Source: an optimization exercise on an open RTL-to-GDS flow (aim: small area, a short achievable clock period and few clock cycles). Production flows keep margins and buffers that such runs may drop.
RTL that was checked went through simulation tests only; none was proved equivalent to the original.
Not every run is shown, and edits may drop behaviour that the tests do not exercise.
Function not checked in run 5: the RTL went through the layout flow alone.
Power figures rest on the tool's default switching activity, not on a simulated workload.

$ cat design.v
module profile_gen#(parameter SPEED_BITS=50) (
    input clk,
    input rst,
    input acc_step,
    output reg busy,
    output reg done,
    output reg signed [SPEED_BITS-1:0] speed_0,
    output reg signed [SPEED_BITS-1:0] speed_1,
    output reg signed [SPEED_BITS-1:0] speed_2,
    output reg signed [SPEED_BITS-1:0] speed_3,
    output reg signed [SPEED_BITS-1:0] speed_4,
    output reg signed [SPEED_BITS-1:0] speed_5,
    output reg signed [SPEED_BITS-1:0] speed_6,
    output reg signed [SPEED_BITS-1:0] speed_7,
    input [7:0] param_addr,
    input [31:0] param_in,
    input param_write_hi,
    input param_write_lo,
    input [7:0] abort,
    output reg [7:0] pending_aborts,
    output reg [7:0] done_aborts
);
    reg reg_write;
    reg [7:0] reg_addr;
    reg signed [63:0] reg_in;
    wire signed [63:0] reg_out;
    reg [31:0] mem0 [0:71];
    reg [31:0] mem1 [0:71];
    reg [7:0] addrB;
    wire [6:0] param_idx = {1'b0, param_addr[7:5], 3'b000} + {4'b0, param_addr[7:5]} + {2'b0, param_addr[4:0]};
    wire param_ok = (param_addr[4:0] < 5'd9);
    wire [6:0] reg_idx = {1'b0, reg_addr[7:5], 3'b000} + {4'b0, reg_addr[7:5]} + {2'b0, reg_addr[4:0]};
    wire [6:0] rd_idx = {1'b0, addrB[7:5], 3'b000} + {4'b0, addrB[7:5]} + {2'b0, addrB[4:0]};
    wire rd_ok = (addrB[4:0] < 5'd9);
    assign reg_out[31:0] = rd_ok ? mem0[rd_idx] : 32'd0;
    assign reg_out[63:32] = rd_ok ? mem1[rd_idx] : 32'd0;
    always @(posedge clk) begin
        if (param_write_lo && param_ok)
            mem0[param_idx] <= param_in;
        if (param_write_hi && param_ok)
            mem1[param_idx] <= param_in;
        if (reg_write && reg_addr[4:0] < 5'd9) begin
            mem0[reg_idx] <= reg_in[31:0];
            mem1[reg_idx] <= reg_in[63:32];
        end
        addrB <= reg_addr;
    end
    reg [7:0] next_done_aborts;
    always @(posedge clk) begin
        if (rst)
            pending_aborts <= 0;
        else
            pending_aborts <= (pending_aborts | abort) & ~done_aborts;
    end
    reg [5:0] state;
    reg [5:0] next_state;
    reg [2:0] channel;
    reg [2:0] next_channel;
    reg [4:0] reg_num;
    reg [4:0] next_reg_num;
    reg [7:0] next_abort_in_progress;
    reg [7:0] abort_in_progress;
    reg signed [63:0] arg0;
    reg signed [63:0] next_arg0;
    reg signed [63:0] arg1;
    reg signed [63:0] next_arg1;
    reg [63:0] next_speed_value;
    reg next_speed_stb;
    reg [63:0] next_reg_in;
    reg next_reg_write;
    reg next_busy;
    reg next_done;
    reg target_v_set;
    reg next_target_v_set;
    wire signed [63:0] args_sum;
    wire signed [63:0] args_sum_2;
    assign args_sum = arg0+arg1;
    assign args_sum_2 = {args_sum[63], args_sum[63:1]};
    localparam
        S_INIT=0,
        S_START=1,
        S_NEXT=2,
        S_READ_STATUS=3,
        S_READ_STATUS2=4,
        S_SAVE_V=5,
        S_START_ABORT=6,
        R_STATUS=0,
        R_V_EFF=1,
        R_V_IN=2,
        R_V_OUT=3,
        R_A=4,
        R_J=5,
        R_JJ=6,
        R_TARGET_V=7,
        R_ABORT_A=8,
        STATUS_ENABLE_BIT=0,
        STATUS_ENABLE_MASK=32'h1 << STATUS_ENABLE_BIT,
        STATUS_TARGET_V_BIT=0,
        STATUS_TARGET_V_MASK=32'h1 << STATUS_TARGET_V_BIT;
    always @(*) begin
        next_state <= state;
        next_channel <= channel;
        next_arg0 <= arg0;
        next_arg1 <= arg1;
        next_busy <= busy;
        next_target_v_set <= target_v_set;
        next_abort_in_progress <= abort_in_progress;
        next_reg_num <= 0;
        next_reg_in <= 0;
        next_reg_write <= 0;
        next_speed_value <= 0;
        next_speed_stb <= 0;
        next_done_aborts <= 0;
        next_done <= 0;
        if (rst) begin
            next_state <= S_INIT;
            next_channel <= 0;
            next_arg0 <= 0;
            next_arg1 <= 0;
            next_busy <= 0;
            next_target_v_set <= 0;
            next_abort_in_progress <= 0;
        end
        else begin
            case (state)
                S_INIT: begin
                    if (acc_step) begin
                        next_channel <= 0;
                        next_reg_num <= R_STATUS;   
                        next_state <= S_READ_STATUS;
                        next_busy <= 1;
                    end
                end
                S_READ_STATUS: begin
                    next_state <= S_READ_STATUS2;
                end
                S_READ_STATUS2: begin
                    if (!reg_out[0]) begin
                        if (pending_aborts[channel]) begin
                            next_abort_in_progress[channel] <= 0;
                            next_done_aborts[channel] <= 1;
                        end
                        if (channel == 7) begin
                            next_state <= S_INIT;
                            next_busy <= 0;
                            next_done <= 1;
                        end
                        else begin
                            next_channel <= channel+1;
                            next_reg_num <= R_STATUS;
                            next_state <= S_READ_STATUS;
                        end
                    end
                    else if (pending_aborts[channel] && !abort_in_progress[channel]) begin
                        next_reg_num <= R_STATUS;
                        next_reg_in <= reg_out | 32'b10;  
                        next_reg_write <= 1;
                        next_abort_in_progress[channel] <= 1;
                        next_state <= S_START_ABORT;
                    end
                    else begin
                        next_target_v_set <= reg_out[1];
                        next_reg_num <= R_JJ;
                        next_state <= S_START;
                    end
                end
                S_START: begin   
                    next_reg_num <= R_J;
                    next_state <= 10;
                end
                10: begin
                    next_arg0 <= reg_out;   
                    next_state <= state+1;
                end
                11: begin
                    next_arg1 <= reg_out;   
                    next_state <= state+1;
                end
                12: begin
                    next_reg_num <= R_J;
                    next_reg_in <= args_sum;  
                    next_reg_write <= 1;
                    next_state <= state+1;
                end
                13: begin   
                    next_reg_num <= R_A;
                    next_state <= state+1;
                end
                14: begin   
                    next_state <= state+1;
                end
                15: begin   
                    next_arg0 <= reg_out;   
                    next_state <= state+1;
                end
                16: begin
                    next_reg_num <= R_A;
                    next_reg_in <= args_sum;  
                    next_reg_write <= 1;
                    next_state <= state+1;
                end
                17: begin   
                    next_reg_num <= R_V_OUT;
                    next_state <= state+1;
                end
                18: begin   
                    next_state <= state+1;
                end
                19: begin
                    next_arg1 <= reg_out;
                    next_reg_num <= R_V_IN;
                    next_reg_in <= reg_out;
                    next_reg_write <= 1;
                    next_state <= state+1;
                end
                20: begin
                    if (target_v_set) begin
                        next_reg_num <= R_TARGET_V;
                        next_state <= state+1;
                    end
                    else begin
                        next_arg0 <= args_sum;
                        next_reg_num <= R_V_OUT;
                        next_reg_in <= args_sum;
                        next_reg_write <= 1;
                        next_state <= S_SAVE_V;
                    end
                end
                21: begin
                    next_state <= state+1;
                end
                22: begin
                    if (((arg1 <= reg_out) && (reg_out <= args_sum)) || ((args_sum <= reg_out) && (reg_out <= arg1))) begin
                        next_arg0 <= reg_out;
                        next_reg_num <= R_A;
                        next_reg_in <= 0;
                        next_reg_write <= 1;
                        if (abort_in_progress[channel] && (arg1 == reg_out)) begin
                            next_abort_in_progress[channel] <= 0;
                            next_done_aborts[channel] <= 1;
                        end
                        next_state <= state+1;
                    end
                    else begin
                        next_arg0 <= args_sum;
                        next_reg_num <= R_V_OUT;
                        next_reg_in <= args_sum;
                        next_reg_write <= 1;
                        next_state <= S_SAVE_V;
                    end
                end
                23: begin
                    next_reg_num <= R_J;
                    next_reg_in <= 0;
                    next_reg_write <= 1;
                    next_state <= state+1;
                end
                24: begin
                    next_reg_num <= R_JJ;
                    next_reg_in <= 0;
                    next_reg_write <= 1;
                    next_state <= state+1;
                end
                25: begin
                    next_reg_num <= R_V_OUT;
                    next_reg_in <= arg0;
                    next_reg_write <= 1;
                    next_state <= S_SAVE_V;
                end
                S_SAVE_V: begin
                    next_reg_num <= R_V_EFF;
                    next_reg_in <= args_sum_2;  
                    next_reg_write <= 1;
                    next_state <= S_NEXT;
                    next_speed_value <= args_sum_2;
                    next_speed_stb <= 1;
                end
                S_NEXT: begin
                    next_arg0 <= 0;
                    next_arg1 <= 0;
                    if (channel == 7) begin
                        next_state <= S_INIT;
                        next_busy <= 0;
                        next_done <= 1;
                    end
                    else begin
                        next_channel <= channel+1;
                        next_reg_num <= R_STATUS;
                        next_state <= S_READ_STATUS;
                    end
                end
                S_START_ABORT: begin
                    next_reg_num <= R_ABORT_A;
                    next_state <= 40;
                end
                40: begin
                    next_reg_num <= R_JJ;
                    next_reg_in <= 0;
                    next_reg_write <= 1;
                    next_state <= state+1;
                end
                41: begin
                    next_arg0 <= reg_out;
                    next_reg_num <= R_V_OUT;
                    next_state <= state+1;
                end
                42: begin
                    next_reg_num <= R_J;
                    next_reg_in <= 0;
                    next_reg_write <= 1;
                    next_state <= state+1;
                end
                43: begin
                    if (arg0 == 0)
                        next_arg0 <= -reg_out;
                    else if (reg_out > 0)
                        next_arg0 <= -arg0;
                    next_reg_num <= R_TARGET_V;
                    next_reg_in <= 0;
                    next_reg_write <= 1;
                    next_state <= state+1;
                end
                44: begin
                    next_reg_num <= R_A;
                    next_reg_in <= arg0;
                    next_reg_write <= 1;
                    next_state <= state+1;
                end
                45: begin
                    next_reg_num <= R_STATUS;
                    next_state <= S_READ_STATUS;
                end
            endcase
        end
    end
    always @(posedge clk) begin
        state <= next_state;
        channel <= next_channel;
        arg0 <= next_arg0;
        arg1 <= next_arg1;
        busy <= next_busy;
        done <= next_done;
        target_v_set <= next_target_v_set;
        done_aborts <= next_done_aborts;
        abort_in_progress <= next_abort_in_progress;
        reg_num <= next_reg_num;
        reg_in <= next_reg_in;
        reg_write <= next_reg_write;
        reg_addr <= {next_channel, next_reg_num};
    end
    always @(posedge clk) begin
        if (rst) begin
            speed_0 <= 0;
            speed_1 <= 0;
            speed_2 <= 0;
            speed_3 <= 0;
            speed_4 <= 0;
            speed_5 <= 0;
            speed_6 <= 0;
            speed_7 <= 0;
        end
        else if (next_speed_stb)
            case (next_channel)
                0: speed_0 <= next_speed_value[SPEED_BITS-1:0];
                1: speed_1 <= next_speed_value[SPEED_BITS-1:0];
                2: speed_2 <= next_speed_value[SPEED_BITS-1:0];
                3: speed_3 <= next_speed_value[SPEED_BITS-1:0];
                4: speed_4 <= next_speed_value[SPEED_BITS-1:0];
                5: speed_5 <= next_speed_value[SPEED_BITS-1:0];
                6: speed_6 <= next_speed_value[SPEED_BITS-1:0];
                7: speed_7 <= next_speed_value[SPEED_BITS-1:0];
            endcase
    end
endmodule
$ cat run.sh
#!/bin/bash
# synth_recipe.tcl (not shown) runs the flow's synth.tcl, then flattens the netlist and writes it again
# the make line also repeats each setting of config.mk as NAME=value (left out here)
make -C /OpenROAD-flow-scripts/flow DESIGN_CONFIG=/design/flow/config.mk WORK_HOME=/design/flow/orfs CLKGATE_MAP_FILE= SYNTH_SCRIPT=/design/flow/synth_recipe.tcl finish
$ cat config.mk
export PLATFORM = sky130hd
export DESIGN_NAME = profile_gen
export DESIGN_NICKNAME = profile_gen
export VERILOG_FILES = /design/flow/design.v
export SDC_FILE = /design/flow/constraint.sdc
export NUM_CORES = 8
export LEC_CHECK = 0
export CAP_MARGIN = 20
export CORE_MARGIN = 2
export CORE_UTILIZATION = 22
export GPL_ROUTABILITY_DRIVEN = 1
export PLACE_DENSITY = 0.4
export SLEW_MARGIN = 20
$ cat constraint.sdc
create_clock -name core_clock -period 12.0 [get_ports {clk}]
set_input_delay 2.4000 -clock core_clock [delete_from_list [all_inputs] [get_ports {clk}]]
set_output_delay 2.4000 -clock core_clock [all_outputs]
set_load 0.01 [all_outputs]
==> metrics.md, run 1 <==
| Metric | Value |
|---|---|
| Final Cell Area | `0.3085 mm^2` |
| Vias in the first global route | `201.3k` |
| Syn Nets | `25.60k` |
| CTS tree | `done` |
| Max Slew Vio Count | `0` |
| Top-area cell type share of the netlist area | `52.72%` |
| Resized cells post-CTS | `0` |
| Status | `complete, no violations` |
| Worst setup EP type | `flip-flop` |
| DP Area | `0.2887 mm^2` |
| Synth Area per Inst | `10.36 um^2` |
| GPL Wtd Cong | `0.9444` |
| Gr ovfl total | `0` |
| RSZ-0062 raised after global routing | `false` |
| Top_reg_cell synth | `edfxtp_1` |
| Critical Path Start Type | `flip-flop` |
| P per Cell Area | `179.8 mW/mm^2` |
| Cell taking the most area after synthesis | `edfxtp_1` |
| Core footprint | `1.191 mm^2` |
| Port Buf Inserts | `470` |
| Critical Path AT | `11.73 ns` |
| Critical path peak fanout | `62` |
| CTS max path bufs | `5` |
| Tightest Hold Check Type | `reg2reg` |
| Register area share after synthesis | `57.60%` |
| Post-CTS Hold Fix Bufs | `0` |
| Most area-consuming cells after synthesis | `edfxtp_1 53%, nand2_1 18%, mux4_2 11%` |
| Cell count after synthesis | `25.33k` |
| I/O Pins | `471` |
| Maxcap violations | `0` |
| Die height | `1.096 mm` |
| Htree depth | `6` |
Testbench counts for the RTL of run 1, summed over its fixed seeds: cycles 249,876.
## run 1: worst max-delay path, cell delays in order, from the launching register on
cell and delay, ns:
dfxtp_1 0.68, inv_2 0.24, fa_4 1.18, buf_12 0.28, buf_12 0.31, buf_4 0.28
mux4_2 0.20, nand2_1 0.05, nand4_1 0.69, nand4_1 0.78, a2111oi_2 1.20, buf_4 0.30
inv_1 0.08, ha_1 0.30, a21o_1 0.17, nand3_1 0.09, a21oi_1 0.07, or4b_2 0.77
a211oi_1 0.25, o211ai_1 0.19, xnor2_1 0.65, or3_1 0.23, o21ai_0 0.25, or2_2 0.40
buf_12 0.21, a222oi_1 0.37, a21oi_1 0.12
## run 1: power breakdown
| part | total, W | switching [W] | internal (W) |
|---|---|---|---|
| Combinational | 0.0159 | 0.0107 | 0.00521 |
| Sequential | 0.0204 | 0.000354 | 0.0200 |
| Clock | 0.0192 | 0.00847 | 0.0107 |
## run 1: logic make-up (layout without fill, tap and decap cells)
| kind of cell | Yosys count | count (layout) | synth area share, % |
|---|---|---|---|
| xor+xnor | 131 | 131 | 0.4400 |
| other cells | 0 | 81 | 0 |
| mux | 1578 | 1578 | 12.11 |
| fa+ha+maj | 219 | 219 | 1.055 |
| simple gates | 14091 | 14091 | 20.87 |
| buf+inv | 2410 | 2618 | 3.884 |
| flops | 5248 | 5248 | 57.60 |
| compound gates | 1648 | 1648 | 4.044 |
## run 1: synth_stat cells (all sizes together) (37+ instances only)
master and number:
mux2i 270, nor4 61, or3 38, a221oi 56
and3 58, dfxtp 640, inv 187, nor3 115
xnor2 81, a311oi 37, a21o 62, ha 215
and2 69, buf 635, nand2 12609, a21oi 465
o21ai 420, nand4 135, a31oi 123, a211oi 65
nor2 655, xor2 50, nand3 226, mux4 1275
clkbuf 1586, a22oi 97, edfxtp 4608
## run 1: final timing paths
path | endpoint | from | slack (ns) | depth (start not counted)
worst min-delay path | speed_7[22]$_SDFFE_PP0P_ | speed_7[22]$_SDFFE_PP0P_ | 0.45 | 2
worst max-delay path | reg_in[55]$_SDFF_PP0_ | addrB[6]$_DFF_P_ | 1.16 | 26
worst min register to register | speed_7[22]$_SDFFE_PP0P_ | speed_7[22]$_SDFFE_PP0P_ | 0.45 | 2
worst max register to register | reg_in[55]$_SDFF_PP0_ | addrB[6]$_DFF_P_ | 1.16 | 26
## run 1: registers in the layout (all words and copies together), names as in the netlist, named ones only
| register | cells |
|---|---|
| mem0 | 2304 |
| mem1 | 2304 |
| arg0 | 64 |
| arg1 | 64 |
| reg_in | 64 |
| speed_0 | 50 |
| speed_1 | 50 |
| speed_2 | 50 |
| speed_3 | 50 |
| speed_4 | 50 |
| speed_5 | 50 |
| speed_6 | 50 |
| speed_7 | 50 |
| done_aborts | 8 |
| pending_aborts | 8 |
| addrB | 7 |
| state | 6 |
| reg_addr | 5 |
| channel | 2 |
| busy | 1 |
| done | 1 |
| reg_write | 1 |
| target_v_set | 1 |
## run 1: cell type report
type | instances | area [um^2]
Antenna cell | 81 | 202.7
Clock buffer | 842 | 17380
Clock inverter | 272 | 2181
Fill cell | 124679 | 882100
Inverter | 189 | 709.4
Multi-Input combinational cell | 17667 | 104800
Sequential cell | 5248 | 151400
Tap cell | 15918 | 19920
Timing Repair Buffer | 1315 | 11880
## run 1: metrics by stage
stage                     instances  util, %  power [W]  setup WS, ns
after floorplan               25325        -    0.02899         4.251
after global routing          41471    25.90    0.05657         1.129
after CTS                     41447    25.89    0.05514         1.493
after detailed placement      40333    24.25    0.03607         1.589
after global placement        40322    24.22    0.03610         1.047
final                         41532    25.91    0.05546         1.162
## run 1: metal layers
metal / up-vias / part of all wire, % / wire length (um) / track usage [%]
li1: 87106 / - / - / -
met1: 109570 / 39 / 562300 / 29.83
met2: 14394 / 43 / 627900 / 35.43
met3: 2880 / 12 / 171500 / 6.985
met4: 66 / 6.5 / 95430 / 12.79
met5: - / 0.030 / 437 / 0
run_1/floorplan.png
Pins as bars on the die edge. Tap cells in gray.
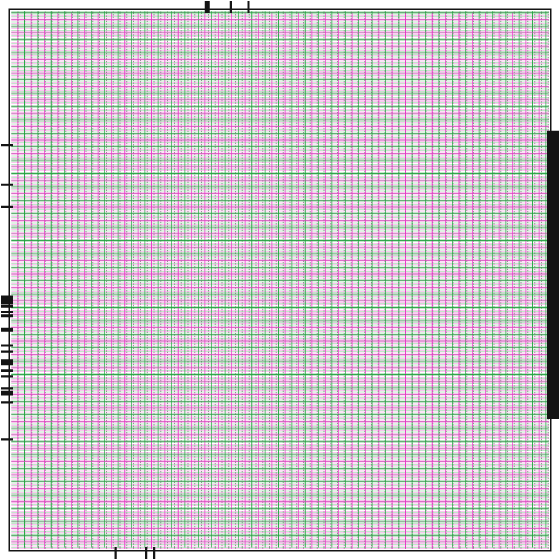
Magenta marks VSS. Green marks VDD.
80 straps on met4. 15918 tap cells. 80 straps on met5.

run_1/class_map.png
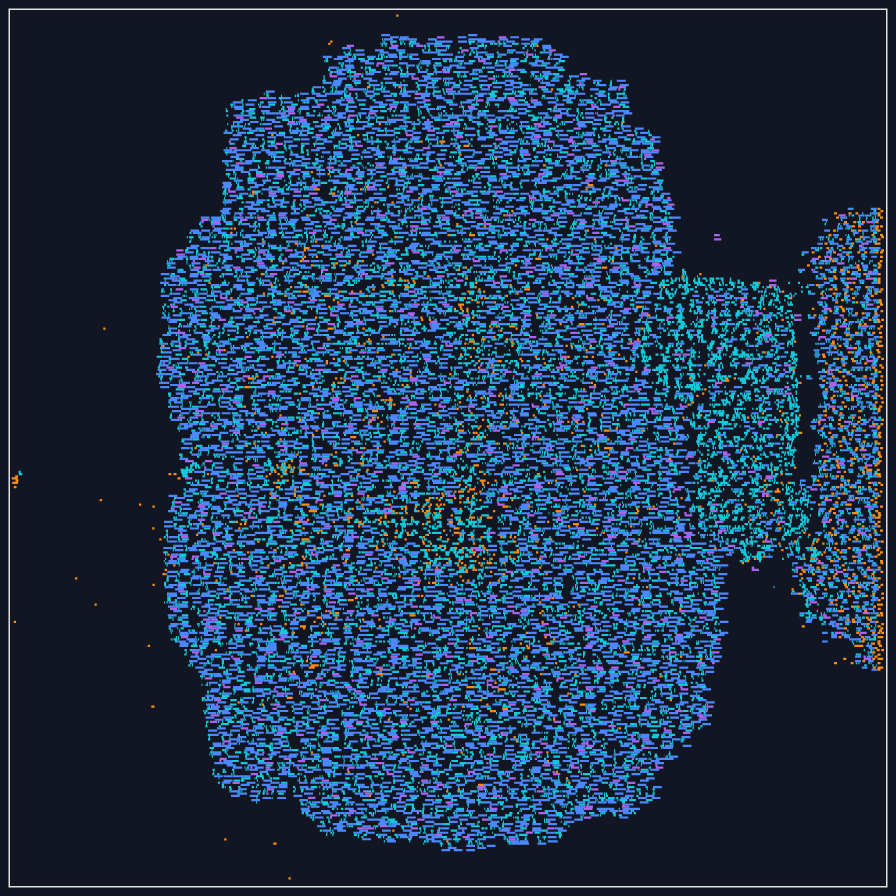
Cyan marks remaining logic cells, cells 17856, share of their area 37%. Orange marks remaining buffers and delay cells, cells 1315, share of their area 4.1%. Blue marks registers, cells 5248, share of their area 53%. Purple marks clock drivers and dummy loads, cells 1114, share of their area 6.8%.

run_1/clock_wires.png
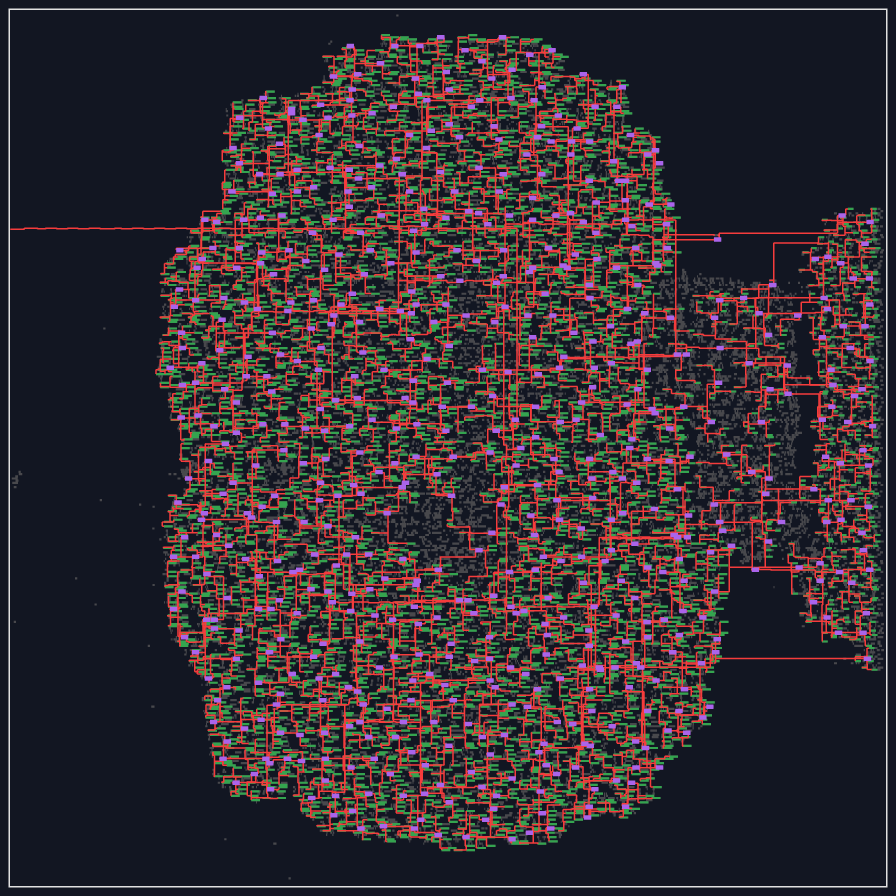
Purple marks clock-net drivers, count 641. Green marks flip-flops, count 5248. Red marks clock wires, length 84.4 mm.
There are 642 routed clock nets.

run_1/layers.png
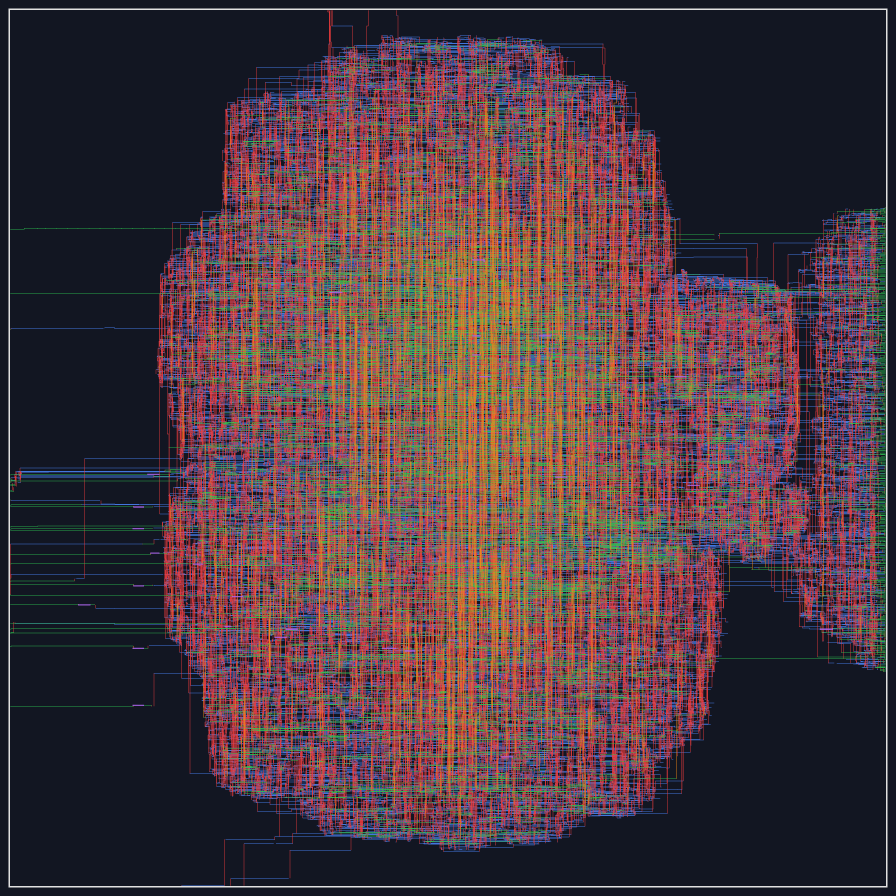
Purple marks M5, wire length 438 um. Green marks M3, wire length 172 mm. Orange marks M4, wire length 95.4 mm. Red marks M2, wire length 628 mm. Blue marks M1, wire length 562 mm.

## Run 2: files that changed since run 1, shown whole
==> design.v <==
module profile_gen#(parameter SPEED_BITS=50) (
    input clk,
    input rst,
    input acc_step,
    output reg busy,
    output reg done,
    output [SPEED_BITS-1:0] speed_0,
    output [SPEED_BITS-1:0] speed_1,
    output [SPEED_BITS-1:0] speed_2,
    output [SPEED_BITS-1:0] speed_3,
    output [SPEED_BITS-1:0] speed_4,
    output [SPEED_BITS-1:0] speed_5,
    output [SPEED_BITS-1:0] speed_6,
    output [SPEED_BITS-1:0] speed_7,
    input [7:0] param_addr,
    input [31:0] param_in,
    input param_write_hi,
    input param_write_lo,
    input [7:0] abort,
    output reg [7:0] pending_aborts,
    output reg [7:0] done_aborts
);
    reg [7:0] en;        
    reg [7:0] tv;        
    reg [7:0] aip;
    reg ph2;
    wire [7:0] start_ab = en & pending_aborts & ~aip;
    wire any_start = |start_ab;
    wire go_abort = acc_step & any_start;
    wire go_step = (acc_step & ~any_start) | ph2;
    wire [7:0] hit, fin;
    wire [SPEED_BITS-1:0] spd [0:7];
    assign speed_0 = spd[0];
    assign speed_1 = spd[1];
    assign speed_2 = spd[2];
    assign speed_3 = spd[3];
    assign speed_4 = spd[4];
    assign speed_5 = spd[5];
    assign speed_6 = spd[6];
    assign speed_7 = spd[7];
    wire [2:0] wch = param_addr[7:5];
    wire [4:0] wword = param_addr[4:0];
    genvar c;
    generate
        for (c = 0; c < 8; c = c + 1) begin : ch
            reg signed [63:0] V, A, J, JJ, T, AB;
            reg [SPEED_BITS-1:0] speed;
            assign spd[c] = speed;
            wire sel = (wch == c);
            wire wlo = param_write_lo & sel;
            wire whi = param_write_hi & sel;
            wire [64:0] sumx = {1'b0, A} + {1'b0, V};
            wire [63:0] sum = sumx[63:0];
            wire [63:0] nT = ~T;
            wire [63:0] cs_s = A ^ V ^ nT;
            wire [63:0] cs_c = (A & V) | (A & nT) | (V & nT);
            wire [65:0] full = {2'b0, cs_s} + {1'b0, cs_c, 1'b1};
            wire c_st = full[64] ^ sumx[64];
            wire lt_st = (sum[63] != T[63]) ? sum[63] : ~c_st;
            wire eq_st = &(cs_s ^ {cs_c[62:0], 1'b0});
            wire lt_vt = (V < T);
            wire eq_vt = (V == T);
            wire le1 = lt_vt | eq_vt;       
            wire le4 = ~lt_vt;              
            wire le2 = ~lt_st;              
            wire le3 = lt_st | eq_st;       
            assign hit[c] = tv[c] & ((le1 & le2) | (le3 & le4));
            assign fin[c] = hit[c] & aip[c] & eq_vt;
            wire signed [63:0] nv = hit[c] ? T : sum;
            wire [50:0] spT = T[50:0] + V[50:0];
            wire [49:0] spS = A[50:1] + V[49:0];
            wire [SPEED_BITS-1:0] nspeed = hit[c] ? spT[50:1] : spS;
            wire signed [63:0] nJ = hit[c] ? 64'd0 : J + JJ;
            wire signed [63:0] nA = hit[c] ? 64'd0 : A + J;
            wire ab_z = (AB == 0);
            wire [63:0] abX = ab_z ? V : AB;
            wire ab_neg = ab_z | (V > 64'sd0);
            wire signed [63:0] abA = (abX ^ {64{ab_neg}}) + {63'd0, ab_neg};
            wire stp = go_step & en[c];
            wire sab = go_abort & start_ab[c];
            always @(posedge clk) begin
                if (wlo && wword == 5'd3) V[31:0] <= param_in;
                else if (whi && wword == 5'd3) V[63:32] <= param_in;
                else if (stp) V <= nv;
                if (wlo && wword == 5'd4) A[31:0] <= param_in;
                else if (whi && wword == 5'd4) A[63:32] <= param_in;
                else if (sab) A <= abA;
                else if (stp) A <= nA;
                if (wlo && wword == 5'd5) J[31:0] <= param_in;
                else if (whi && wword == 5'd5) J[63:32] <= param_in;
                else if (sab) J <= 0;
                else if (stp) J <= nJ;
                if (wlo && wword == 5'd6) JJ[31:0] <= param_in;
                else if (whi && wword == 5'd6) JJ[63:32] <= param_in;
                else if (sab || (stp && hit[c])) JJ <= 0;
                if (wlo && wword == 5'd7) T[31:0] <= param_in;
                else if (whi && wword == 5'd7) T[63:32] <= param_in;
                else if (sab) T <= 0;
                if (wlo && wword == 5'd8) AB[31:0] <= param_in;
                else if (whi && wword == 5'd8) AB[63:32] <= param_in;
                if (wlo && wword == 5'd0) begin
                    en[c] <= param_in[0];
                    tv[c] <= param_in[1];
                end else if (sab)
                    tv[c] <= 1'b1;
                if (rst)
                    speed <= 0;
                else if (stp)
                    speed <= nspeed;
            end
        end
    endgenerate
    wire [7:0] dab = go_step ? ((~en & pending_aborts) | (en & fin)) : 8'd0;
    always @(posedge clk) begin
        if (rst) begin
            busy <= 0;
            done <= 0;
            ph2 <= 0;
            done_aborts <= 0;
            pending_aborts <= 0;
            aip <= 0;
        end else begin
            busy <= go_abort;
            ph2 <= go_abort;
            done <= go_step;
            done_aborts <= dab;
            pending_aborts <= (pending_aborts | abort) & ~dab;
            aip <= (aip | (go_abort ? start_ab : 8'd0)) & ~dab;
        end
    end
endmodule
==> config.mk <==
export PLATFORM = sky130hd
export DESIGN_NAME = profile_gen
export DESIGN_NICKNAME = profile_gen
export VERILOG_FILES = /design/flow/design.v
export SDC_FILE = /design/flow/constraint.sdc
export NUM_CORES = 8
export LEC_CHECK = 0
export CAP_MARGIN = 20
export CORE_MARGIN = 2
export CORE_UTILIZATION = 45
export GPL_ROUTABILITY_DRIVEN = 1
export PLACE_DENSITY = 0.6
export SETUP_SLACK_MARGIN = 5
export SLEW_MARGIN = 20
==> run 2 against run 1 <==
  * Clock-buffer cell count is 298 lower
  * Cell count is 15% higher
  * Clock skew is 0.048 ns lower
  * Combinational power is 76% higher
  * Synthesized area is 25% higher
  * Hold slack worse by 0.00059 ns
  * Wire length is 14% lower
  * Global-route usage is 9.2 points higher
  * Setup slack better by 4.0 ns
  * Utilization is 23 points higher
  * Largest cell class is now multi-input combinational cells
  * Synthesized cell count is 50% higher
==> metrics.md, run 2 <==
| Metric | Value |
|---|---|
| Most common cell in the netlist | `a21oi_1` |
| Max Slew Vio Count | `0 (unchanged)` |
| Reg-to-Reg Start | `ch[0].V[1]$_DFFE_PP_` |
| Core footprint | `0.7257 mm^2 (-39%)` |
| Multi-input logic area | `0.2103 mm^2 (+100%)` |
| Cell taking the most area after synthesis | `edfxtp_1` |
| Critical Path Start Type | `flip-flop` |
| Commonest cells post-synth | `3810 x a21oi_1, 3336 x ha_1, 3253 x nor2_1` |
| Tightest Hold Check Type | `reg2reg` |
| Critical Path AT | `7.81 ns (-3.92 ns)` |
| Cells after DPL | `46.75k (+16%)` |
| Cell count after synthesis | `38.02k (+50%)` |
| DP Area | `0.3426 mm^2 (+19%)` |
| Port Buf Inserts | `470 (unchanged)` |
| I/O Pins | `471 (unchanged)` |
| Post-Layout Cell Count | `47.65k (+15%)` |
| Synth Area per Inst | `8.611 um^2 (-17%)` |
| Status | `complete, no violations` |
| Top_reg_cell synth | `edfxtp_1` |
| Register area share after synthesis | `30.93% (-27 points)` |
| Die height | `856.9 um (-22%)` |
| Htree depth | `5 (-1)` |
| Worst setup EP type | `flip-flop` |
| P per Cell Area | `167.1 mW/mm^2 (-7.0%)` |
| Worst r2r dst | `ch[0].speed[28]$_SDFFE_PP0P_` |
| CTS tree | `done` |
| Syn Nets | `41.96k (+64%)` |
| Register-to-register setup slack | `5.15 ns (+3.99 ns)` |
| Gr ovfl total | `0 (unchanged)` |
Testbench counts for the RTL of run 2, summed over its fixed seeds: cycles 1,991.
-- run 2: through the flow --
step	utilization (%)	worst slack, ns
after CTS	49.29	4.973
final	49.39	5.152
after detailed placement	47.22	4.476
after global routing	49.38	4.919
after global placement	47.19	4.505
after floorplan	-	5.015
-- run 2: worst max-delay path, stage by stage (launching register included) --
cell      delay (ns)
edfxtp_1        0.50
inv_1           0.34
fa_1            0.28
nand2b_1        0.15
a21oi_1         0.15
o41ai_2         0.45
a211oi_2        0.22
o21ai_0         0.51
a211o_1         0.26
nand3_1         0.25
o31a_1          0.38
a21o_1          0.30
o41ai_1         0.45
o21ai_0         0.20
a32oi_1         0.37
o2111a_4        0.81
buf_4           0.57
nor3_1          0.14
a311o_1         0.34
-- run 2: cell type report --
class | instances | share of cell area [%]
Inverter | 2831 | 2.967
Timing Repair Buffer | 973 | 2.561
Clock inverter | 279 | 0.8587
Sequential cell | 3514 | 28.25
Clock buffer | 544 | 3.301
Multi-Input combinational cell | 29856 | 58.68
Antenna cell | 44 | 0.03072
Tap cell | 9607 | 3.354
-- run 2: worst max-delay path by stage --
stage / depth (start not counted) / endpoint / slack (ns) / from
5_1_grt: 19 / ch[0].speed[20]$_SDFFE_PP0P_ / 4.92 / ch[0].V[49]$_DFFE_PP_
4_1_cts: 17 / ch[0].A[54]$_DFFE_PP_ / 4.97 / ch[0].V[46]$_DFFE_PP_
6_report: 18 / ch[0].speed[28]$_SDFFE_PP0P_ / 5.15 / ch[0].V[1]$_DFFE_PP_
2_1_floorplan: 20 / ch[4].JJ[32]$_SDFFCE_PN0P_ / 5.02 / ch[4].V[53]$_DFFE_PP_
3_3_place_gp: 17 / ch[0].A[54]$_DFFE_PP_ / 4.51 / ch[0].V[46]$_DFFE_PP_
3_5_place_dp: 17 / ch[0].A[54]$_DFFE_PP_ / 4.48 / ch[0].V[46]$_DFFE_PP_
-- run 2: cells by family (layout without fill, tap and decap cells) --
| logic type | Yosys count | count (layout) | share of synthesized area (%) |
|---|---|---|---|
| AOI/OAI and AO/OA | 11997 | 11999 | 23.50 |
| adders and majority gates | 3892 | 3892 | 16.14 |
| other | 0 | 44 | 0 |
| and+or+nand+nor | 11254 | 11254 | 16.74 |
| muxes | 161 | 161 | 0.4988 |
| buffers and inverters | 4652 | 4627 | 5.373 |
| xor gates and xnor gates | 2550 | 2550 | 6.822 |
| DFF | 3514 | 3514 | 30.93 |
-- run 2: metal layers --
| layer | track usage (%) | wire length [um] |
|---|---|---|
| met1 | 46.28 | 542900 |
| met4 | 12.40 | 55090 |
| met5 | 0 | 103 |
| met2 | 48.86 | 530500 |
| met3 | 6.221 | 129700 |
-- run 2: timing repair --
action                     in CTS  in global routing
setup buffers                   0                 10
hold buffers                    0                  0
gates resized for setup        16                 46
setup endpoints to repair     512                651
cloned                          1                  4
pin swaps                       1                  5
-- run 2: report_power, final --
group | total [W] | switching [W] | internal (W) | leakage [nW]
clock network | 0.0143 | 0.00613 | 0.00818 | 7.24
registers | 0.0176 | 0.00226 | 0.0154 | 31.5
logic | 0.0280 | 0.0163 | 0.0116 | 110
total | 0.0599 | 0.0247 | 0.0352 | 149
run_2/clock_wires.png
(1 px per um)
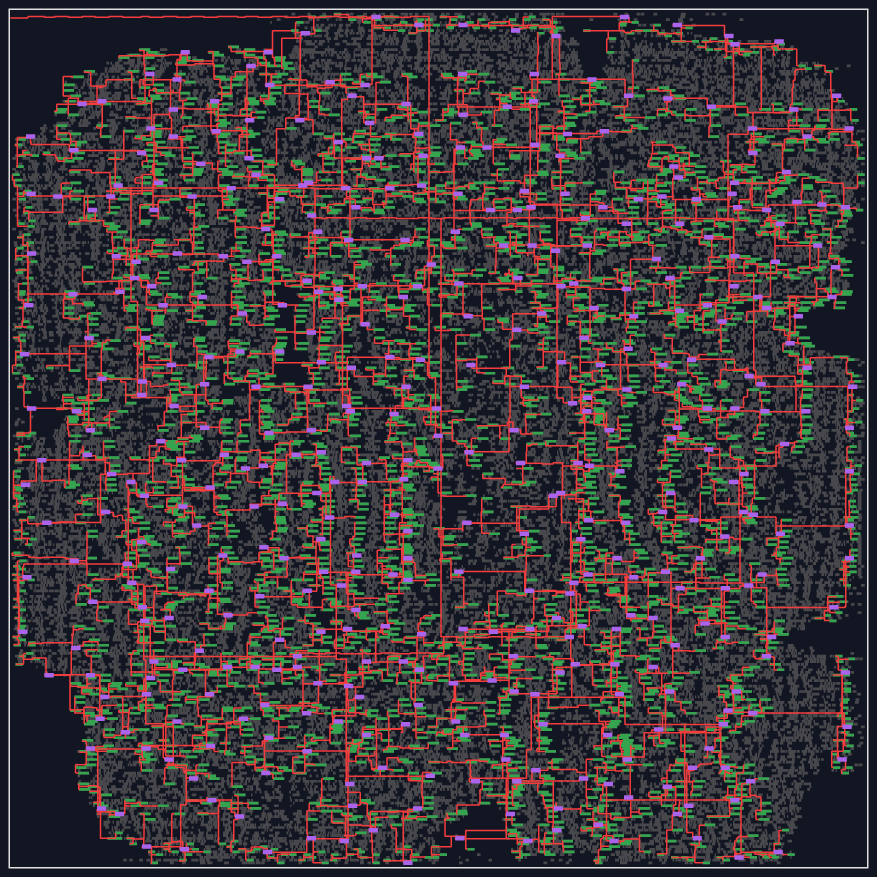
Red marks clock wires, length 61.7 mm. Green marks flip-flops, count 3514. Purple marks clock-net drivers, count 442.
There are 443 routed clock nets.

run_2/class_map.png
(1 px per um)
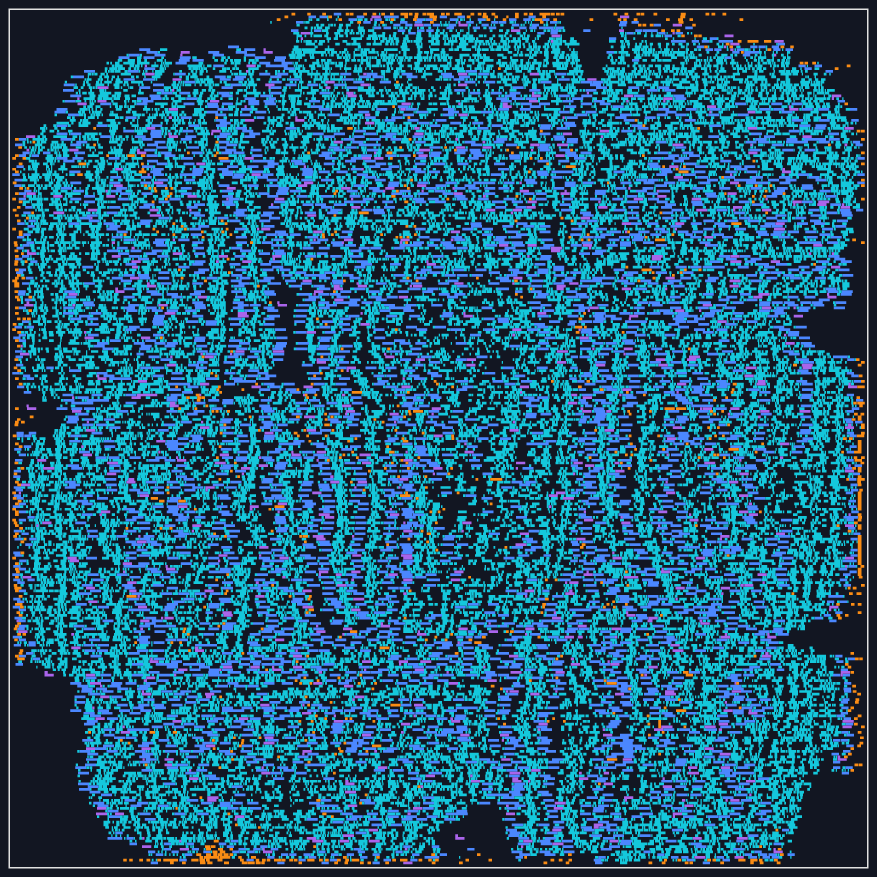
Purple marks clock drivers and dummy loads, cells 823, share of their area 4.3%. Cyan marks remaining logic cells, cells 32687, share of their area 64%. Orange marks remaining buffers and delay cells, cells 973, share of their area 2.7%. Blue marks registers, cells 3514, share of their area 29%.

==> run 2 -> run 3 <==
--- a/design.v
+++ b/design.v
@@ -23,6 +23,7 @@
     reg [7:0] en;        
     reg [7:0] tv;        
     reg [7:0] aip;
+    reg [7:0] aci;
     reg ph2;
     wire [7:0] start_ab = en & pending_aborts & ~aip;
     wire any_start = |start_ab;
@@ -49,33 +50,12 @@
             wire sel = (wch == c);
             wire wlo = param_write_lo & sel;
             wire whi = param_write_hi & sel;
-            wire [64:0] sumx = {1'b0, A} + {1'b0, V};
-            wire [63:0] sum = sumx[63:0];
-            wire [63:0] nT = ~T;
-            wire [63:0] cs_s = A ^ V ^ nT;
-            wire [63:0] cs_c = (A & V) | (A & nT) | (V & nT);
-            wire [65:0] full = {2'b0, cs_s} + {1'b0, cs_c, 1'b1};
-            wire c_st = full[64] ^ sumx[64];
-            wire lt_st = (sum[63] != T[63]) ? sum[63] : ~c_st;
-            wire eq_st = &(cs_s ^ {cs_c[62:0], 1'b0});
-            wire lt_vt = (V < T);
-            wire eq_vt = (V == T);
-            wire le1 = lt_vt | eq_vt;       
-            wire le4 = ~lt_vt;              
-            wire le2 = ~lt_st;              
-            wire le3 = lt_st | eq_st;       
-            assign hit[c] = tv[c] & ((le1 & le2) | (le3 & le4));
-            assign fin[c] = hit[c] & aip[c] & eq_vt;
-            wire signed [63:0] nv = hit[c] ? T : sum;
-            wire [50:0] spT = T[50:0] + V[50:0];
-            wire [49:0] spS = A[50:1] + V[49:0];
-            wire [SPEED_BITS-1:0] nspeed = hit[c] ? spT[50:1] : spS;
-            wire signed [63:0] nJ = hit[c] ? 64'd0 : J + JJ;
-            wire signed [63:0] nA = hit[c] ? 64'd0 : A + J;
-            wire ab_z = (AB == 0);
-            wire [63:0] abX = ab_z ? V : AB;
-            wire ab_neg = ab_z | (V > 64'sd0);
-            wire signed [63:0] abA = (abX ^ {64{ab_neg}}) + {63'd0, ab_neg};
+            wire [63:0] nv, nA, nJ, abA;
+            wire [SPEED_BITS-1:0] nspeed;
+            wire ab_neg;
+            chan_dp u_dp (.V(V), .A(A), .J(J), .JJ(JJ), .T(T), .AB(AB), .aci(aci[c]),
+                          .tv(tv[c]), .aip(aip[c]), .hit(hit[c]), .fin(fin[c]), .nv(nv),
+                          .nA(nA), .nJ(nJ), .nspeed(nspeed), .abA(abA), .ab_neg(ab_neg));
             wire stp = go_step & en[c];
             wire sab = go_abort & start_ab[c];
             always @(posedge clk) begin
@@ -86,6 +66,9 @@
                 else if (whi && wword == 5'd4) A[63:32] <= param_in;
                 else if (sab) A <= abA;
                 else if (stp) A <= nA;
+                if ((wlo || whi) && wword == 5'd4) aci[c] <= 1'b0;
+                else if (sab) aci[c] <= ab_neg;
+                else if (stp) aci[c] <= 1'b0;
                 if (wlo && wword == 5'd5) J[31:0] <= param_in;
                 else if (whi && wword == 5'd5) J[63:32] <= param_in;
                 else if (sab) J <= 0;
@@ -129,3 +112,96 @@
         end
     end
 endmodule
+module chan_dp (
+    input [63:0] V,
+    input [63:0] A,
+    input [63:0] J,
+    input [63:0] JJ,
+    input [63:0] T,
+    input [63:0] AB,
+    input aci,
+    input tv,
+    input aip,
+    output hit,
+    output fin,
+    output [63:0] nv,
+    output [63:0] nA,
+    output [63:0] nJ,
+    output [49:0] nspeed,
+    output [63:0] abA,
+    output ab_neg
+);
+    wire [63:0] sum;
+    wire c_av;
+    pg_add #(64) u_sum (.a(A), .b(V), .ci(aci), .s(sum), .co(c_av));
+    wire [63:0] nT = ~T;
+    wire [63:0] cs_s = A ^ V ^ nT;
+    wire [63:0] cs_c = (A & V) | (A & nT) | (V & nT);
+    wire [63:0] cs_y = {cs_c[62:0], aci};
+    wire [63:0] unused_f;
+    wire co_f;
+    pg_add #(64) u_full (.a(cs_s), .b(cs_y), .ci(1'b1), .s(unused_f), .co(co_f));
+    wire c_st = cs_c[63] ^ co_f ^ c_av;
+    wire lt_st = (sum[63] != T[63]) ? sum[63] : ~c_st;
+    wire eq_st = &(cs_s ^ cs_y);
+    wire [63:0] unused_v;
+    wire co_v;
+    pg_add #(64) u_vt (.a(V), .b(nT), .ci(1'b1), .s(unused_v), .co(co_v));
+    wire lt_vt = (V[63] != T[63]) ? V[63] : ~co_v;
+    wire eq_vt = (V == T);
+    wire le1 = lt_vt | eq_vt;       
+    wire le4 = ~lt_vt;              
+    wire le2 = ~lt_st;              
+    wire le3 = lt_st | eq_st;       
+    assign hit = tv & ((le1 & le2) | (le3 & le4));
+    assign fin = hit & aip & eq_vt;
+    assign nv = hit ? T : sum;
+    wire [50:0] spT;
+    wire co_t;
+    pg_add #(51) u_spt (.a(T[50:0]), .b(V[50:0]), .ci(1'b0), .s(spT), .co(co_t));
+    wire [49:0] spS;
+    wire co_s;
+    pg_add #(50) u_sps (.a(A[50:1]), .b(V[49:0]), .ci(A[0] & aci), .s(spS), .co(co_s));
+    assign nspeed = hit ? spT[50:1] : spS;
+    wire [63:0] aj, jjj;
+    wire co_aj, co_jj;
+    pg_add #(64) u_aj (.a(A), .b(J), .ci(aci), .s(aj), .co(co_aj));
+    pg_add #(64) u_jj (.a(J), .b(JJ), .ci(1'b0), .s(jjj), .co(co_jj));
+    assign nJ = hit ? 64'd0 : jjj;
+    assign nA = hit ? 64'd0 : aj;
+    wire ab_z = ~|AB;
+    wire [63:0] abX = ab_z ? V : AB;
+    assign ab_neg = ab_z | (~V[63] & (|V));
+    assign abA = abX ^ {64{ab_neg}};
+endmodule
+module pg_add #(parameter N = 64, parameter L = 6) (
+    input [N-1:0] a,
+    input [N-1:0] b,
+    input ci,
+    output [N-1:0] s,
+    output co
+);
+    wire [(L+1)*N-1:0] g;
+    wire [(L+1)*N-1:0] p;
+    wire [N-1:0] p0 = a ^ b;
+    assign g[N-1:1] = a[N-1:1] & b[N-1:1];
+    assign g[0] = (a[0] & b[0]) | (p0[0] & ci);
+    assign p[N-1:0] = p0;
+    genvar k, i;
+    generate
+        for (k = 0; k < L; k = k + 1) begin : lv
+            for (i = 0; i < N; i = i + 1) begin : bt
+                if ((i >> k) & 1) begin : m
+                    localparam integer J = ((i >> k) << k) - 1;
+                    assign g[(k+1)*N+i] = g[k*N+i] | (p[k*N+i] & g[k*N+J]);
+                    assign p[(k+1)*N+i] = p[k*N+i] & p[k*N+J];
+                end else begin : t
+                    assign g[(k+1)*N+i] = g[k*N+i];
+                    assign p[(k+1)*N+i] = p[k*N+i];
+                end
+            end
+        end
+    endgenerate
+    assign s = p0 ^ {g[L*N+N-2:L*N], ci};
+    assign co = g[L*N+N-1];
+endmodule
==> run 3 against run 2 <==
  * The layout now fails its checks (antenna violations)
  * Clock power fell by 4%
  * Setup slack improved by 0.0040 ns
  * Synthesized cell count fell by 20%
  * Cell area fell by 12%
  * Register-to-register slack barely moved
  * Sequential share of layout area rose by 4.0 points
  * Critical path type unchanged
==> metrics.md, run 3 <==
| Metric | Value |
|---|---|
| Status | `finished with violations` |
| Violated checks | `antenna violations` |
| Warnings from Yosys | `1` |
| Worst Setup Path Type | `reg2reg` |
| Setup total negative slack | `0 ns` |
| Critical path peak fanout | `55` |
| Total CTS buffers | `429` |
| Max Slew Vio Count | `0 (unchanged)` |
| Power Total | `0.05023 W` |
| Gr ovfl total | `0 (unchanged)` |
| Die W | `800.2 um` |
| ANT nets after route | `1` |
| Worst setup EP type | `flip-flop` |
| Final Hold Viols | `0` |
| Die height | `800.2 um (-6.6%)` |
| P per Cell Area | `159.5 mW/mm^2 (-4.5%)` |
| Cell count after synthesis | `30.40k (-20%)` |
| Most common cell in the netlist | `ha_1` |
| Layout cells sized above 1 | `4.949%` |
| Sequential group share of total power | `33.8% (+4.4 points)` |
| Sw frac | `37.75% (-3.5 points)` |
| Slew margin rel. | `12.19%` |
| Row cnt | `292` |
| Critical Path Start Type | `flip-flop` |
| CTS tree | `done` |
| Most area-consuming cells after synthesis | `edfxtp_1 33%, ha_1 14%, fa_1 5.4%` |
| DRC Markers | `0` |
| Clock network power share | `27.2% (+3.3 points)` |
| Cell internal pwr | `0.03127 W (-11%)` |
| # nets final | `34.48k` |
| Top_reg_cell synth | `edfxtp_1` |
| Post-CTS Hold Fix Bufs | `0 (unchanged)` |
| NetSw | `0.01896 W (-23%)` |
| RSZ-0062 raised after global routing | `false` |
| I/O Pins | `471 (unchanged)` |
| Htree depth | `5 (unchanged)` |
| Tightest Hold Check Type | `reg2reg` |
| Syn Nets | `34.50k (-18%)` |
| Core footprint | `0.6321 mm^2 (-13%)` |
| Commonest cells post-synth | `3272 x ha_1, 3088 x edfxtp_1, 2820 x nor2_1` |
| Port Buf Inserts | `470 (unchanged)` |
| Critical Path AT | `7.77 ns (-0.04 ns)` |
| Multi-input logic area | `0.1699 mm^2 (-19%)` |
| Detailed placement HPWL | `732.2 mm` |
| Initial antenna violation count | `68` |
| Total track usage | `30.90%` |
| Cell taking the most area after synthesis | `edfxtp_1` |
| Synth Area per Inst | `9.383 um^2 (+9.0%)` |
| Register area share after synthesis | `35.55% (+4.6 points)` |
| Final design utilization | `49.81% (+0.42 points)` |
| Final WL | `1025 mm` |
| Comb pwr share | `39.0% (-7.7 points)` |
| Worst-Skew Late Latency | `1.09 ns` |
Testbench counts for the RTL of run 3, summed over its fixed seeds: cycles 1,991.
[run 3: routing by layer]
| layer | up-vias | share of wire [%] | GRT usage, % | wire [um] |
|---|---|---|---|---|
| met3 | 1861 | 9.7 | 5.064 | 99610 |
| met2 | 11020 | 43 | 47.00 | 440200 |
| li1 | 109314 | - | - | - |
| met5 | - | 0.0083 | 0 | 85 |
| met4 | 14 | 5.2 | 13.84 | 53200 |
| met1 | 114779 | 42 | 43.27 | 431800 |
[run 3: timing repair]
item	in CTS	in global routing
endpoints found under the setup margin	88	537
pin swaps	1	1
gates cloned	1	4
buffers inserted	0	2
endpoints found under the hold margin	0	0
gates resized for setup	4	24
[run 3: critical path: stages (launching register included)]
cell and delay [ns]:
edfxtp_1 0.49, inv_1 0.16, fa_1 0.44, inv_1 0.08
fa_1 0.25, a211oi_1 0.12, o21ai_1 0.31, a21oi_1 0.17
or3_1 0.48, a2111oi_0 0.64, or3b_1 0.42, a21o_1 0.26
a31o_1 0.30, a2111oi_0 0.18, nor4_2 0.40, mux2i_4 0.31
buf_6 0.45, nand2_2 0.43, nor2_2 0.20, buf_4 0.37
a22o_1 0.20
[run 3: kinds of logic (layout without fill, tap and decap cells)]
group / count (synthesis) / after routing / synth area share, %
AND/OR/NAND/NOR: 8461 / 8463 / 14.26
AO/OA/AOI/OAI: 8203 / 8205 / 18.46
buffers and inverters: 4089 / 4439 / 5.447
adder cells (fa/ha/maj): 4049 / 4049 / 19.80
flip-flops: 3522 / 3522 / 35.55
XOR/XNOR: 1878 / 1878 / 5.776
multiplexers: 200 / 200 / 0.7088
other: 0 / 44 / 0
[run 3: worst paths after layout]
path	start	to	slack, ns	depth (start not counted)
worst min-delay path	ch[3].speed[23]$_SDFFE_PP0P_	ch[3].speed[23]$_SDFFE_PP0P_	0.45	2
worst max register to register	ch[4].V[0]$_DFFE_PP_	ch[4].J[55]$_DFFE_PP_	5.16	20
worst max-delay path	ch[4].V[0]$_DFFE_PP_	ch[4].J[55]$_DFFE_PP_	5.16	20
worst min register to register	ch[3].speed[23]$_SDFFE_PP0P_	ch[3].speed[23]$_SDFFE_PP0P_	0.45	2
[run 3: power by group through the flow]
stage | clock network (W) | registers [W] | logic, W
3_3_place_gp | 0 | 0.0171 | 0.0188
4_1_cts | 0.0138 | 0.0169 | 0.0193
3_5_place_dp | 0 | 0.0172 | 0.0192
2_1_floorplan | 0 | 0.0162 | 0.0145
5_1_grt | 0.0142 | 0.0170 | 0.0219
6_report | 0.0137 | 0.0170 | 0.0196
[run 3: cell type report]
class                           instances  area share, %
Antenna cell                           44        0.03497
Clock buffer                          550          3.716
Clock inverter                        254         0.8298
Inverter                             2757          3.287
Multi-Input combinational cell      22795          53.97
Sequential cell                      3522          32.21
Tap cell                             8379          3.330
Timing Repair Buffer                  878          2.622
[run 3: per-stage QoR]
step / std cells / instance area [um^2] / hold WS [ns] / setup slack, ns
3_5_place_dp: 38315 / 300000 / 0.4417 / 4.804
3_3_place_gp: 38310 / 299800 / 0.4405 / 4.882
2_1_floorplan: 30402 / 285300 / 0.4631 / 5.414
6_report: 39179 / 314900 / 0.4507 / 5.157
5_1_grt: 39150 / 314800 / 0.4667 / 5.017
4_1_cts: 39120 / 314300 / 0.4552 / 5.010
run_3/critical_path.png
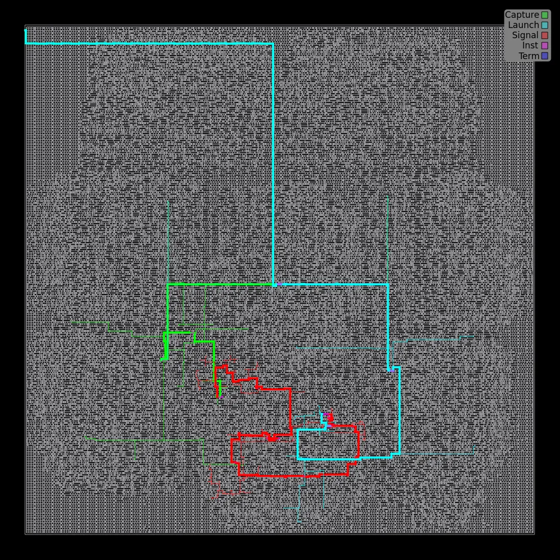
fin worst setup slack: 5.157 ns
Post-Layout Cell Count: 39.18k

run_3/class_map.png
(1 px per um)
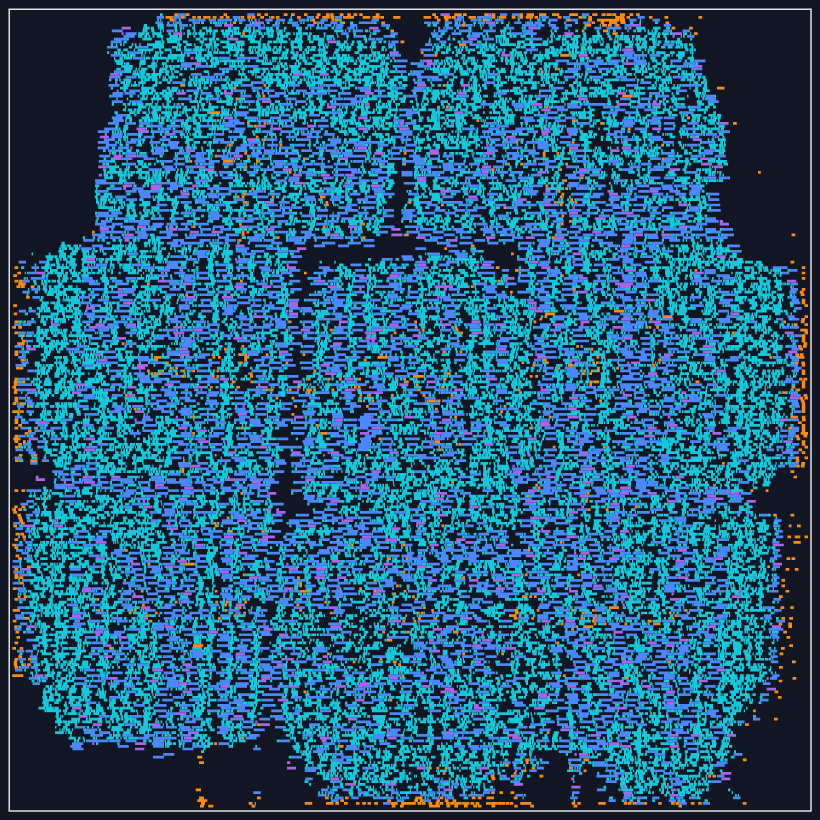
Cyan marks remaining logic cells, cells 25552, share of their area 59%. Blue marks registers, cells 3522, share of their area 33%. Orange marks remaining buffers and delay cells, cells 878, share of their area 2.7%. Purple marks clock drivers and dummy loads, cells 804, share of their area 4.7%.

==> run 3 -> run 4 <==
==> flow/run.sh (new file) <==
#!/bin/bash
# Standard ORFS layout (standard.sh, synthesis unchanged), with
# timing repair aimed below the 12 ns clock so that the achieved period,
# not only the 12 ns constraint, is optimised. Logs: flow.log here, and
# each ORFS step's own log under orfs/logs/.
set -euo pipefail
export SETUP_SLACK_MARGIN=7
bash standard.sh > flow.log 2>&1
==> standard.sh (new file) <==
#!/bin/bash
# synth_recipe.tcl (not shown) runs the flow's synth.tcl, then flattens the netlist and writes it again
# the make line also repeats each setting of config.mk as NAME=value (left out here)
make -C /OpenROAD-flow-scripts/flow DESIGN_CONFIG=/design/flow/config.mk WORK_HOME=/design/flow/orfs CLKGATE_MAP_FILE= SYNTH_SCRIPT=/design/flow/synth_recipe.tcl "${@:-finish}"
--- a/config.mk
+++ b/config.mk
@@ -10,5 +10,4 @@
 export CORE_UTILIZATION = 45
 export GPL_ROUTABILITY_DRIVEN = 1
 export PLACE_DENSITY = 0.6
-export SETUP_SLACK_MARGIN = 5
 export SLEW_MARGIN = 20
removed: run.sh
==> run 4 against run 3 <==
  * The run now finishes clean
  * Synthesized area did not move
  * Utilization rose by 5.0 points
  * Hold slack got worse by 0.0037 ns
  * Maximum frequency rose by 29%
  * Cell count rose by 3.4%
  * First-iteration DRC count rose by 15%
  * Combinational power rose by 32%
  * Die area did not move
  * Wire length rose by 12%
  * Critical endpoint is now ch[1].JJ[20]$_SDFFCE_PN0P_
==> metrics.md, run 4 <==
| Metric | Value |
|---|---|
| RSZ-0062 raised after global routing | `true` |
| Status | `complete, no violations` |
| Sw frac | `38.81% (+1.1 points)` |
| Multi-input logic area | `0.1835 mm^2 (+8.0%)` |
| Comb pwr share | `45.8% (+6.8 points)` |
| Warnings from Yosys | `1 (unchanged)` |
| Cell taking the most area after synthesis | `edfxtp_1` |
| Die height | `800.2 um (unchanged)` |
| Cell count after synthesis | `30.40k (unchanged)` |
| Most area-consuming cells after synthesis | `edfxtp_1 33%, ha_1 14%, fa_1 5.4%` |
| NetSw | `0.02193 W (+16%)` |
| Detailed placement HPWL | `737.0 mm (+0.66%)` |
| Fin worst setup slack | `6.706 ns (+1.550 ns)` |
| Initial antenna violation count | `81 (+19%)` |
| Top_reg_cell synth | `edfxtp_1` |
| # nets final | `35.80k (+3.8%)` |
| Worst Setup Path Type | `reg2reg` |
| Most common cell in the netlist | `ha_1` |
| Clock network power share | `24.6% (-2.6 points)` |
| Tightest Hold Check Type | `reg2reg` |
| Final WL | `1148 mm (+12%)` |
| Post-CTS Hold Fix Bufs | `0 (unchanged)` |
| Total CTS buffers | `433 (+0.93%)` |
| Critical Path Start Type | `flip-flop` |
| ANT nets after route | `0 (-1)` |
| Total track usage | `33.15% (+2.3 points)` |
| CP max-delay cell | `a2111o_1` |
| Port Buf Inserts | `470 (unchanged)` |
| Worst path max stage delay | `0.52 ns (-0.12 ns)` |
| Register area share after synthesis | `35.55% (unchanged)` |
| Final Hold Viols | `0 (unchanged)` |
| Commonest cells post-synth | `3272 x ha_1, 3088 x edfxtp_1, 2820 x nor2_1` |
| Syn Nets | `34.50k (unchanged)` |
| P per Cell Area | `163.2 mW/mm^2 (+2.3%)` |
| Slew margin rel. | `13.54% (+1.3 points)` |
| Critical path cell sequence | `buf_6 -> inv_4 -> fa_2 -> inv_2 -> fa_2 -> a211o_1 -> a21boi_2 -> a211o_1 -> a2111o_1 -> a211oi_4 -> buf_6 -> o311ai_4 -> a21oi_4 -> o221a_2 -> a211oi_2 -> or4_4 -> and2_4 -> buf_12 -> a21oi_4 -> buf_6 -> o22ai_4 -> buf_12 -> buf_12 -> buf_16` |
| Cell internal pwr | `0.03457 W (+11%)` |
| Layout cells sized above 1 | `14.40% (+9.5 points)` |
| Max Slew Vio Count | `0 (unchanged)` |
[run 4: cell count changes in the layout (fill, tap and decap cells not counted), moves of 171 or more]
cell | before | now
buf_4 | 381 | 953
o21ai_0 | 1486 | 1029
a21oi_1 | 2583 | 2184
a21oi_2 | 2 | 346
o21ai_1 | 15 | 324
o31ai_1 | 358 | 137
buf_12 | 6 | 190
buf_6 | 17 | 200
nand2_1 | 1842 | 1671
[run 4: power by group through the flow]
stage                     clock network (W)  registers [W]  logic (W)
after floorplan                           0         0.0162     0.0145
after global placement                    0         0.0171     0.0189
after detailed placement                  0         0.0171     0.0193
after CTS                            0.0140         0.0167     0.0217
after global routing                 0.0144         0.0167     0.0280
final                                0.0139         0.0167     0.0259
[run 4: what timing repair did]
item	CTS	global route
gates resized for setup	936	2718
endpoints found under the setup margin	4339	2907
gates cloned	171	194
pin swaps	353	1145
buffers inserted	584	394
[run 4: area by class of cell]
type | instances | area share, %
Timing Repair Buffer | 2115 | 7.419
Multi-Input combinational cell | 22866 | 53.00
Antenna cell | 68 | 0.04915
Inverter | 2757 | 2.991
Tap cell | 8379 | 3.028
Sequential cell | 3522 | 29.30
Clock buffer | 583 | 3.449
Clock inverter | 233 | 0.7633
[run 4: through the flow]
step	cells	util, %	total power (W)	instance area [um^2]
after floorplan	30402	-	0.03073	286000
final	40523	54.77	0.05650	346200
after CTS	39867	51.85	0.05236	327700
after detailed placement	38296	47.49	0.03648	300200
after global routing	40476	54.76	0.05911	346100
after global placement	38282	47.43	0.03606	299800
[run 4: path summary, 6_finish.rpt]
check,from,to,slack (ns),cells past startpoint
setup / recovery,ch[1].A[0]$_DFFE_PP_,ch[1].JJ[20]$_SDFFCE_PN0P_,6.71,24
hold / removal,ch[3].speed[45]$_SDFFE_PP0P_,ch[3].speed[45]$_SDFFE_PP0P_,0.45,2
setup reg to reg,ch[1].A[0]$_DFFE_PP_,ch[1].JJ[20]$_SDFFCE_PN0P_,6.71,24
hold reg to reg,ch[3].speed[45]$_SDFFE_PP0P_,ch[3].speed[45]$_SDFFE_PP0P_,0.45,2
[run 4: layer usage]
layer | track usage (%) | wire [um] | up-vias
li1 | - | - | 112251
met1 | 44.75 | 448200 | 122540
met2 | 50.62 | 498600 | 14211
met3 | 5.971 | 124400 | 2972
met4 | 17.82 | 76610 | 14
met5 | 0 | 113 | -
[run 4: cells by family (layout without fill, tap and decap cells)]
kind of cell	after synthesis	in the layout	share of synthesized area [%]
buffers and inverters	4089	5688	5.447
adder cells (fa/ha/maj)	4049	4049	19.80
XOR/XNOR	1878	1878	5.776
flip-flops	3522	3522	35.55
AND/OR/NAND/NOR	8461	8508	14.26
multiplexers	200	205	0.7088
other	0	68	0
AO/OA/AOI/OAI	8203	8226	18.46
[run 4: critical path, delay by kind of cell (launching register included)]
kind / cells / cell delay [ns]
AOI/OAI and AO/OA: 11 / 2.29
adders and majority gates: 2 / 0.58
buffers and inverters: 9 / 1.08
DFF: 1 / 0.38
and+or+nand+nor: 2 / 0.66
run_4/critical_path.png
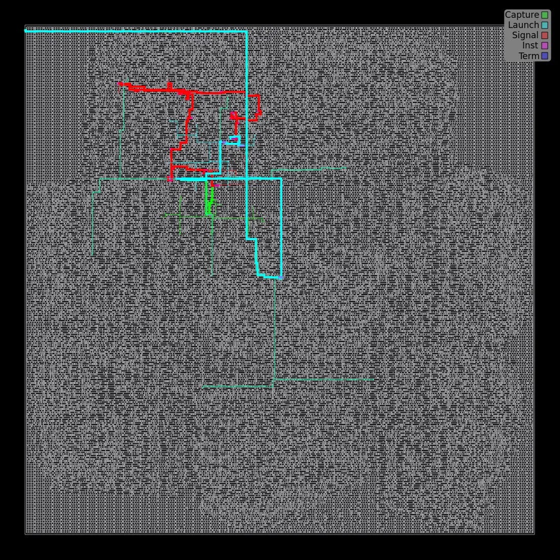
Post-Layout Cell Count: 40.52k
min cycle time layout: 5.294 ns
setup total negative slack: 0 ns

run_4/class_map.png
(1 px per um)
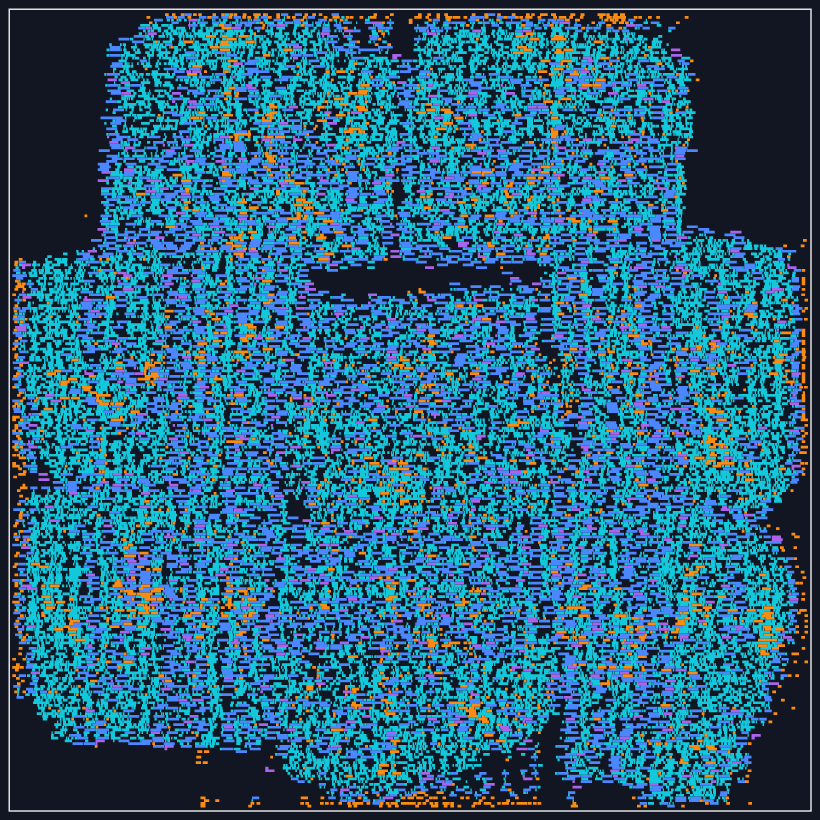
Final Cell Area: 0.3462 mm^2
core footprint: 0.6321 mm^2
row cnt: 292
final design utilization: 54.77%
Seq area share: 29.30%

==> run 4 -> run 5 <==
--- a/design.v
+++ b/design.v
@@ -131,29 +131,46 @@
     output [63:0] abA,
     output ab_neg
 );
-    wire [63:0] sum;
-    wire c_av;
-    pg_add #(64) u_sum (.a(A), .b(V), .ci(aci), .s(sum), .co(c_av));
-    wire [63:0] nT = ~T;
-    wire [63:0] cs_s = A ^ V ^ nT;
-    wire [63:0] cs_c = (A & V) | (A & nT) | (V & nT);
+    wire [63:0] g0 = A & V;
+    wire [63:0] p0 = A ^ V;
+    wire [64:0] c_sum;
+    pg_carry #(64) u_sum (.g(g0), .p(p0), .ci(aci), .c(c_sum));
+    wire [63:0] sum = p0 ^ c_sum[63:0];
+    wire c_av = c_sum[64];
+    wire [63:0] cs_s = ~(p0 ^ T);
+    wire [63:0] cs_c = g0 | (p0 & ~T);
     wire [63:0] cs_y = {cs_c[62:0], aci};
-    wire [63:0] unused_f;
-    wire co_f;
-    pg_add #(64) u_full (.a(cs_s), .b(cs_y), .ci(1'b1), .s(unused_f), .co(co_f));
-    wire c_st = cs_c[63] ^ co_f ^ c_av;
-    wire lt_st = (sum[63] != T[63]) ? sum[63] : ~c_st;
-    wire eq_st = &(cs_s ^ cs_y);
-    wire [63:0] unused_v;
-    wire co_v;
-    pg_add #(64) u_vt (.a(V), .b(nT), .ci(1'b1), .s(unused_v), .co(co_v));
-    wire lt_vt = (V[63] != T[63]) ? V[63] : ~co_v;
-    wire eq_vt = (V == T);
+    wire gf, pf;
+    pg_group #(64) u_full (.g(cs_s & cs_y), .p(cs_s ^ cs_y), .G(gf), .P(pf));
+    wire gv, pv;
+    pg_group #(64) u_vt (.g(V & ~T), .p(~(V ^ T)), .G(gv), .P(pv));
+    wire sd_vt = V[63] ^ T[63];
+    wire lt_vt = sd_vt ? V[63] : ~(gv | pv);    
+    wire eq_vt = pv;
     wire le1 = lt_vt | eq_vt;       
     wire le4 = ~lt_vt;              
-    wire le2 = ~lt_st;              
-    wire le3 = lt_st | eq_st;       
-    assign hit = tv & ((le1 & le2) | (le3 & le4));
+    wire h0_00 = hit_case(1'b0, 1'b0, 1'b0);
+    wire h0_01 = hit_case(1'b0, 1'b0, 1'b1);
+    wire h0_11 = hit_case(1'b0, 1'b1, 1'b1);
+    wire h1_00 = hit_case(1'b1, 1'b0, 1'b0);
+    wire h1_01 = hit_case(1'b1, 1'b0, 1'b1);
+    wire h1_11 = hit_case(1'b1, 1'b1, 1'b1);
+    wire h0 = gf ? h0_11 : (pf ? h0_01 : h0_00);
+    wire h1 = gf ? h1_11 : (pf ? h1_01 : h1_00);
+    assign hit = c_sum[63] ? h1 : h0;
+    function hit_case(input x, input gfv, input gpv);
+        reg s63, cav, c_st1, c_st0, sd, lt_st, gt_st;
+        begin
+            s63 = p0[63] ^ x;
+            cav = g0[63] | (p0[63] & x);
+            c_st1 = cs_c[63] ^ gpv ^ cav;
+            c_st0 = cs_c[63] ^ gfv ^ cav;
+            sd = s63 ^ T[63];
+            lt_st = sd ? s63 : ~c_st1;      
+            gt_st = sd ? T[63] : c_st0;     
+            hit_case = tv & ((le1 & ~lt_st) | (~gt_st & le4));
+        end
+    endfunction
     assign fin = hit & aip & eq_vt;
     assign nv = hit ? T : sum;
     wire [50:0] spT;
@@ -174,6 +191,53 @@
     assign ab_neg = ab_z | (~V[63] & (|V));
     assign abA = abX ^ {64{ab_neg}};
 endmodule
+module pg_carry #(parameter N = 64, parameter L = 6) (
+    input [N-1:0] g,
+    input [N-1:0] p,
+    input ci,
+    output [N:0] c
+);
+    wire [(L+1)*N-1:0] gg;
+    wire [(L+1)*N-1:0] pp;
+    assign gg[N-1:1] = g[N-1:1];
+    assign gg[0] = g[0] | (p[0] & ci);
+    assign pp[N-1:0] = p;
+    genvar k, i;
+    generate
+        for (k = 0; k < L; k = k + 1) begin : lv
+            for (i = 0; i < N; i = i + 1) begin : bt
+                if ((i >> k) & 1) begin : m
+                    localparam integer J = ((i >> k) << k) - 1;
+                    assign gg[(k+1)*N+i] = gg[k*N+i] | (pp[k*N+i] & gg[k*N+J]);
+                    assign pp[(k+1)*N+i] = pp[k*N+i] & pp[k*N+J];
+                end else begin : t
+                    assign gg[(k+1)*N+i] = gg[k*N+i];
+                    assign pp[(k+1)*N+i] = pp[k*N+i];
+                end
+            end
+        end
+    endgenerate
+    assign c = {gg[L*N+N-1:L*N], ci};
+endmodule
+module pg_group #(parameter N = 64) (
+    input [N-1:0] g,
+    input [N-1:0] p,
+    output G,
+    output P
+);
+    generate
+        if (N == 1) begin : leaf
+            assign G = g[0];
+            assign P = p[0];
+        end else begin : node
+            wire gh, ph, gl, pl;
+            pg_group #(N/2) hi (.g(g[N-1:N/2]), .p(p[N-1:N/2]), .G(gh), .P(ph));
+            pg_group #(N/2) lo (.g(g[N/2-1:0]), .p(p[N/2-1:0]), .G(gl), .P(pl));
+            assign G = gh | (ph & gl);
+            assign P = ph & pl;
+        end
+    endgenerate
+endmodule
 module pg_add #(parameter N = 64, parameter L = 6) (
     input [N-1:0] a,
     input [N-1:0] b,
==> run 5 against run 4 <==
  * Sequential share of layout area up 0.91 points
  * Clock power about the same
  * Synthesized area down 0.70%
  * Die area down 0.70%
  * Hold slack better by 0.00075 ns
  * Cell count down 1.9%
  * Critical endpoint is now ch[3].JJ[58]$_SDFFCE_PN0P_
==> metrics.md, run 5 <==
| Metric | Value |
|---|---|
| Cell count after synthesis | `29.68k (-2.4%)` |
| Reg-to-Reg Start | `ch[3].V[0]$_DFFE_PP_` |
| Most area-consuming cells after synthesis | `edfxtp_1 33%, ha_1 15%, fa_1 5.5%` |
| # nets final | `35.09k (-2.0%)` |
| Syn Nets | `33.80k (-2.0%)` |
| Iter 0 DRT Violations | `32.70k` |
| Crit path from | `ch[3].V[0]$_DFFE_PP_` |
| Layout cells sized above 1 | `12.83% (-1.6 points)` |
| Total CTS buffers | `434 (+0.23%)` |
| Initial antenna violation count | `77 (-4.9%)` |
| Top_reg_cell synth | `edfxtp_1` |
| Detailed placement HPWL | `743.3 mm (+0.85%)` |
| Critical Path Start Type | `flip-flop` |
| Status | `complete, no violations` |
| Min cycle time layout | `5.219 ns (-0.07413 ns)` |
| P per Cell Area | `168.6 mW/mm^2 (+3.3%)` |
| Max VDD drop | `0.1289 mV` |
| Row cnt | `291 (-0.34%)` |
| RSZ-0062 raised after global routing | `true` |
| Critical path destination | `ch[3].JJ[58]$_SDFFCE_PN0P_` |
| Tightest Hold Check Type | `reg2reg` |
| Post-CTS Hold Fix Bufs | `0 (unchanged)` |
| Worst setup EP type | `flip-flop` |
| Cell taking the most area after synthesis | `edfxtp_1` |
| Pin count of the biggest net entering global routing | `87` |
| Number of synthesized flops with an enable pin | `3088` |
| Commonest cells post-synth | `3288 x ha_1, 3088 x edfxtp_1, 2875 x nor2_1` |
| Htree depth | `5` |
| Most common cell in the netlist | `ha_1` |
| Total clock sinks | `3522` |
| Warnings from Yosys | `2 (+1)` |
| Final period util | `43.50%` |
| Max Slew Vio Count | `0 (unchanged)` |
| Slew margin rel. | `18.78% (+5.2 points)` |
| Register-to-register setup slack | `6.78 ns (+0.07 ns)` |
| Final Hold Viols | `0 (unchanged)` |
| Fin worst setup slack | `6.781 ns (+0.07413 ns)` |
| Maxcap violations | `0` |
| Global-route wire length before repair | `1571 mm` |
| Worst Setup Path Type | `reg2reg` |
| Worst-case reg-to-reg path depth | `22 (-8.3%)` |
| Setup total negative slack | `0 ns (unchanged)` |
| Port Buf Inserts | `470 (unchanged)` |
| ANT nets after route | `0 (unchanged)` |
==> run 5: logic make-up (layout without fill, tap and decap cells) <==
group | after synthesis | after routing | synth area share (%)
other | 0 | 56 | 0
AOI/OAI and AO/OA | 8210 | 8228 | 18.53
muxes | 214 | 216 | 0.7694
buffers and inverters | 3117 | 4731 | 4.255
and+or+nand+nor | 8495 | 8522 | 14.27
xor gates and xnor gates | 2060 | 2060 | 6.369
DFF | 3522 | 3522 | 35.80
adders and majority gates | 4064 | 4064 | 20.01
==> run 5: worst min-delay path by stage <==
stage,cells past startpoint,endpoint,from,slack [ns]
after floorplan,1,aip[6]$_SDFF_PP0_,aip[6]$_SDFF_PP0_,0.46
after global placement,2,ch[3].speed[3]$_SDFFE_PP0P_,ch[3].speed[3]$_SDFFE_PP0P_,0.44
after detailed placement,2,ch[6].speed[19]$_SDFFE_PP0P_,ch[6].speed[19]$_SDFFE_PP0P_,0.44
after CTS,2,ch[1].speed[39]$_SDFFE_PP0P_,ch[1].speed[39]$_SDFFE_PP0P_,0.45
after global routing,2,ch[3].speed[3]$_SDFFE_PP0P_,ch[3].speed[3]$_SDFFE_PP0P_,0.47
final,2,ch[3].speed[5]$_SDFFE_PP0P_,ch[3].speed[5]$_SDFFE_PP0P_,0.45
==> run 5: critical path, stage by stage (launching register included) <==
cell	delay (ns)
edfxtp_1	0.43
inv_2	0.11
fa_2	0.19
inv_2	0.04
fa_2	0.41
a211oi_2	0.25
nor2_2	0.10
o21a_2	0.26
o2111ai_4	0.27
a21oi_2	0.10
o211a_1	0.30
o211a_1	0.27
o2111a_1	0.30
o21ai_2	0.22
a21oi_2	0.10
a21o_4	0.26
mux2_8	0.38
nor2_4	0.17
buf_12	0.16
nor3_4	0.05
buf_6	0.14
nor2_4	0.18
clkbuf_16	0.20
==> run 5: metrics by stage <==
stage	area [um^2]	util, %	hold slack, ns	cells
2_1_floorplan	283900	-	0.4631	29682
3_3_place_gp	297900	47.46	0.4409	37572
3_5_place_dp	298100	47.49	0.4434	37579
4_1_cts	322200	51.33	0.4524	39046
5_1_grt	335600	53.47	0.4699	39705
6_report	335700	53.49	0.4478	39749
==> run 5: report_power, final <==
part	internal (W)	switching, W	leakage, nW
Combinational	0.0113	0.0144	99.6
Sequential	0.0152	0.00169	31.7
Clock	0.00794	0.00599	7.12
==> run 5: routing by layer <==
layer	track usage (%)	up-vias	part of all wire (%)
li1	-	110377	-
met1	47.59	119553	41
met2	47.56	14066	41
met3	8.828	2231	13
met4	12.21	28	4.5
met5	0	-	0.019
==> run 5: repair_timing <==
action / 4_1_cts / 5_1_grt
cloned: 97 / 144
endpoints found under the setup margin: 3842 / 3339
setup buffers: 559 / 498
resized for setup: 621 / 1492
pin swaps: 175 / 600
==> run 5: cell type report <==
type | instances | area [um^2] | share of cell area [%]
diodes | 56 | 140.1 | 0.04174
multi-input cells | 23090 | 179600 | 53.51
clock buffers | 577 | 12010 | 3.577
repair buffers | 2149 | 22840 | 6.803
well taps | 8350 | 10450 | 3.112
inverters | 1771 | 6661 | 1.984
clock inverters | 234 | 2566 | 0.7644
flip-flops and latches | 3522 | 101400 | 30.21
run_5/layers.png
(1 px per um)
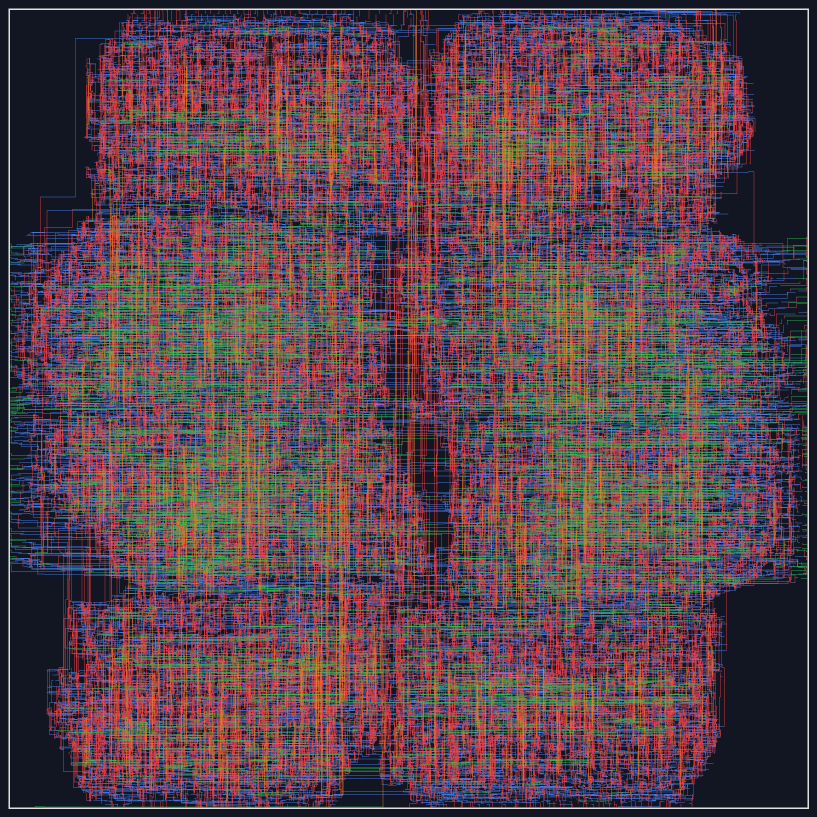
final WL: 1130 mm
routed vias: 246.3k
total track usage: 33.11%
WL per Instance: 28.43 um

run_5/floorplan.png
(0.5 px per um) Pins as bars on the die edge. Tap cells in gray.
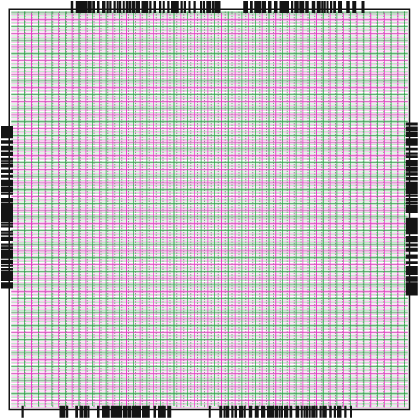
Die W: 797.4 um
die height: 797.4 um
core footprint: 0.6277 mm^2

==> run 5 -> run 6 <==
--- a/design.v
+++ b/design.v
@@ -24,6 +24,7 @@
     reg [7:0] tv;        
     reg [7:0] aip;
     reg [7:0] aci;
+    reg [7:0] z;         
     reg ph2;
     wire [7:0] start_ab = en & pending_aborts & ~aip;
     wire any_start = |start_ab;
@@ -53,29 +54,39 @@
             wire [63:0] nv, nA, nJ, abA;
             wire [SPEED_BITS-1:0] nspeed;
             wire ab_neg;
-            chan_dp u_dp (.V(V), .A(A), .J(J), .JJ(JJ), .T(T), .AB(AB), .aci(aci[c]),
+            chan_dp u_dp (.V(V), .A(A), .J(J), .JJ(JJ), .T(T), .AB(AB), .aci(aci[c]), .z(z[c]),
                           .tv(tv[c]), .aip(aip[c]), .hit(hit[c]), .fin(fin[c]), .nv(nv),
                           .nA(nA), .nJ(nJ), .nspeed(nspeed), .abA(abA), .ab_neg(ab_neg));
             wire stp = go_step & en[c];
             wire sab = go_abort & start_ab[c];
+            wire mat = z[c] & ~stp & ~sab;
             always @(posedge clk) begin
                 if (wlo && wword == 5'd3) V[31:0] <= param_in;
                 else if (whi && wword == 5'd3) V[63:32] <= param_in;
                 else if (stp) V <= nv;
                 if (wlo && wword == 5'd4) A[31:0] <= param_in;
-                else if (whi && wword == 5'd4) A[63:32] <= param_in;
-                else if (sab) A <= abA;
-                else if (stp) A <= nA;
+                else if (sab) A[31:0] <= abA[31:0];
+                else if (stp) A[31:0] <= nA[31:0];
+                else if (mat) A[31:0] <= 0;
+                if (whi && wword == 5'd4) A[63:32] <= param_in;
+                else if (sab) A[63:32] <= abA[63:32];
+                else if (stp) A[63:32] <= nA[63:32];
+                else if (mat) A[63:32] <= 0;
                 if ((wlo || whi) && wword == 5'd4) aci[c] <= 1'b0;
                 else if (sab) aci[c] <= ab_neg;
                 else if (stp) aci[c] <= 1'b0;
                 if (wlo && wword == 5'd5) J[31:0] <= param_in;
-                else if (whi && wword == 5'd5) J[63:32] <= param_in;
-                else if (sab) J <= 0;
-                else if (stp) J <= nJ;
+                else if (sab || mat) J[31:0] <= 0;
+                else if (stp) J[31:0] <= nJ[31:0];
+                if (whi && wword == 5'd5) J[63:32] <= param_in;
+                else if (sab || mat) J[63:32] <= 0;
+                else if (stp) J[63:32] <= nJ[63:32];
                 if (wlo && wword == 5'd6) JJ[31:0] <= param_in;
-                else if (whi && wword == 5'd6) JJ[63:32] <= param_in;
-                else if (sab || (stp && hit[c])) JJ <= 0;
+                else if (sab || mat) JJ[31:0] <= 0;
+                if (whi && wword == 5'd6) JJ[63:32] <= param_in;
+                else if (sab || mat) JJ[63:32] <= 0;
+                if (sab || mat) z[c] <= 1'b0;
+                else if (stp) z[c] <= hit[c];
                 if (wlo && wword == 5'd7) T[31:0] <= param_in;
                 else if (whi && wword == 5'd7) T[63:32] <= param_in;
                 else if (sab) T <= 0;
@@ -120,6 +131,7 @@
     input [63:0] T,
     input [63:0] AB,
     input aci,
+    input z,
     input tv,
     input aip,
     output hit,
@@ -157,7 +169,7 @@
     wire h1_11 = hit_case(1'b1, 1'b1, 1'b1);
     wire h0 = gf ? h0_11 : (pf ? h0_01 : h0_00);
     wire h1 = gf ? h1_11 : (pf ? h1_01 : h1_00);
-    assign hit = c_sum[63] ? h1 : h0;
+    assign hit = z | (c_sum[63] ? h1 : h0);
     function hit_case(input x, input gfv, input gpv);
         reg s63, cav, c_st1, c_st0, sd, lt_st, gt_st;
         begin
@@ -184,8 +196,8 @@
     wire co_aj, co_jj;
     pg_add #(64) u_aj (.a(A), .b(J), .ci(aci), .s(aj), .co(co_aj));
     pg_add #(64) u_jj (.a(J), .b(JJ), .ci(1'b0), .s(jjj), .co(co_jj));
-    assign nJ = hit ? 64'd0 : jjj;
-    assign nA = hit ? 64'd0 : aj;
+    assign nJ = jjj;
+    assign nA = aj;
     wire ab_z = ~|AB;
     wire [63:0] abX = ab_z ? V : AB;
     assign ab_neg = ab_z | (~V[63] & (|V));
==> run 6 against run 5 <==
  * Still clean on timing, DRC and antenna
  * First-iteration DRC count decreased by 11%
  * Register-to-register slack improved by 0.10 ns
  * Clock skew increased by 0.0050 ns
  * Sequential cell count increased by 8
  * Clock-buffer cell count decreased by 48
  * Cell area decreased by 3.2%
==> metrics.md, run 6 <==
| Metric | Value |
|---|---|
| Status | `complete, no violations` |
| P per Cell Area | `137.7 mW/mm^2 (-18%)` |
| Setup total negative slack | `0 ns (unchanged)` |
| Maxcap violations | `0 (unchanged)` |
| Row cnt | `291 (unchanged)` |
| Final hold slack | `0.4435 ns (-0.004262 ns)` |
| Pin count of the biggest net entering global routing | `110 (+26%)` |
| Max VDD drop | `0.1442 mV (+12%)` |
| Number of synthesized flops with an enable pin | `3088 (unchanged)` |
| Syn Nets | `33.46k (-1.0%)` |
| Global-route wire length before repair | `1515 mm (-3.5%)` |
| Worst Setup Path Type | `reg2reg` |
| Commonest cells post-synth | `3288 x ha_1, 3090 x nor2_1, 3088 x edfxtp_1` |
| Most common cell in the netlist | `ha_1` |
| Max Slew Vio Count | `0 (unchanged)` |
| ANT nets after route | `0 (unchanged)` |
| GR Layer Usage met1 | `44.58% (-3.0 points)` |
| Final design utilization | `51.81% (-1.7 points)` |
| Final Cell Area | `0.3248 mm^2 (-3.2%)` |
| Final Hold Viols | `0 (unchanged)` |
| Detailed placement HPWL | `726.4 mm (-2.3%)` |
| Critical Path Start Type | `flip-flop` |
| Met3 Use GR | `5.603% (-3.2 points)` |
| Iter 0 DRT Violations | `29.04k (-11%)` |
| WL per Instance | `27.18 um (-4.4%)` |
| Total track usage | `31.73% (-1.4 points)` |
| Cell taking the most area after synthesis | `edfxtp_1` |
| Port Buf Inserts | `470 (unchanged)` |
| Worst setup EP type | `flip-flop` |
| Cell count after synthesis | `29.34k (-1.1%)` |
| Die height | `796.8 um (about the same)` |
| Slew margin rel. | `12.66% (-6.1 points)` |
| Tightest Hold Check Type | `reg2reg` |
Testbench counts for the RTL of run 6, summed over its fixed seeds: cycles 1,991.
[run 6: cell count changes after synthesis, sizes merged, moves of 82 or more]
cell and delta:
o21a -82, o21ai -287, a22o +334, nand2 -447, xnor2 +354, o31ai -267
nor2 +208, a21o +142, o211ai -86
[run 6: routing by layer]
metal | vias to the layer above | wire length (um)
met5 | - | 68
met4 | 10 | 49990
met3 | 2029 | 109700
met2 | 11789 | 458600
met1 | 115116 | 441800
li1 | 107954 | -
[run 6: where the power goes]
group	total (W)	internal (W)	switching, W
Combinational	0.0152	0.00653	0.00864
Sequential	0.0157	0.0145	0.00120
Clock	0.0138	0.00786	0.00598
Total	0.0447	0.0289	0.0158
[run 6: timing repair]
action / 4_1_cts / 5_1_grt
setup buffers: 294 / 476
hold endpoints to repair: 0 / 0
hold buffers: 0 / 0
resized for setup: 416 / 563
setup endpoints to repair: 1857 / 1564
pin swaps: 89 / 222
gates cloned: 49 / 46
[run 6: critical path: stages (launching register included)]
cell      delay [ns]
edfxtp_1        0.45
inv_2           0.08
fa_2            0.60
inv_2           0.06
ha_4            0.26
nand4_1         0.16
nor3_4          0.29
nand2_2         0.12
or4_4           0.55
or4_1           0.48
nor3b_4         0.17
xor2_1          0.19
mux2_4          0.28
o221ai_4        0.17
a31o_4          0.35
buf_12          0.18
buf_12          0.14
buf_16          0.14
mux2i_1         0.19
a22o_1          0.13
[run 6: cell families (layout without fill, tap and decap cells)]
family	after synthesis	after routing	share of synthesized area, %
AND/OR/NAND/NOR	8272	8283	13.98
AO/OA/AOI/OAI	7793	7801	17.81
adder cells (fa/ha/maj)	4064	4064	20.04
flip-flops	3530	3530	35.91
buffers and inverters	3110	4350	4.205
XOR/XNOR	2392	2392	7.407
multiplexers	182	182	0.6494
other	0	58	0
[run 6: path summary, 6_finish.rpt]
check	from	end	slack, ns	depth (start not counted)
worst max-delay path	ch[4].A[63]$_DFFE_PP_	ch[4].speed[42]$_SDFFE_PP0P_	6.88	19
worst min-delay path	ch[6].speed[14]$_SDFFE_PP0P_	ch[6].speed[14]$_SDFFE_PP0P_	0.44	2
worst max register to register	ch[4].A[63]$_DFFE_PP_	ch[4].speed[42]$_SDFFE_PP0P_	6.88	19
worst min register to register	ch[6].speed[14]$_SDFFE_PP0P_	ch[6].speed[14]$_SDFFE_PP0P_	0.44	2
[run 6: per-stage QoR]
step,power [W],std cells
2_1_floorplan,0.02523,29343
3_3_place_gp,0.02907,37266
3_5_place_dp,0.02931,37273
4_1_cts,0.04382,38425
5_1_grt,0.04682,38960
6_report,0.04471,39010
[run 6: area by class of cell]
type | count | share of cell area, %
Antenna cell | 58 | 0.04468
Tap cell | 8350 | 3.216
Multi-Input combinational cell | 22722 | 53.75
Clock buffer | 529 | 3.514
Sequential cell | 3530 | 31.27
Clock inverter | 280 | 0.9564
Timing Repair Buffer | 1739 | 5.156
Inverter | 1802 | 2.084
run_6/layers.png
(1 px per um)
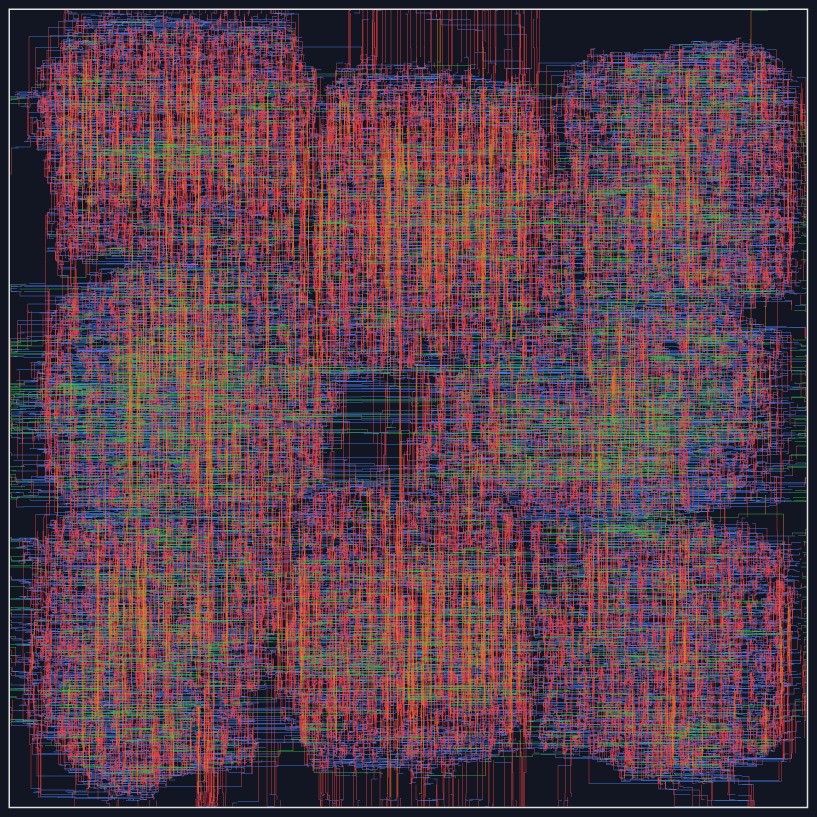
final WL: 1060 mm
routed vias: 236.9k

run_6/clock_wires.png
(1 px per um)
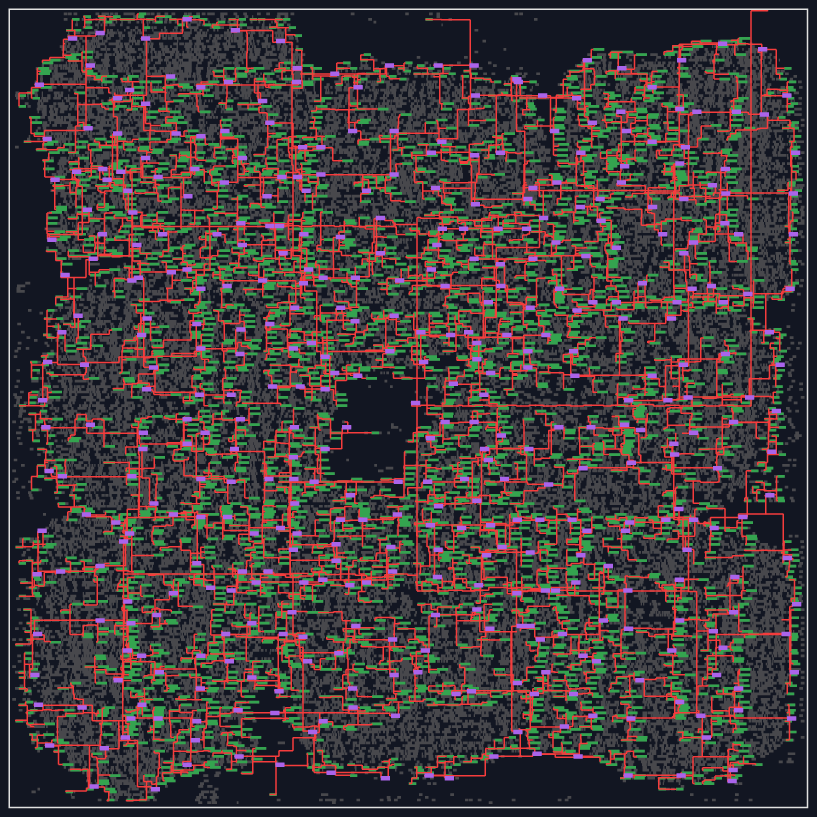
Green marks flip-flops, count 3530. Red marks clock wires, length 57.8 mm. Purple marks clock-net drivers, count 430.
Position of the flops: all over the die.

==> run 6 -> run 7 <==
==> flow/run.sh (replaced) <==
#!/bin/bash
# Standard ORFS layout (standard.sh, synthesis unchanged), with
# timing repair aimed below the 12 ns clock so that the achieved period,
# not only the 12 ns constraint, is optimised, and plain buffers (not
# delay cells) on the ports. Logs: flow.log here, and each ORFS step's
# own log under orfs/logs/.
set -euo pipefail
export SETUP_SLACK_MARGIN=7
export BUFFER_PORTS_ARGS="-buffer_cell sky130_fd_sc_hd__buf_2"
bash standard.sh > flow.log 2>&1
--- a/config.mk
+++ b/config.mk
@@ -7,7 +7,10 @@
 export LEC_CHECK = 0
 export CAP_MARGIN = 20
 export CORE_MARGIN = 2
-export CORE_UTILIZATION = 45
+export CORE_UTILIZATION = 70
+export CTS_BUF_LIST = sky130_fd_sc_hd__clkbuf_16
+export CTS_CLUSTER_DIAMETER = 80
+export CTS_CLUSTER_SIZE = 20
 export GPL_ROUTABILITY_DRIVEN = 1
-export PLACE_DENSITY = 0.6
+export PLACE_DENSITY = 0.8
 export SLEW_MARGIN = 20
==> run 7 against run 6 <==
  * Still clean
  * Wire length shrank 4.5%
  * Via count grew 4.3%
  * Cell count shrank 8.4%
  * Setup slack lost 0.080 ns
  * Power shrank 11%
  * Critical path type unchanged
  * Critical endpoint is now ch[5].speed[44]$_SDFFE_PP0P_
==> metrics.md, run 7 <==
| Metric | Value |
|---|---|
| CP max-delay cell | `edfxtp_1` |
| Clock network power share | `21.8% (-9.1 points)` |
| Worst Setup Path Type | `reg2reg` |
| Commonest cells post-synth | `3288 x ha_1, 3090 x nor2_1, 3088 x edfxtp_1` |
| Critical Path Start Type | `flip-flop` |
| Register-to-register setup slack | `6.80 ns (-0.08 ns)` |
| Cell taking the most area after synthesis | `edfxtp_1` |
| Post-CTS Hold Fix Bufs | `0 (unchanged)` |
| Number of synthesized flops with an enable pin | `3088 (unchanged)` |
| Slew margin rel. | `5.276% (-7.4 points)` |
| NetSw | `0.01490 W (-5.7%)` |
| Comb pwr share | `38.7% (+4.8 points)` |
| Maxcap violations | `0 (unchanged)` |
| P per Cell Area | `127.1 mW/mm^2 (-7.6%)` |
| Sequential group share of total power | `39.5% (+4.4 points)` |
| Worst setup EP type | `flip-flop` |
| Tightest Hold Check Type | `reg2reg` |
| Layout cells sized above 1 | `10.08%` |
| Final Hold Viols | `0 (unchanged)` |
| Met3 Use GR | `14.45% (+8.9 points)` |
| Die height | `639.7 um (-20%)` |
| Most common cell in the netlist | `ha_1` |
| Max VDD drop | `0.1417 mV (-1.8%)` |
| Status | `complete, no violations` |
| Detailed placement HPWL | `677.9 mm (-6.7%)` |
| Worst path max stage delay | `0.62 ns (+0.02 ns)` |
| Final Cell Area | `0.3115 mm^2 (-4.1%)` |
| Critical path cell sequence | `fa_1 -> ha_1 -> nand3_1 -> nor3_1 -> nand3_1 -> o21ai_0 -> and2_4 -> o21ai_0 -> a31oi_1 -> a221o_1 -> a21oi_4 -> buf_12 -> buf_4 -> a221o_4 -> buf_4 -> a21oi_2 -> a22o_1` |
| Power Total | `0.03960 W (-11%)` |
| GR Layer Usage met1 | `62.16% (+18 points)` |
| Iter 0 DRT Violations | `37.36k (+29%)` |
| Cell internal pwr | `0.02469 W (-15%)` |
| Die W | `639.7 um` |
| Sw frac | `37.64% (+2.3 points)` |
| Max Slew Vio Count | `0 (unchanged)` |
[run 7: cell counts after synthesis]
No cell type changed its count.
[run 7: cell families after synthesis]
family	share of synthesized area, %
buffers and inverters	4.205
flip-flops	35.91
AND/OR/NAND/NOR	13.98
adder cells (fa/ha/maj)	20.04
multiplexers	0.6494
XOR/XNOR	7.407
AO/OA/AOI/OAI	17.81
[run 7: area by class of cell]
type,count,area share [%]
sequential,3530,32.61
timing repair buffer,1779,4.715
clock buffer,235,1.888
inverter,1802,2.173
tap,5405,2.171
antenna,69,0.05544
multi-input combinational,22722,55.98
clock inverter,175,0.3997
[run 7: through the flow]
step | cells | worst slack (ns) | hold slack, ns | util [%]
final | 35717 | 6.804 | 0.4405 | 77.36
after CTS | 35074 | 6.986 | 0.4420 | 75.48
after floorplan | 29343 | 6.933 | 0.4491 | -
after global placement | 34314 | 5.083 | 0.4239 | 72.36
after global routing | 35657 | 6.661 | 0.4573 | 77.32
after detailed placement | 34320 | 4.983 | 0.4302 | 72.39
[run 7: metal layers]
| metal | up-vias | wire length, um |
|---|---|---|
| li1 | 107399 | - |
| met1 | 116682 | 357900 |
| met2 | 18882 | 416700 |
| met3 | 4013 | 161100 |
| met4 | 34 | 76290 |
| met5 | - | 344 |
[run 7: worst paths after layout]
kind | start | depth (start not counted) | end
worst min register to register | ch[6].speed[7]$_SDFFE_PP0P_ | 2 | ch[6].speed[7]$_SDFFE_PP0P_
worst max-delay path | ch[5].V[14]$_DFFE_PP_ | 17 | ch[5].speed[44]$_SDFFE_PP0P_
worst max register to register | ch[5].V[14]$_DFFE_PP_ | 17 | ch[5].speed[44]$_SDFFE_PP0P_
worst min-delay path | ch[6].speed[7]$_SDFFE_PP0P_ | 2 | ch[6].speed[7]$_SDFFE_PP0P_
[run 7: power groups by stage]
stage / Sequential [W] / Clock, W / Combinational [W]
5_1_grt: 0.0157 / 0.00888 / 0.0165
6_report: 0.0156 / 0.00862 / 0.0153
3_3_place_gp: 0.0160 / 0 / 0.0126
4_1_cts: 0.0156 / 0.00850 / 0.0139
2_1_floorplan: 0.0154 / 0 / 0.00978
3_5_place_dp: 0.0160 / 0 / 0.0130
[run 7: worst max-delay path, delay by kind of cell, from the launching register on]
family,cells,cell delay (ns)
AND/OR/NAND/NOR,4,1.17
AO/OA/AOI/OAI,8,1.97
flip-flops,1,0.62
buffers and inverters,3,0.48
adder cells (fa/ha/maj),2,0.87
[run 7: repair_timing]
| item | in CTS | in global routing |
|---|---|---|
| cloned | 42 | 56 |
| pin swaps | 91 | 227 |
| gates resized for setup | 400 | 531 |
| buffers inserted | 302 | 512 |
| setup endpoints to repair | 2035 | 1400 |
run_7/clock_wires.png
(1 px per um)
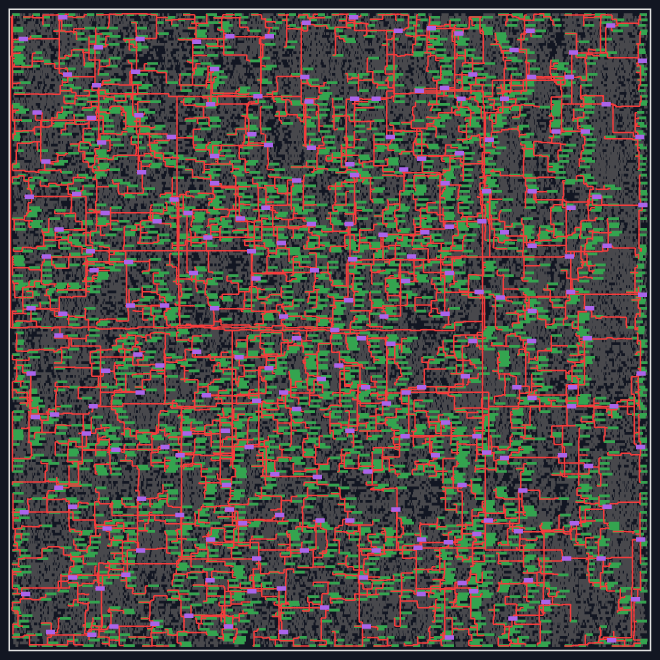
Red marks clock wires, length 46.9 mm. Green marks flip-flops, count 3530. Purple marks clock-net drivers, count 225.
Position of the flops: all over the die.

run_7/layers.png
(1 px per um)
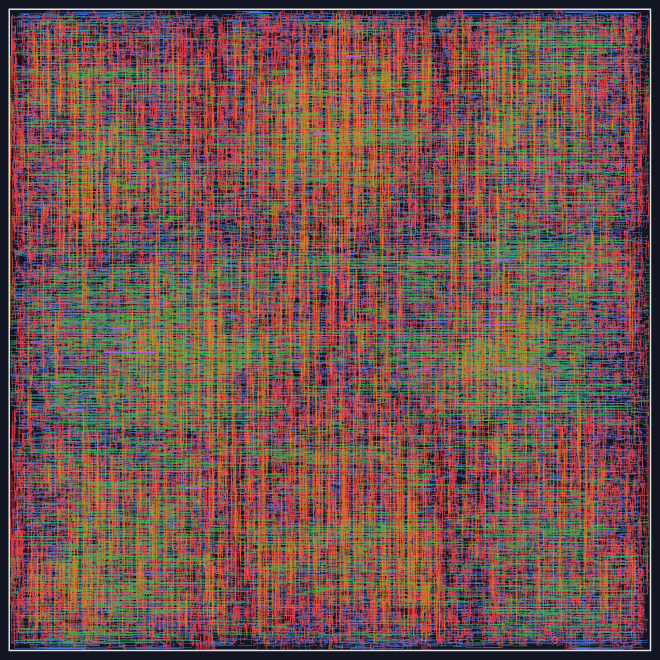
WL per Instance: 28.34 um
total track usage: 46.92%
routed vias: 247.0k
final WL: 1012 mm

==> run 7 -> run 8 <==
--- a/config.mk
+++ b/config.mk
@@ -7,10 +7,10 @@
 export LEC_CHECK = 0
 export CAP_MARGIN = 20
 export CORE_MARGIN = 2
-export CORE_UTILIZATION = 70
+export CORE_UTILIZATION = 60
 export CTS_BUF_LIST = sky130_fd_sc_hd__clkbuf_16
 export CTS_CLUSTER_DIAMETER = 80
 export CTS_CLUSTER_SIZE = 20
 export GPL_ROUTABILITY_DRIVEN = 1
-export PLACE_DENSITY = 0.8
+export PLACE_DENSITY = 0.7
 export SLEW_MARGIN = 20
==> run 8 against run 7 <==
  * Power up 0.82%
  * Critical endpoint is now ch[6].V[29]$_DFFE_PP_
  * Register-to-register slack better by 0.04 ns
  * Sequential power about the same
  * Synthesized cell count unchanged
  * Clock-buffer cell count up 19
  * Largest power group unchanged
  * Non-clock buffer count down 25
==> metrics.md, run 8 <==
| Metric | Value |
|---|---|
| Status | `complete, no violations` |
| Most common cell in the netlist | `ha_1` |
| Detailed placement HPWL | `703.3 mm (+3.8%)` |
| WP buf/inv | `4 (+1)` |
| Commonest cells post-synth | `3288 x ha_1, 3090 x nor2_1, 3088 x edfxtp_1` |
| Routed vias | `241.1k (-2.4%)` |
| GR Layer Usage met1 | `57.40% (-4.8 points)` |
| CP max-delay cell | `fa_1` |
| Slew margin rel. | `16.09% (+11 points)` |
| Die W | `690.6 um (+8.0%)` |
| Number of synthesized flops with an enable pin | `3088 (unchanged)` |
| Met3 Use GR | `9.645% (-4.8 points)` |
| Cell taking the most area after synthesis | `edfxtp_1` |
| Reg-to-Reg Start | `ch[6].A[27]$_DFFE_PP_` |
| Iter 0 DRT Violations | `32.68k (-13%)` |
| Beginning of the worst hold path | `ch[6].speed[31]$_SDFFE_PP0P_` |
| Worst path max stage delay | `0.57 ns (-0.05 ns)` |
| Fin worst setup slack | `6.843 ns (+0.03988 ns)` |
| Crit path from | `ch[6].A[27]$_DFFE_PP_` |
| Final WL | `1026 mm (+1.3%)` |
| Tightest Hold Check Type | `reg2reg` |
| Final design utilization | `66.54% (-11 points)` |
| WL per Instance | `28.09 um (-0.88%)` |
| Max VDD drop | `0.1454 mV (+2.6%)` |
| Worst slack at placement | `4.968 ns (-0.01507 ns)` |
| Post-CTS Hold Fix Bufs | `0 (unchanged)` |
| Worst setup EP type | `flip-flop` |
| Worst Setup Path Type | `reg2reg` |
| Register-to-register setup slack | `6.84 ns (+0.04 ns)` |
| Final Cell Area | `0.3128 mm^2 (+0.44%)` |
==> run 8: changes by cell type in the layout (fill, tap and decap cells not counted), sizes merged <==
cell    delta
clkinv    +18
inv       -16
diode     -15
buf        -9
bufbuf     +4
a221o      -3
nor2       -3
a31o       +2
bufinv     +2
nand2      +2
o211a      -2
clkbuf     -1
==> run 8: final timing paths <==
check,endpoint,cells after the start
worst max-delay path,ch[6].V[29]$_DFFE_PP_,18
worst min-delay path,ch[6].speed[31]$_SDFFE_PP0P_,2
worst max register to register,ch[6].V[29]$_DFFE_PP_,18
worst min register to register,ch[6].speed[31]$_SDFFE_PP0P_,2
==> run 8: through the flow <==
| step | cells | hold WS, ns | power (W) |
|---|---|---|---|
| floorplan | 29343 | 0.4491 | 0.02523 |
| global placement | 35142 | 0.4204 | 0.02882 |
| detailed placement | 35156 | 0.4301 | 0.02913 |
| CTS | 35891 | 0.4411 | 0.03879 |
| global route | 36468 | 0.4712 | 0.04164 |
| finish | 36514 | 0.4362 | 0.03992 |
==> run 8: cell families (layout without fill, tap and decap cells) <==
| logic type | count (synthesis) | in the layout | share of synthesized area [%] |
|---|---|---|---|
| buffers and inverters | 3110 | 3989 | 4.205 |
| adder cells (fa/ha/maj) | 4064 | 4064 | 20.04 |
| other | 0 | 54 | 0 |
| multiplexers | 182 | 182 | 0.6494 |
| flip-flops | 3530 | 3530 | 35.91 |
| AND/OR/NAND/NOR | 8272 | 8278 | 13.98 |
| AO/OA/AOI/OAI | 7793 | 7802 | 17.81 |
| XOR/XNOR | 2392 | 2392 | 7.407 |
==> run 8: report_power, final <==
| part | switching (W) | leakage [nW] | internal [W] | total (W) |
|---|---|---|---|---|
| combinational | 0.00868 | 99.3 | 0.00636 | 0.0150 |
| sequential | 0.00117 | 31.9 | 0.0145 | 0.0157 |
| clock | 0.00507 | 4.06 | 0.00414 | 0.00921 |
| total | 0.0149 | 135 | 0.0250 | 0.0399 |
==> run 8: layout make-up <==
class	count	area, um^2	share of cell area, %
clock inverter	179	1543	0.4932
antenna	54	135.1	0.04320
tap	6223	7786	2.489
clock buffer	254	6356	2.032
sequential	3530	101600	32.47
multi-input combinational	22718	174300	55.73
inverter	1802	6766	2.163
timing repair buffer	1754	14330	4.580
==> run 8: per-layer routing <==
metal  wire (um)  vias to the layer above
met5         198                        -
li1            -                   107361
met2      431800                    14807
met3      134900                     2537
met1      401500                   116343
met4       57300                       28
==> run 8: worst min-delay path, delay by kind of cell (launching register included) <==
family | cells | cell delay, ns
flip-flops | 1 | 0.31
AND/OR/NAND/NOR | 2 | 0.09
==> run 8: repair_timing <==
action | in CTS | in global routing
gates resized for setup | 410 | 473
cloned | 43 | 25
setup buffers | 259 | 536
pin swaps | 80 | 240
setup endpoints to repair | 1518 | 1078
run_8/class_map.png
(1 px per um)
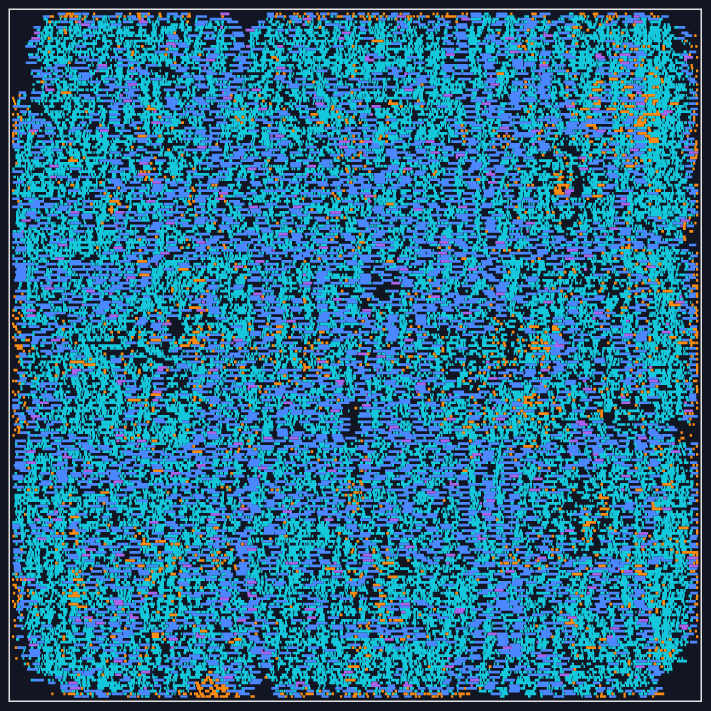
Purple marks clock drivers and dummy loads, cells 433, share of their area 2.6%. Cyan marks remaining logic cells, cells 24520, share of their area 59%. Blue marks registers, cells 3530, share of their area 33%. Orange marks remaining buffers and delay cells, cells 1754, share of their area 4.7%.

run_8/floorplan.png
Pins as bars on the die edge. Tap cells in gray.
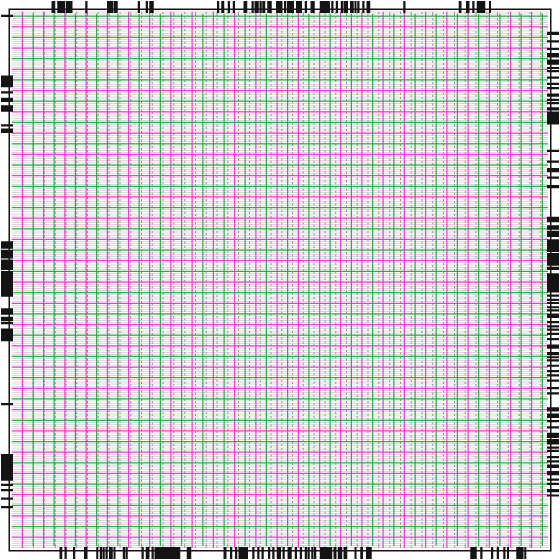
Green marks VDD. Magenta marks VSS.
6223 tap cells. 253 met1 rails follow the rows. The core has 252 rows. 50 straps on met4. 50 straps on met5.

==> run 8 -> run 9 <==
--- a/config.mk
+++ b/config.mk
@@ -9,8 +9,9 @@
 export CORE_MARGIN = 2
 export CORE_UTILIZATION = 60
 export CTS_BUF_LIST = sky130_fd_sc_hd__clkbuf_16
-export CTS_CLUSTER_DIAMETER = 80
-export CTS_CLUSTER_SIZE = 20
+export CTS_CLUSTER_DIAMETER = 90
+export CTS_CLUSTER_SIZE = 24
 export GPL_ROUTABILITY_DRIVEN = 1
 export PLACE_DENSITY = 0.7
 export SLEW_MARGIN = 20
+export TNS_END_PERCENT = 20
==> run 9 against run 8 <==
  * Utilization decreased by 0.66 points
  * Maximum frequency decreased by 2.8%
  * Clock skew increased by 0.0045 ns
  * Largest power group unchanged
  * Sequential cell count unchanged
  * Sequential share of layout area increased by 0.32 points
  * Cell area decreased by 0.99%
==> metrics.md, run 9 <==
| Metric | Value |
|---|---|
| Post-CTS Hold Fix Bufs | `0 (unchanged)` |
| Worst path max stage delay | `0.78 ns (+0.21 ns)` |
| Status | `complete, no violations` |
| WHS Endpoint | `ch[6].speed[31]$_SDFFE_PP0P_` |
| Power Total | `0.03895 W (-2.4%)` |
| CTS max path bufs | `4` |
| WL per Instance | `27.92 um (-0.62%)` |
| Reg-to-Reg Start | `pending_aborts[6]$_SDFF_PP0_` |
| Detailed placement HPWL | `698.2 mm (-0.73%)` |
| Layout cells sized above 1 | `9.212%` |
| Beginning of the worst hold path | `ch[6].speed[31]$_SDFFE_PP0P_` |
| Register-to-register setup slack | `6.69 ns (-0.15 ns)` |
| Most common cell in the netlist | `ha_1` |
| FF+latch area | `0.1016 mm^2 (about the same)` |
| Worst r2r dst | `ch[1].A[39]$_DFFE_PP_` |
| Multi-input logic area | `0.1735 mm^2 (-0.50%)` |
| Cell taking the most area after synthesis | `edfxtp_1` |
| Max VDD drop | `0.1212 mV (-17%)` |
| Commonest cells post-synth | `3288 x ha_1, 3090 x nor2_1, 3088 x edfxtp_1` |
| Slew margin rel. | `14.54% (-1.6 points)` |
| Routed vias | `239.0k (-0.88%)` |
| WP buf/inv | `2 (-2)` |
| CP Data Required Time | `12.73 ns` |
| Final hold slack | `0.4377 ns (+0.001561 ns)` |
| Worst Setup Path Type | `reg2reg` |
| Tightest Hold Check Type | `reg2reg` |
| Iter 0 DRT Violations | `33.80k (+3.4%)` |
| CTS tree | `done` |
| Die W | `690.6 um (unchanged)` |
| Worst-case reg-to-reg path depth | `10 (-8)` |
| WHS Path Cells | `2 (unchanged)` |
| Final WL | `1015 mm (-1.1%)` |
| Worst setup EP type | `flip-flop` |
| Number of synthesized flops with an enable pin | `3088 (unchanged)` |
| CP max-delay cell | `nand2_1` |
## run 9: layout make-up
cell class | instances | share of cell area, %
well taps | 6223 | 2.514
multi-input cells | 22720 | 56.00
clock buffers | 217 | 1.753
clock inverters | 154 | 0.4686
flip-flops and latches | 3530 | 32.80
repair buffers | 1647 | 4.237
inverters | 1802 | 2.185
diodes | 55 | 0.04444
## run 9: cells by family (layout without fill, tap and decap cells)
| family | after synthesis | after routing | share of synthesized area (%) |
|---|---|---|---|
| AO/OA/AOI/OAI | 7793 | 7804 | 17.81 |
| multiplexers | 182 | 182 | 0.6494 |
| other | 0 | 55 | 0 |
| adder cells (fa/ha/maj) | 4064 | 4064 | 20.04 |
| XOR/XNOR | 2392 | 2392 | 7.407 |
| flip-flops | 3530 | 3530 | 35.91 |
| buffers and inverters | 3110 | 3820 | 4.205 |
| AND/OR/NAND/NOR | 8272 | 8278 | 13.98 |
## run 9: per-stage QoR
step | cell area, um^2 | instances | setup slack [ns]
finish | 309700 | 36348 | 6.693
global route | 309600 | 36296 | 6.728
floorplan | 282900 | 29343 | 6.450
CTS | 303500 | 35764 | 6.837
detailed placement | 292600 | 35145 | 5.233
global placement | 292500 | 35141 | 5.389
## run 9: where the power goes
group	switching (W)	internal, W	total (W)
Combinational	0.00855	0.00621	0.0148
Clock	0.00495	0.00356	0.00852
Sequential	0.00119	0.0145	0.0157
## run 9: timing repair
item	4_1_cts	5_1_grt
gates resized for setup	296	344
endpoints found under the setup margin	1300	1273
pin swaps	58	137
gates cloned	39	25
hold endpoints to repair	0	0
setup buffers	209	494
## run 9: metal layers
metal  global-route usage (%)  share of wire [%]  up-vias
met3                    9.726                 13     2443
met2                    59.61                 42    14600
li1                         -                  -   107056
met4                    18.52                5.6       18
met1                    56.63                 39   114848
met5                        0              0.031        -
## run 9: worst max-delay path by stage
stage | start | end | slack, ns | depth (start not counted)
after floorplan | param_addr[3] | ch[1].V[32]$_DFFE_PP_ | 6.45 | 7
after global placement | acc_step | ch[1].A[62]$_DFFE_PP_ | 5.39 | 10
after detailed placement | ch[7].V[0]$_DFFE_PP_ | ch[7].V[39]$_DFFE_PP_ | 5.23 | 20
after CTS | ch[0].V[2]$_DFFE_PP_ | ch[0].speed[49]$_SDFFE_PP0P_ | 6.84 | 16
after global routing | ch[2].V[0]$_DFFE_PP_ | ch[2].speed[36]$_SDFFE_PP0P_ | 6.73 | 20
final | pending_aborts[6]$_SDFF_PP0_ | ch[1].A[39]$_DFFE_PP_ | 6.69 | 10
## run 9: worst reg2reg max path, stage by stage, from the launching register on
cell     delay, ns
dfxtp_1       0.56
nand2_1       0.11
nor2_1        0.71
or4_1         0.49
nor4_2        0.12
a21o_4        0.43
buf_6         0.30
and2_2        0.29
nor3_1        0.72
nand2_1       0.78
buf_4         0.50
run_9/floorplan.png
Pins as bars on the die edge. Tap cells in gray.
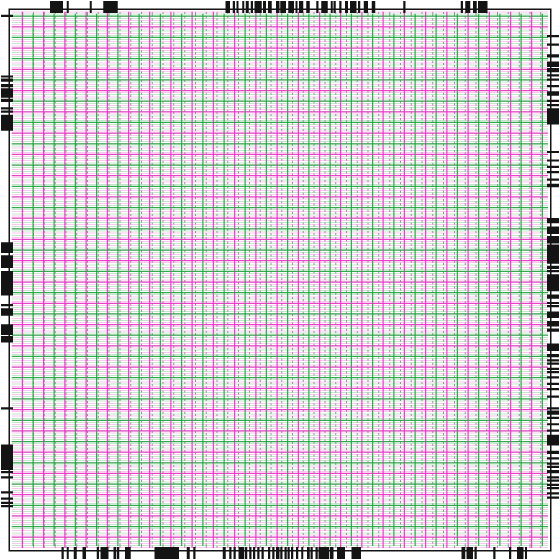
Green marks VDD. Magenta marks VSS.
The core has 252 rows. 6223 tap cells. 50 straps on met4. 50 straps on met5. 253 met1 rails follow the rows.

run_9/critical_path.png
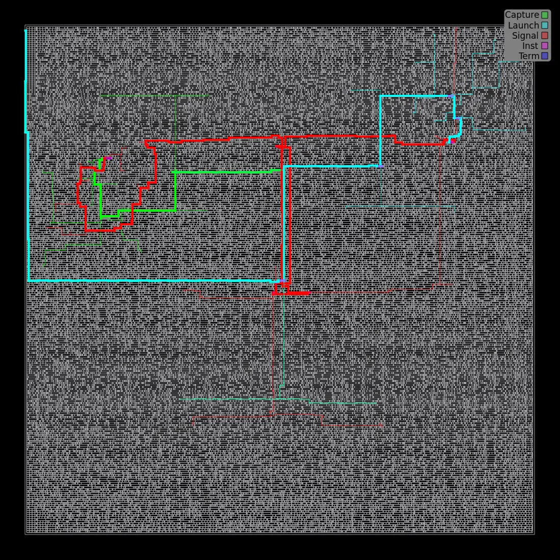
min cycle time layout: 5.307 ns
final design utilization: 65.88%
fin worst setup slack: 6.693 ns
Post-Layout Cell Count: 36.35k


==> notes/layouts.md <==
Pictures saved along the way, in no particular order.

Placement by cell class.
(1 px per um)
shot_01.png
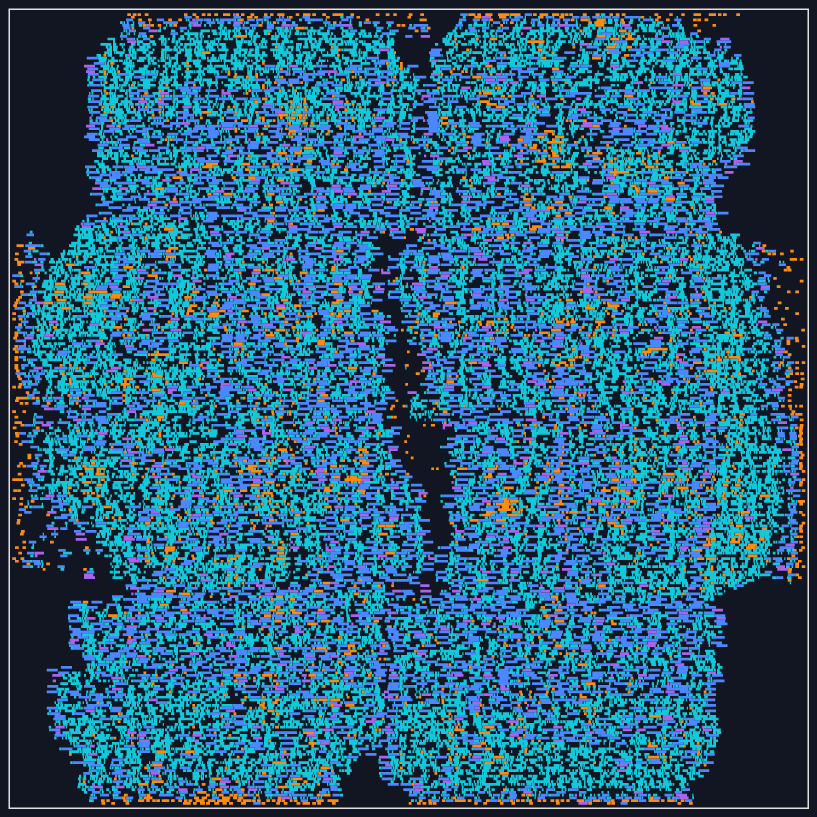
shot_02.png
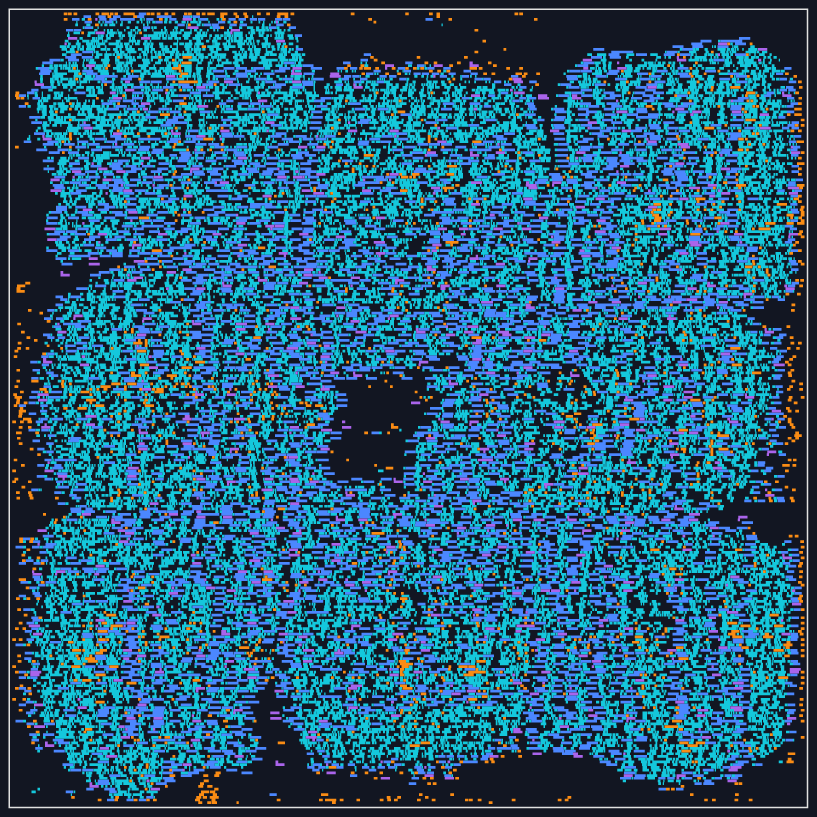
shot_03.png
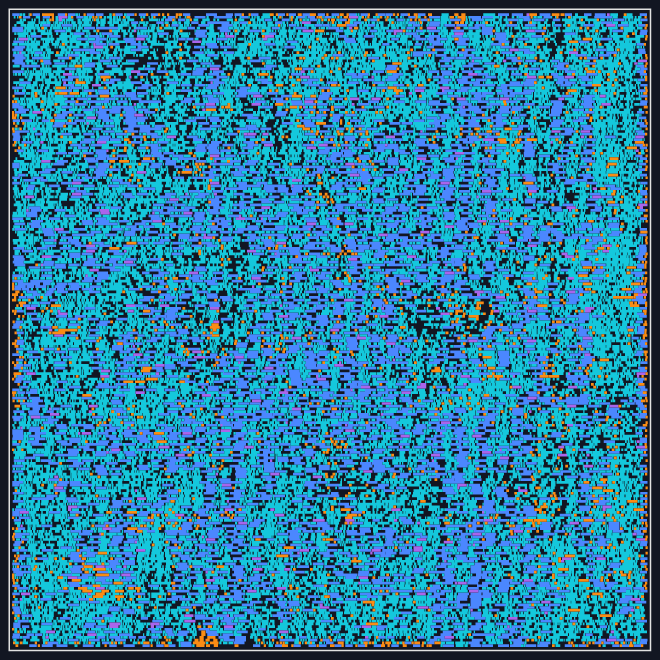
shot_04.png
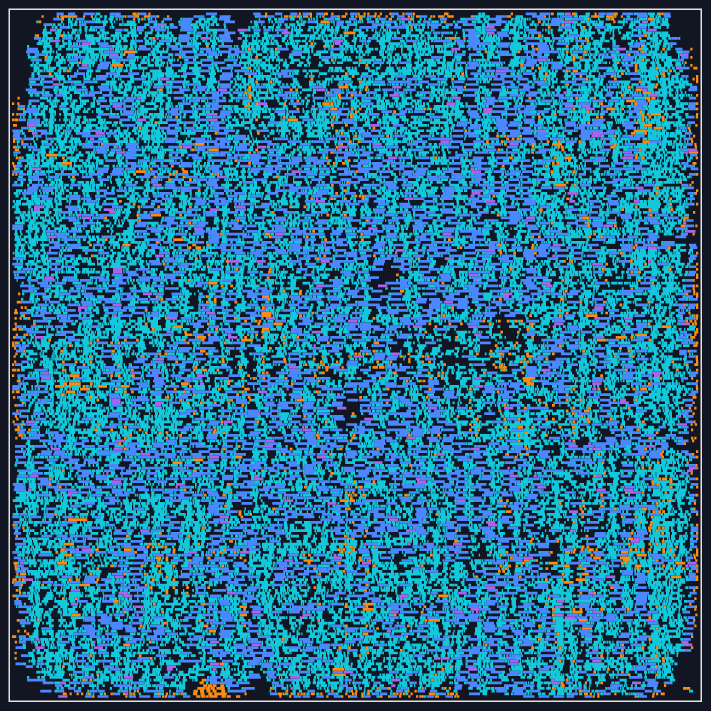
shot_02.png: run 6
shot_04.png: run 9
shot_03.png: run 7
shot_01.png: run 5

Key to shot_01.png:
Purple marks clock drivers and dummy loads, cells 811, share of their area 4.5%. Orange marks remaining buffers and delay cells, cells 2149, share of their area 7.0%. Blue marks registers, cells 3522, share of their area 31%. Cyan marks remaining logic cells, cells 24861, share of their area 57%.

-- what the ideal ports hide --
Ports are ideal in the flow. The routed layouts listed here were re-timed in OpenROAD.
Step 1 assumes that a clkbuf_16 drives the clock port and a buf_2 every other input.
Step 2 adds t to the input delays and takes it off the output delays; t is the mean of the earliest and latest rising clock arrival at the registers after step 1. Input paths then give back, and output paths get back, about the clock's delay inside the block.
a / b / c = no drivers / after step 1 / after step 2; a / b = the first two.
run	shift t [ns]	slack for setup (ns)	latest minus earliest clock arrival (ns)	worst data-port slew with drivers (ns)	pins driven straight from the clock port
run 1	1.240	1.162 / 1.162 / 1.162	0.132 / 0.133	0.34	1
run 2	1.252	5.152 / 5.152 / 4.941	0.076 / 0.077	0.26	1
run 3	1.208	5.157 / 5.157 / 4.738	0.060 / 0.061	0.24	1
run 4	1.237	6.706 / 6.706 / 5.596	0.084 / 0.084	0.25	1
run 5	1.197	6.781 / 6.781 / 5.693	0.092 / 0.092	0.42	1
run 6	1.230	6.883 / 6.883 / 5.828	0.097 / 0.097	0.17	1
run 7	1.177	6.804 / 6.804 / 5.842	0.075 / 0.074	0.25	1
run 8	1.183	6.843 / 6.843 / 6.012	0.063 / 0.063	0.41	1
run 9	1.147	6.693 / 6.693 / 5.671	0.058 / 0.058	0.38	1
The setup slack of run 4, which loses most, moves by 0.000 ns with the drivers and by -1.110 ns with both steps.
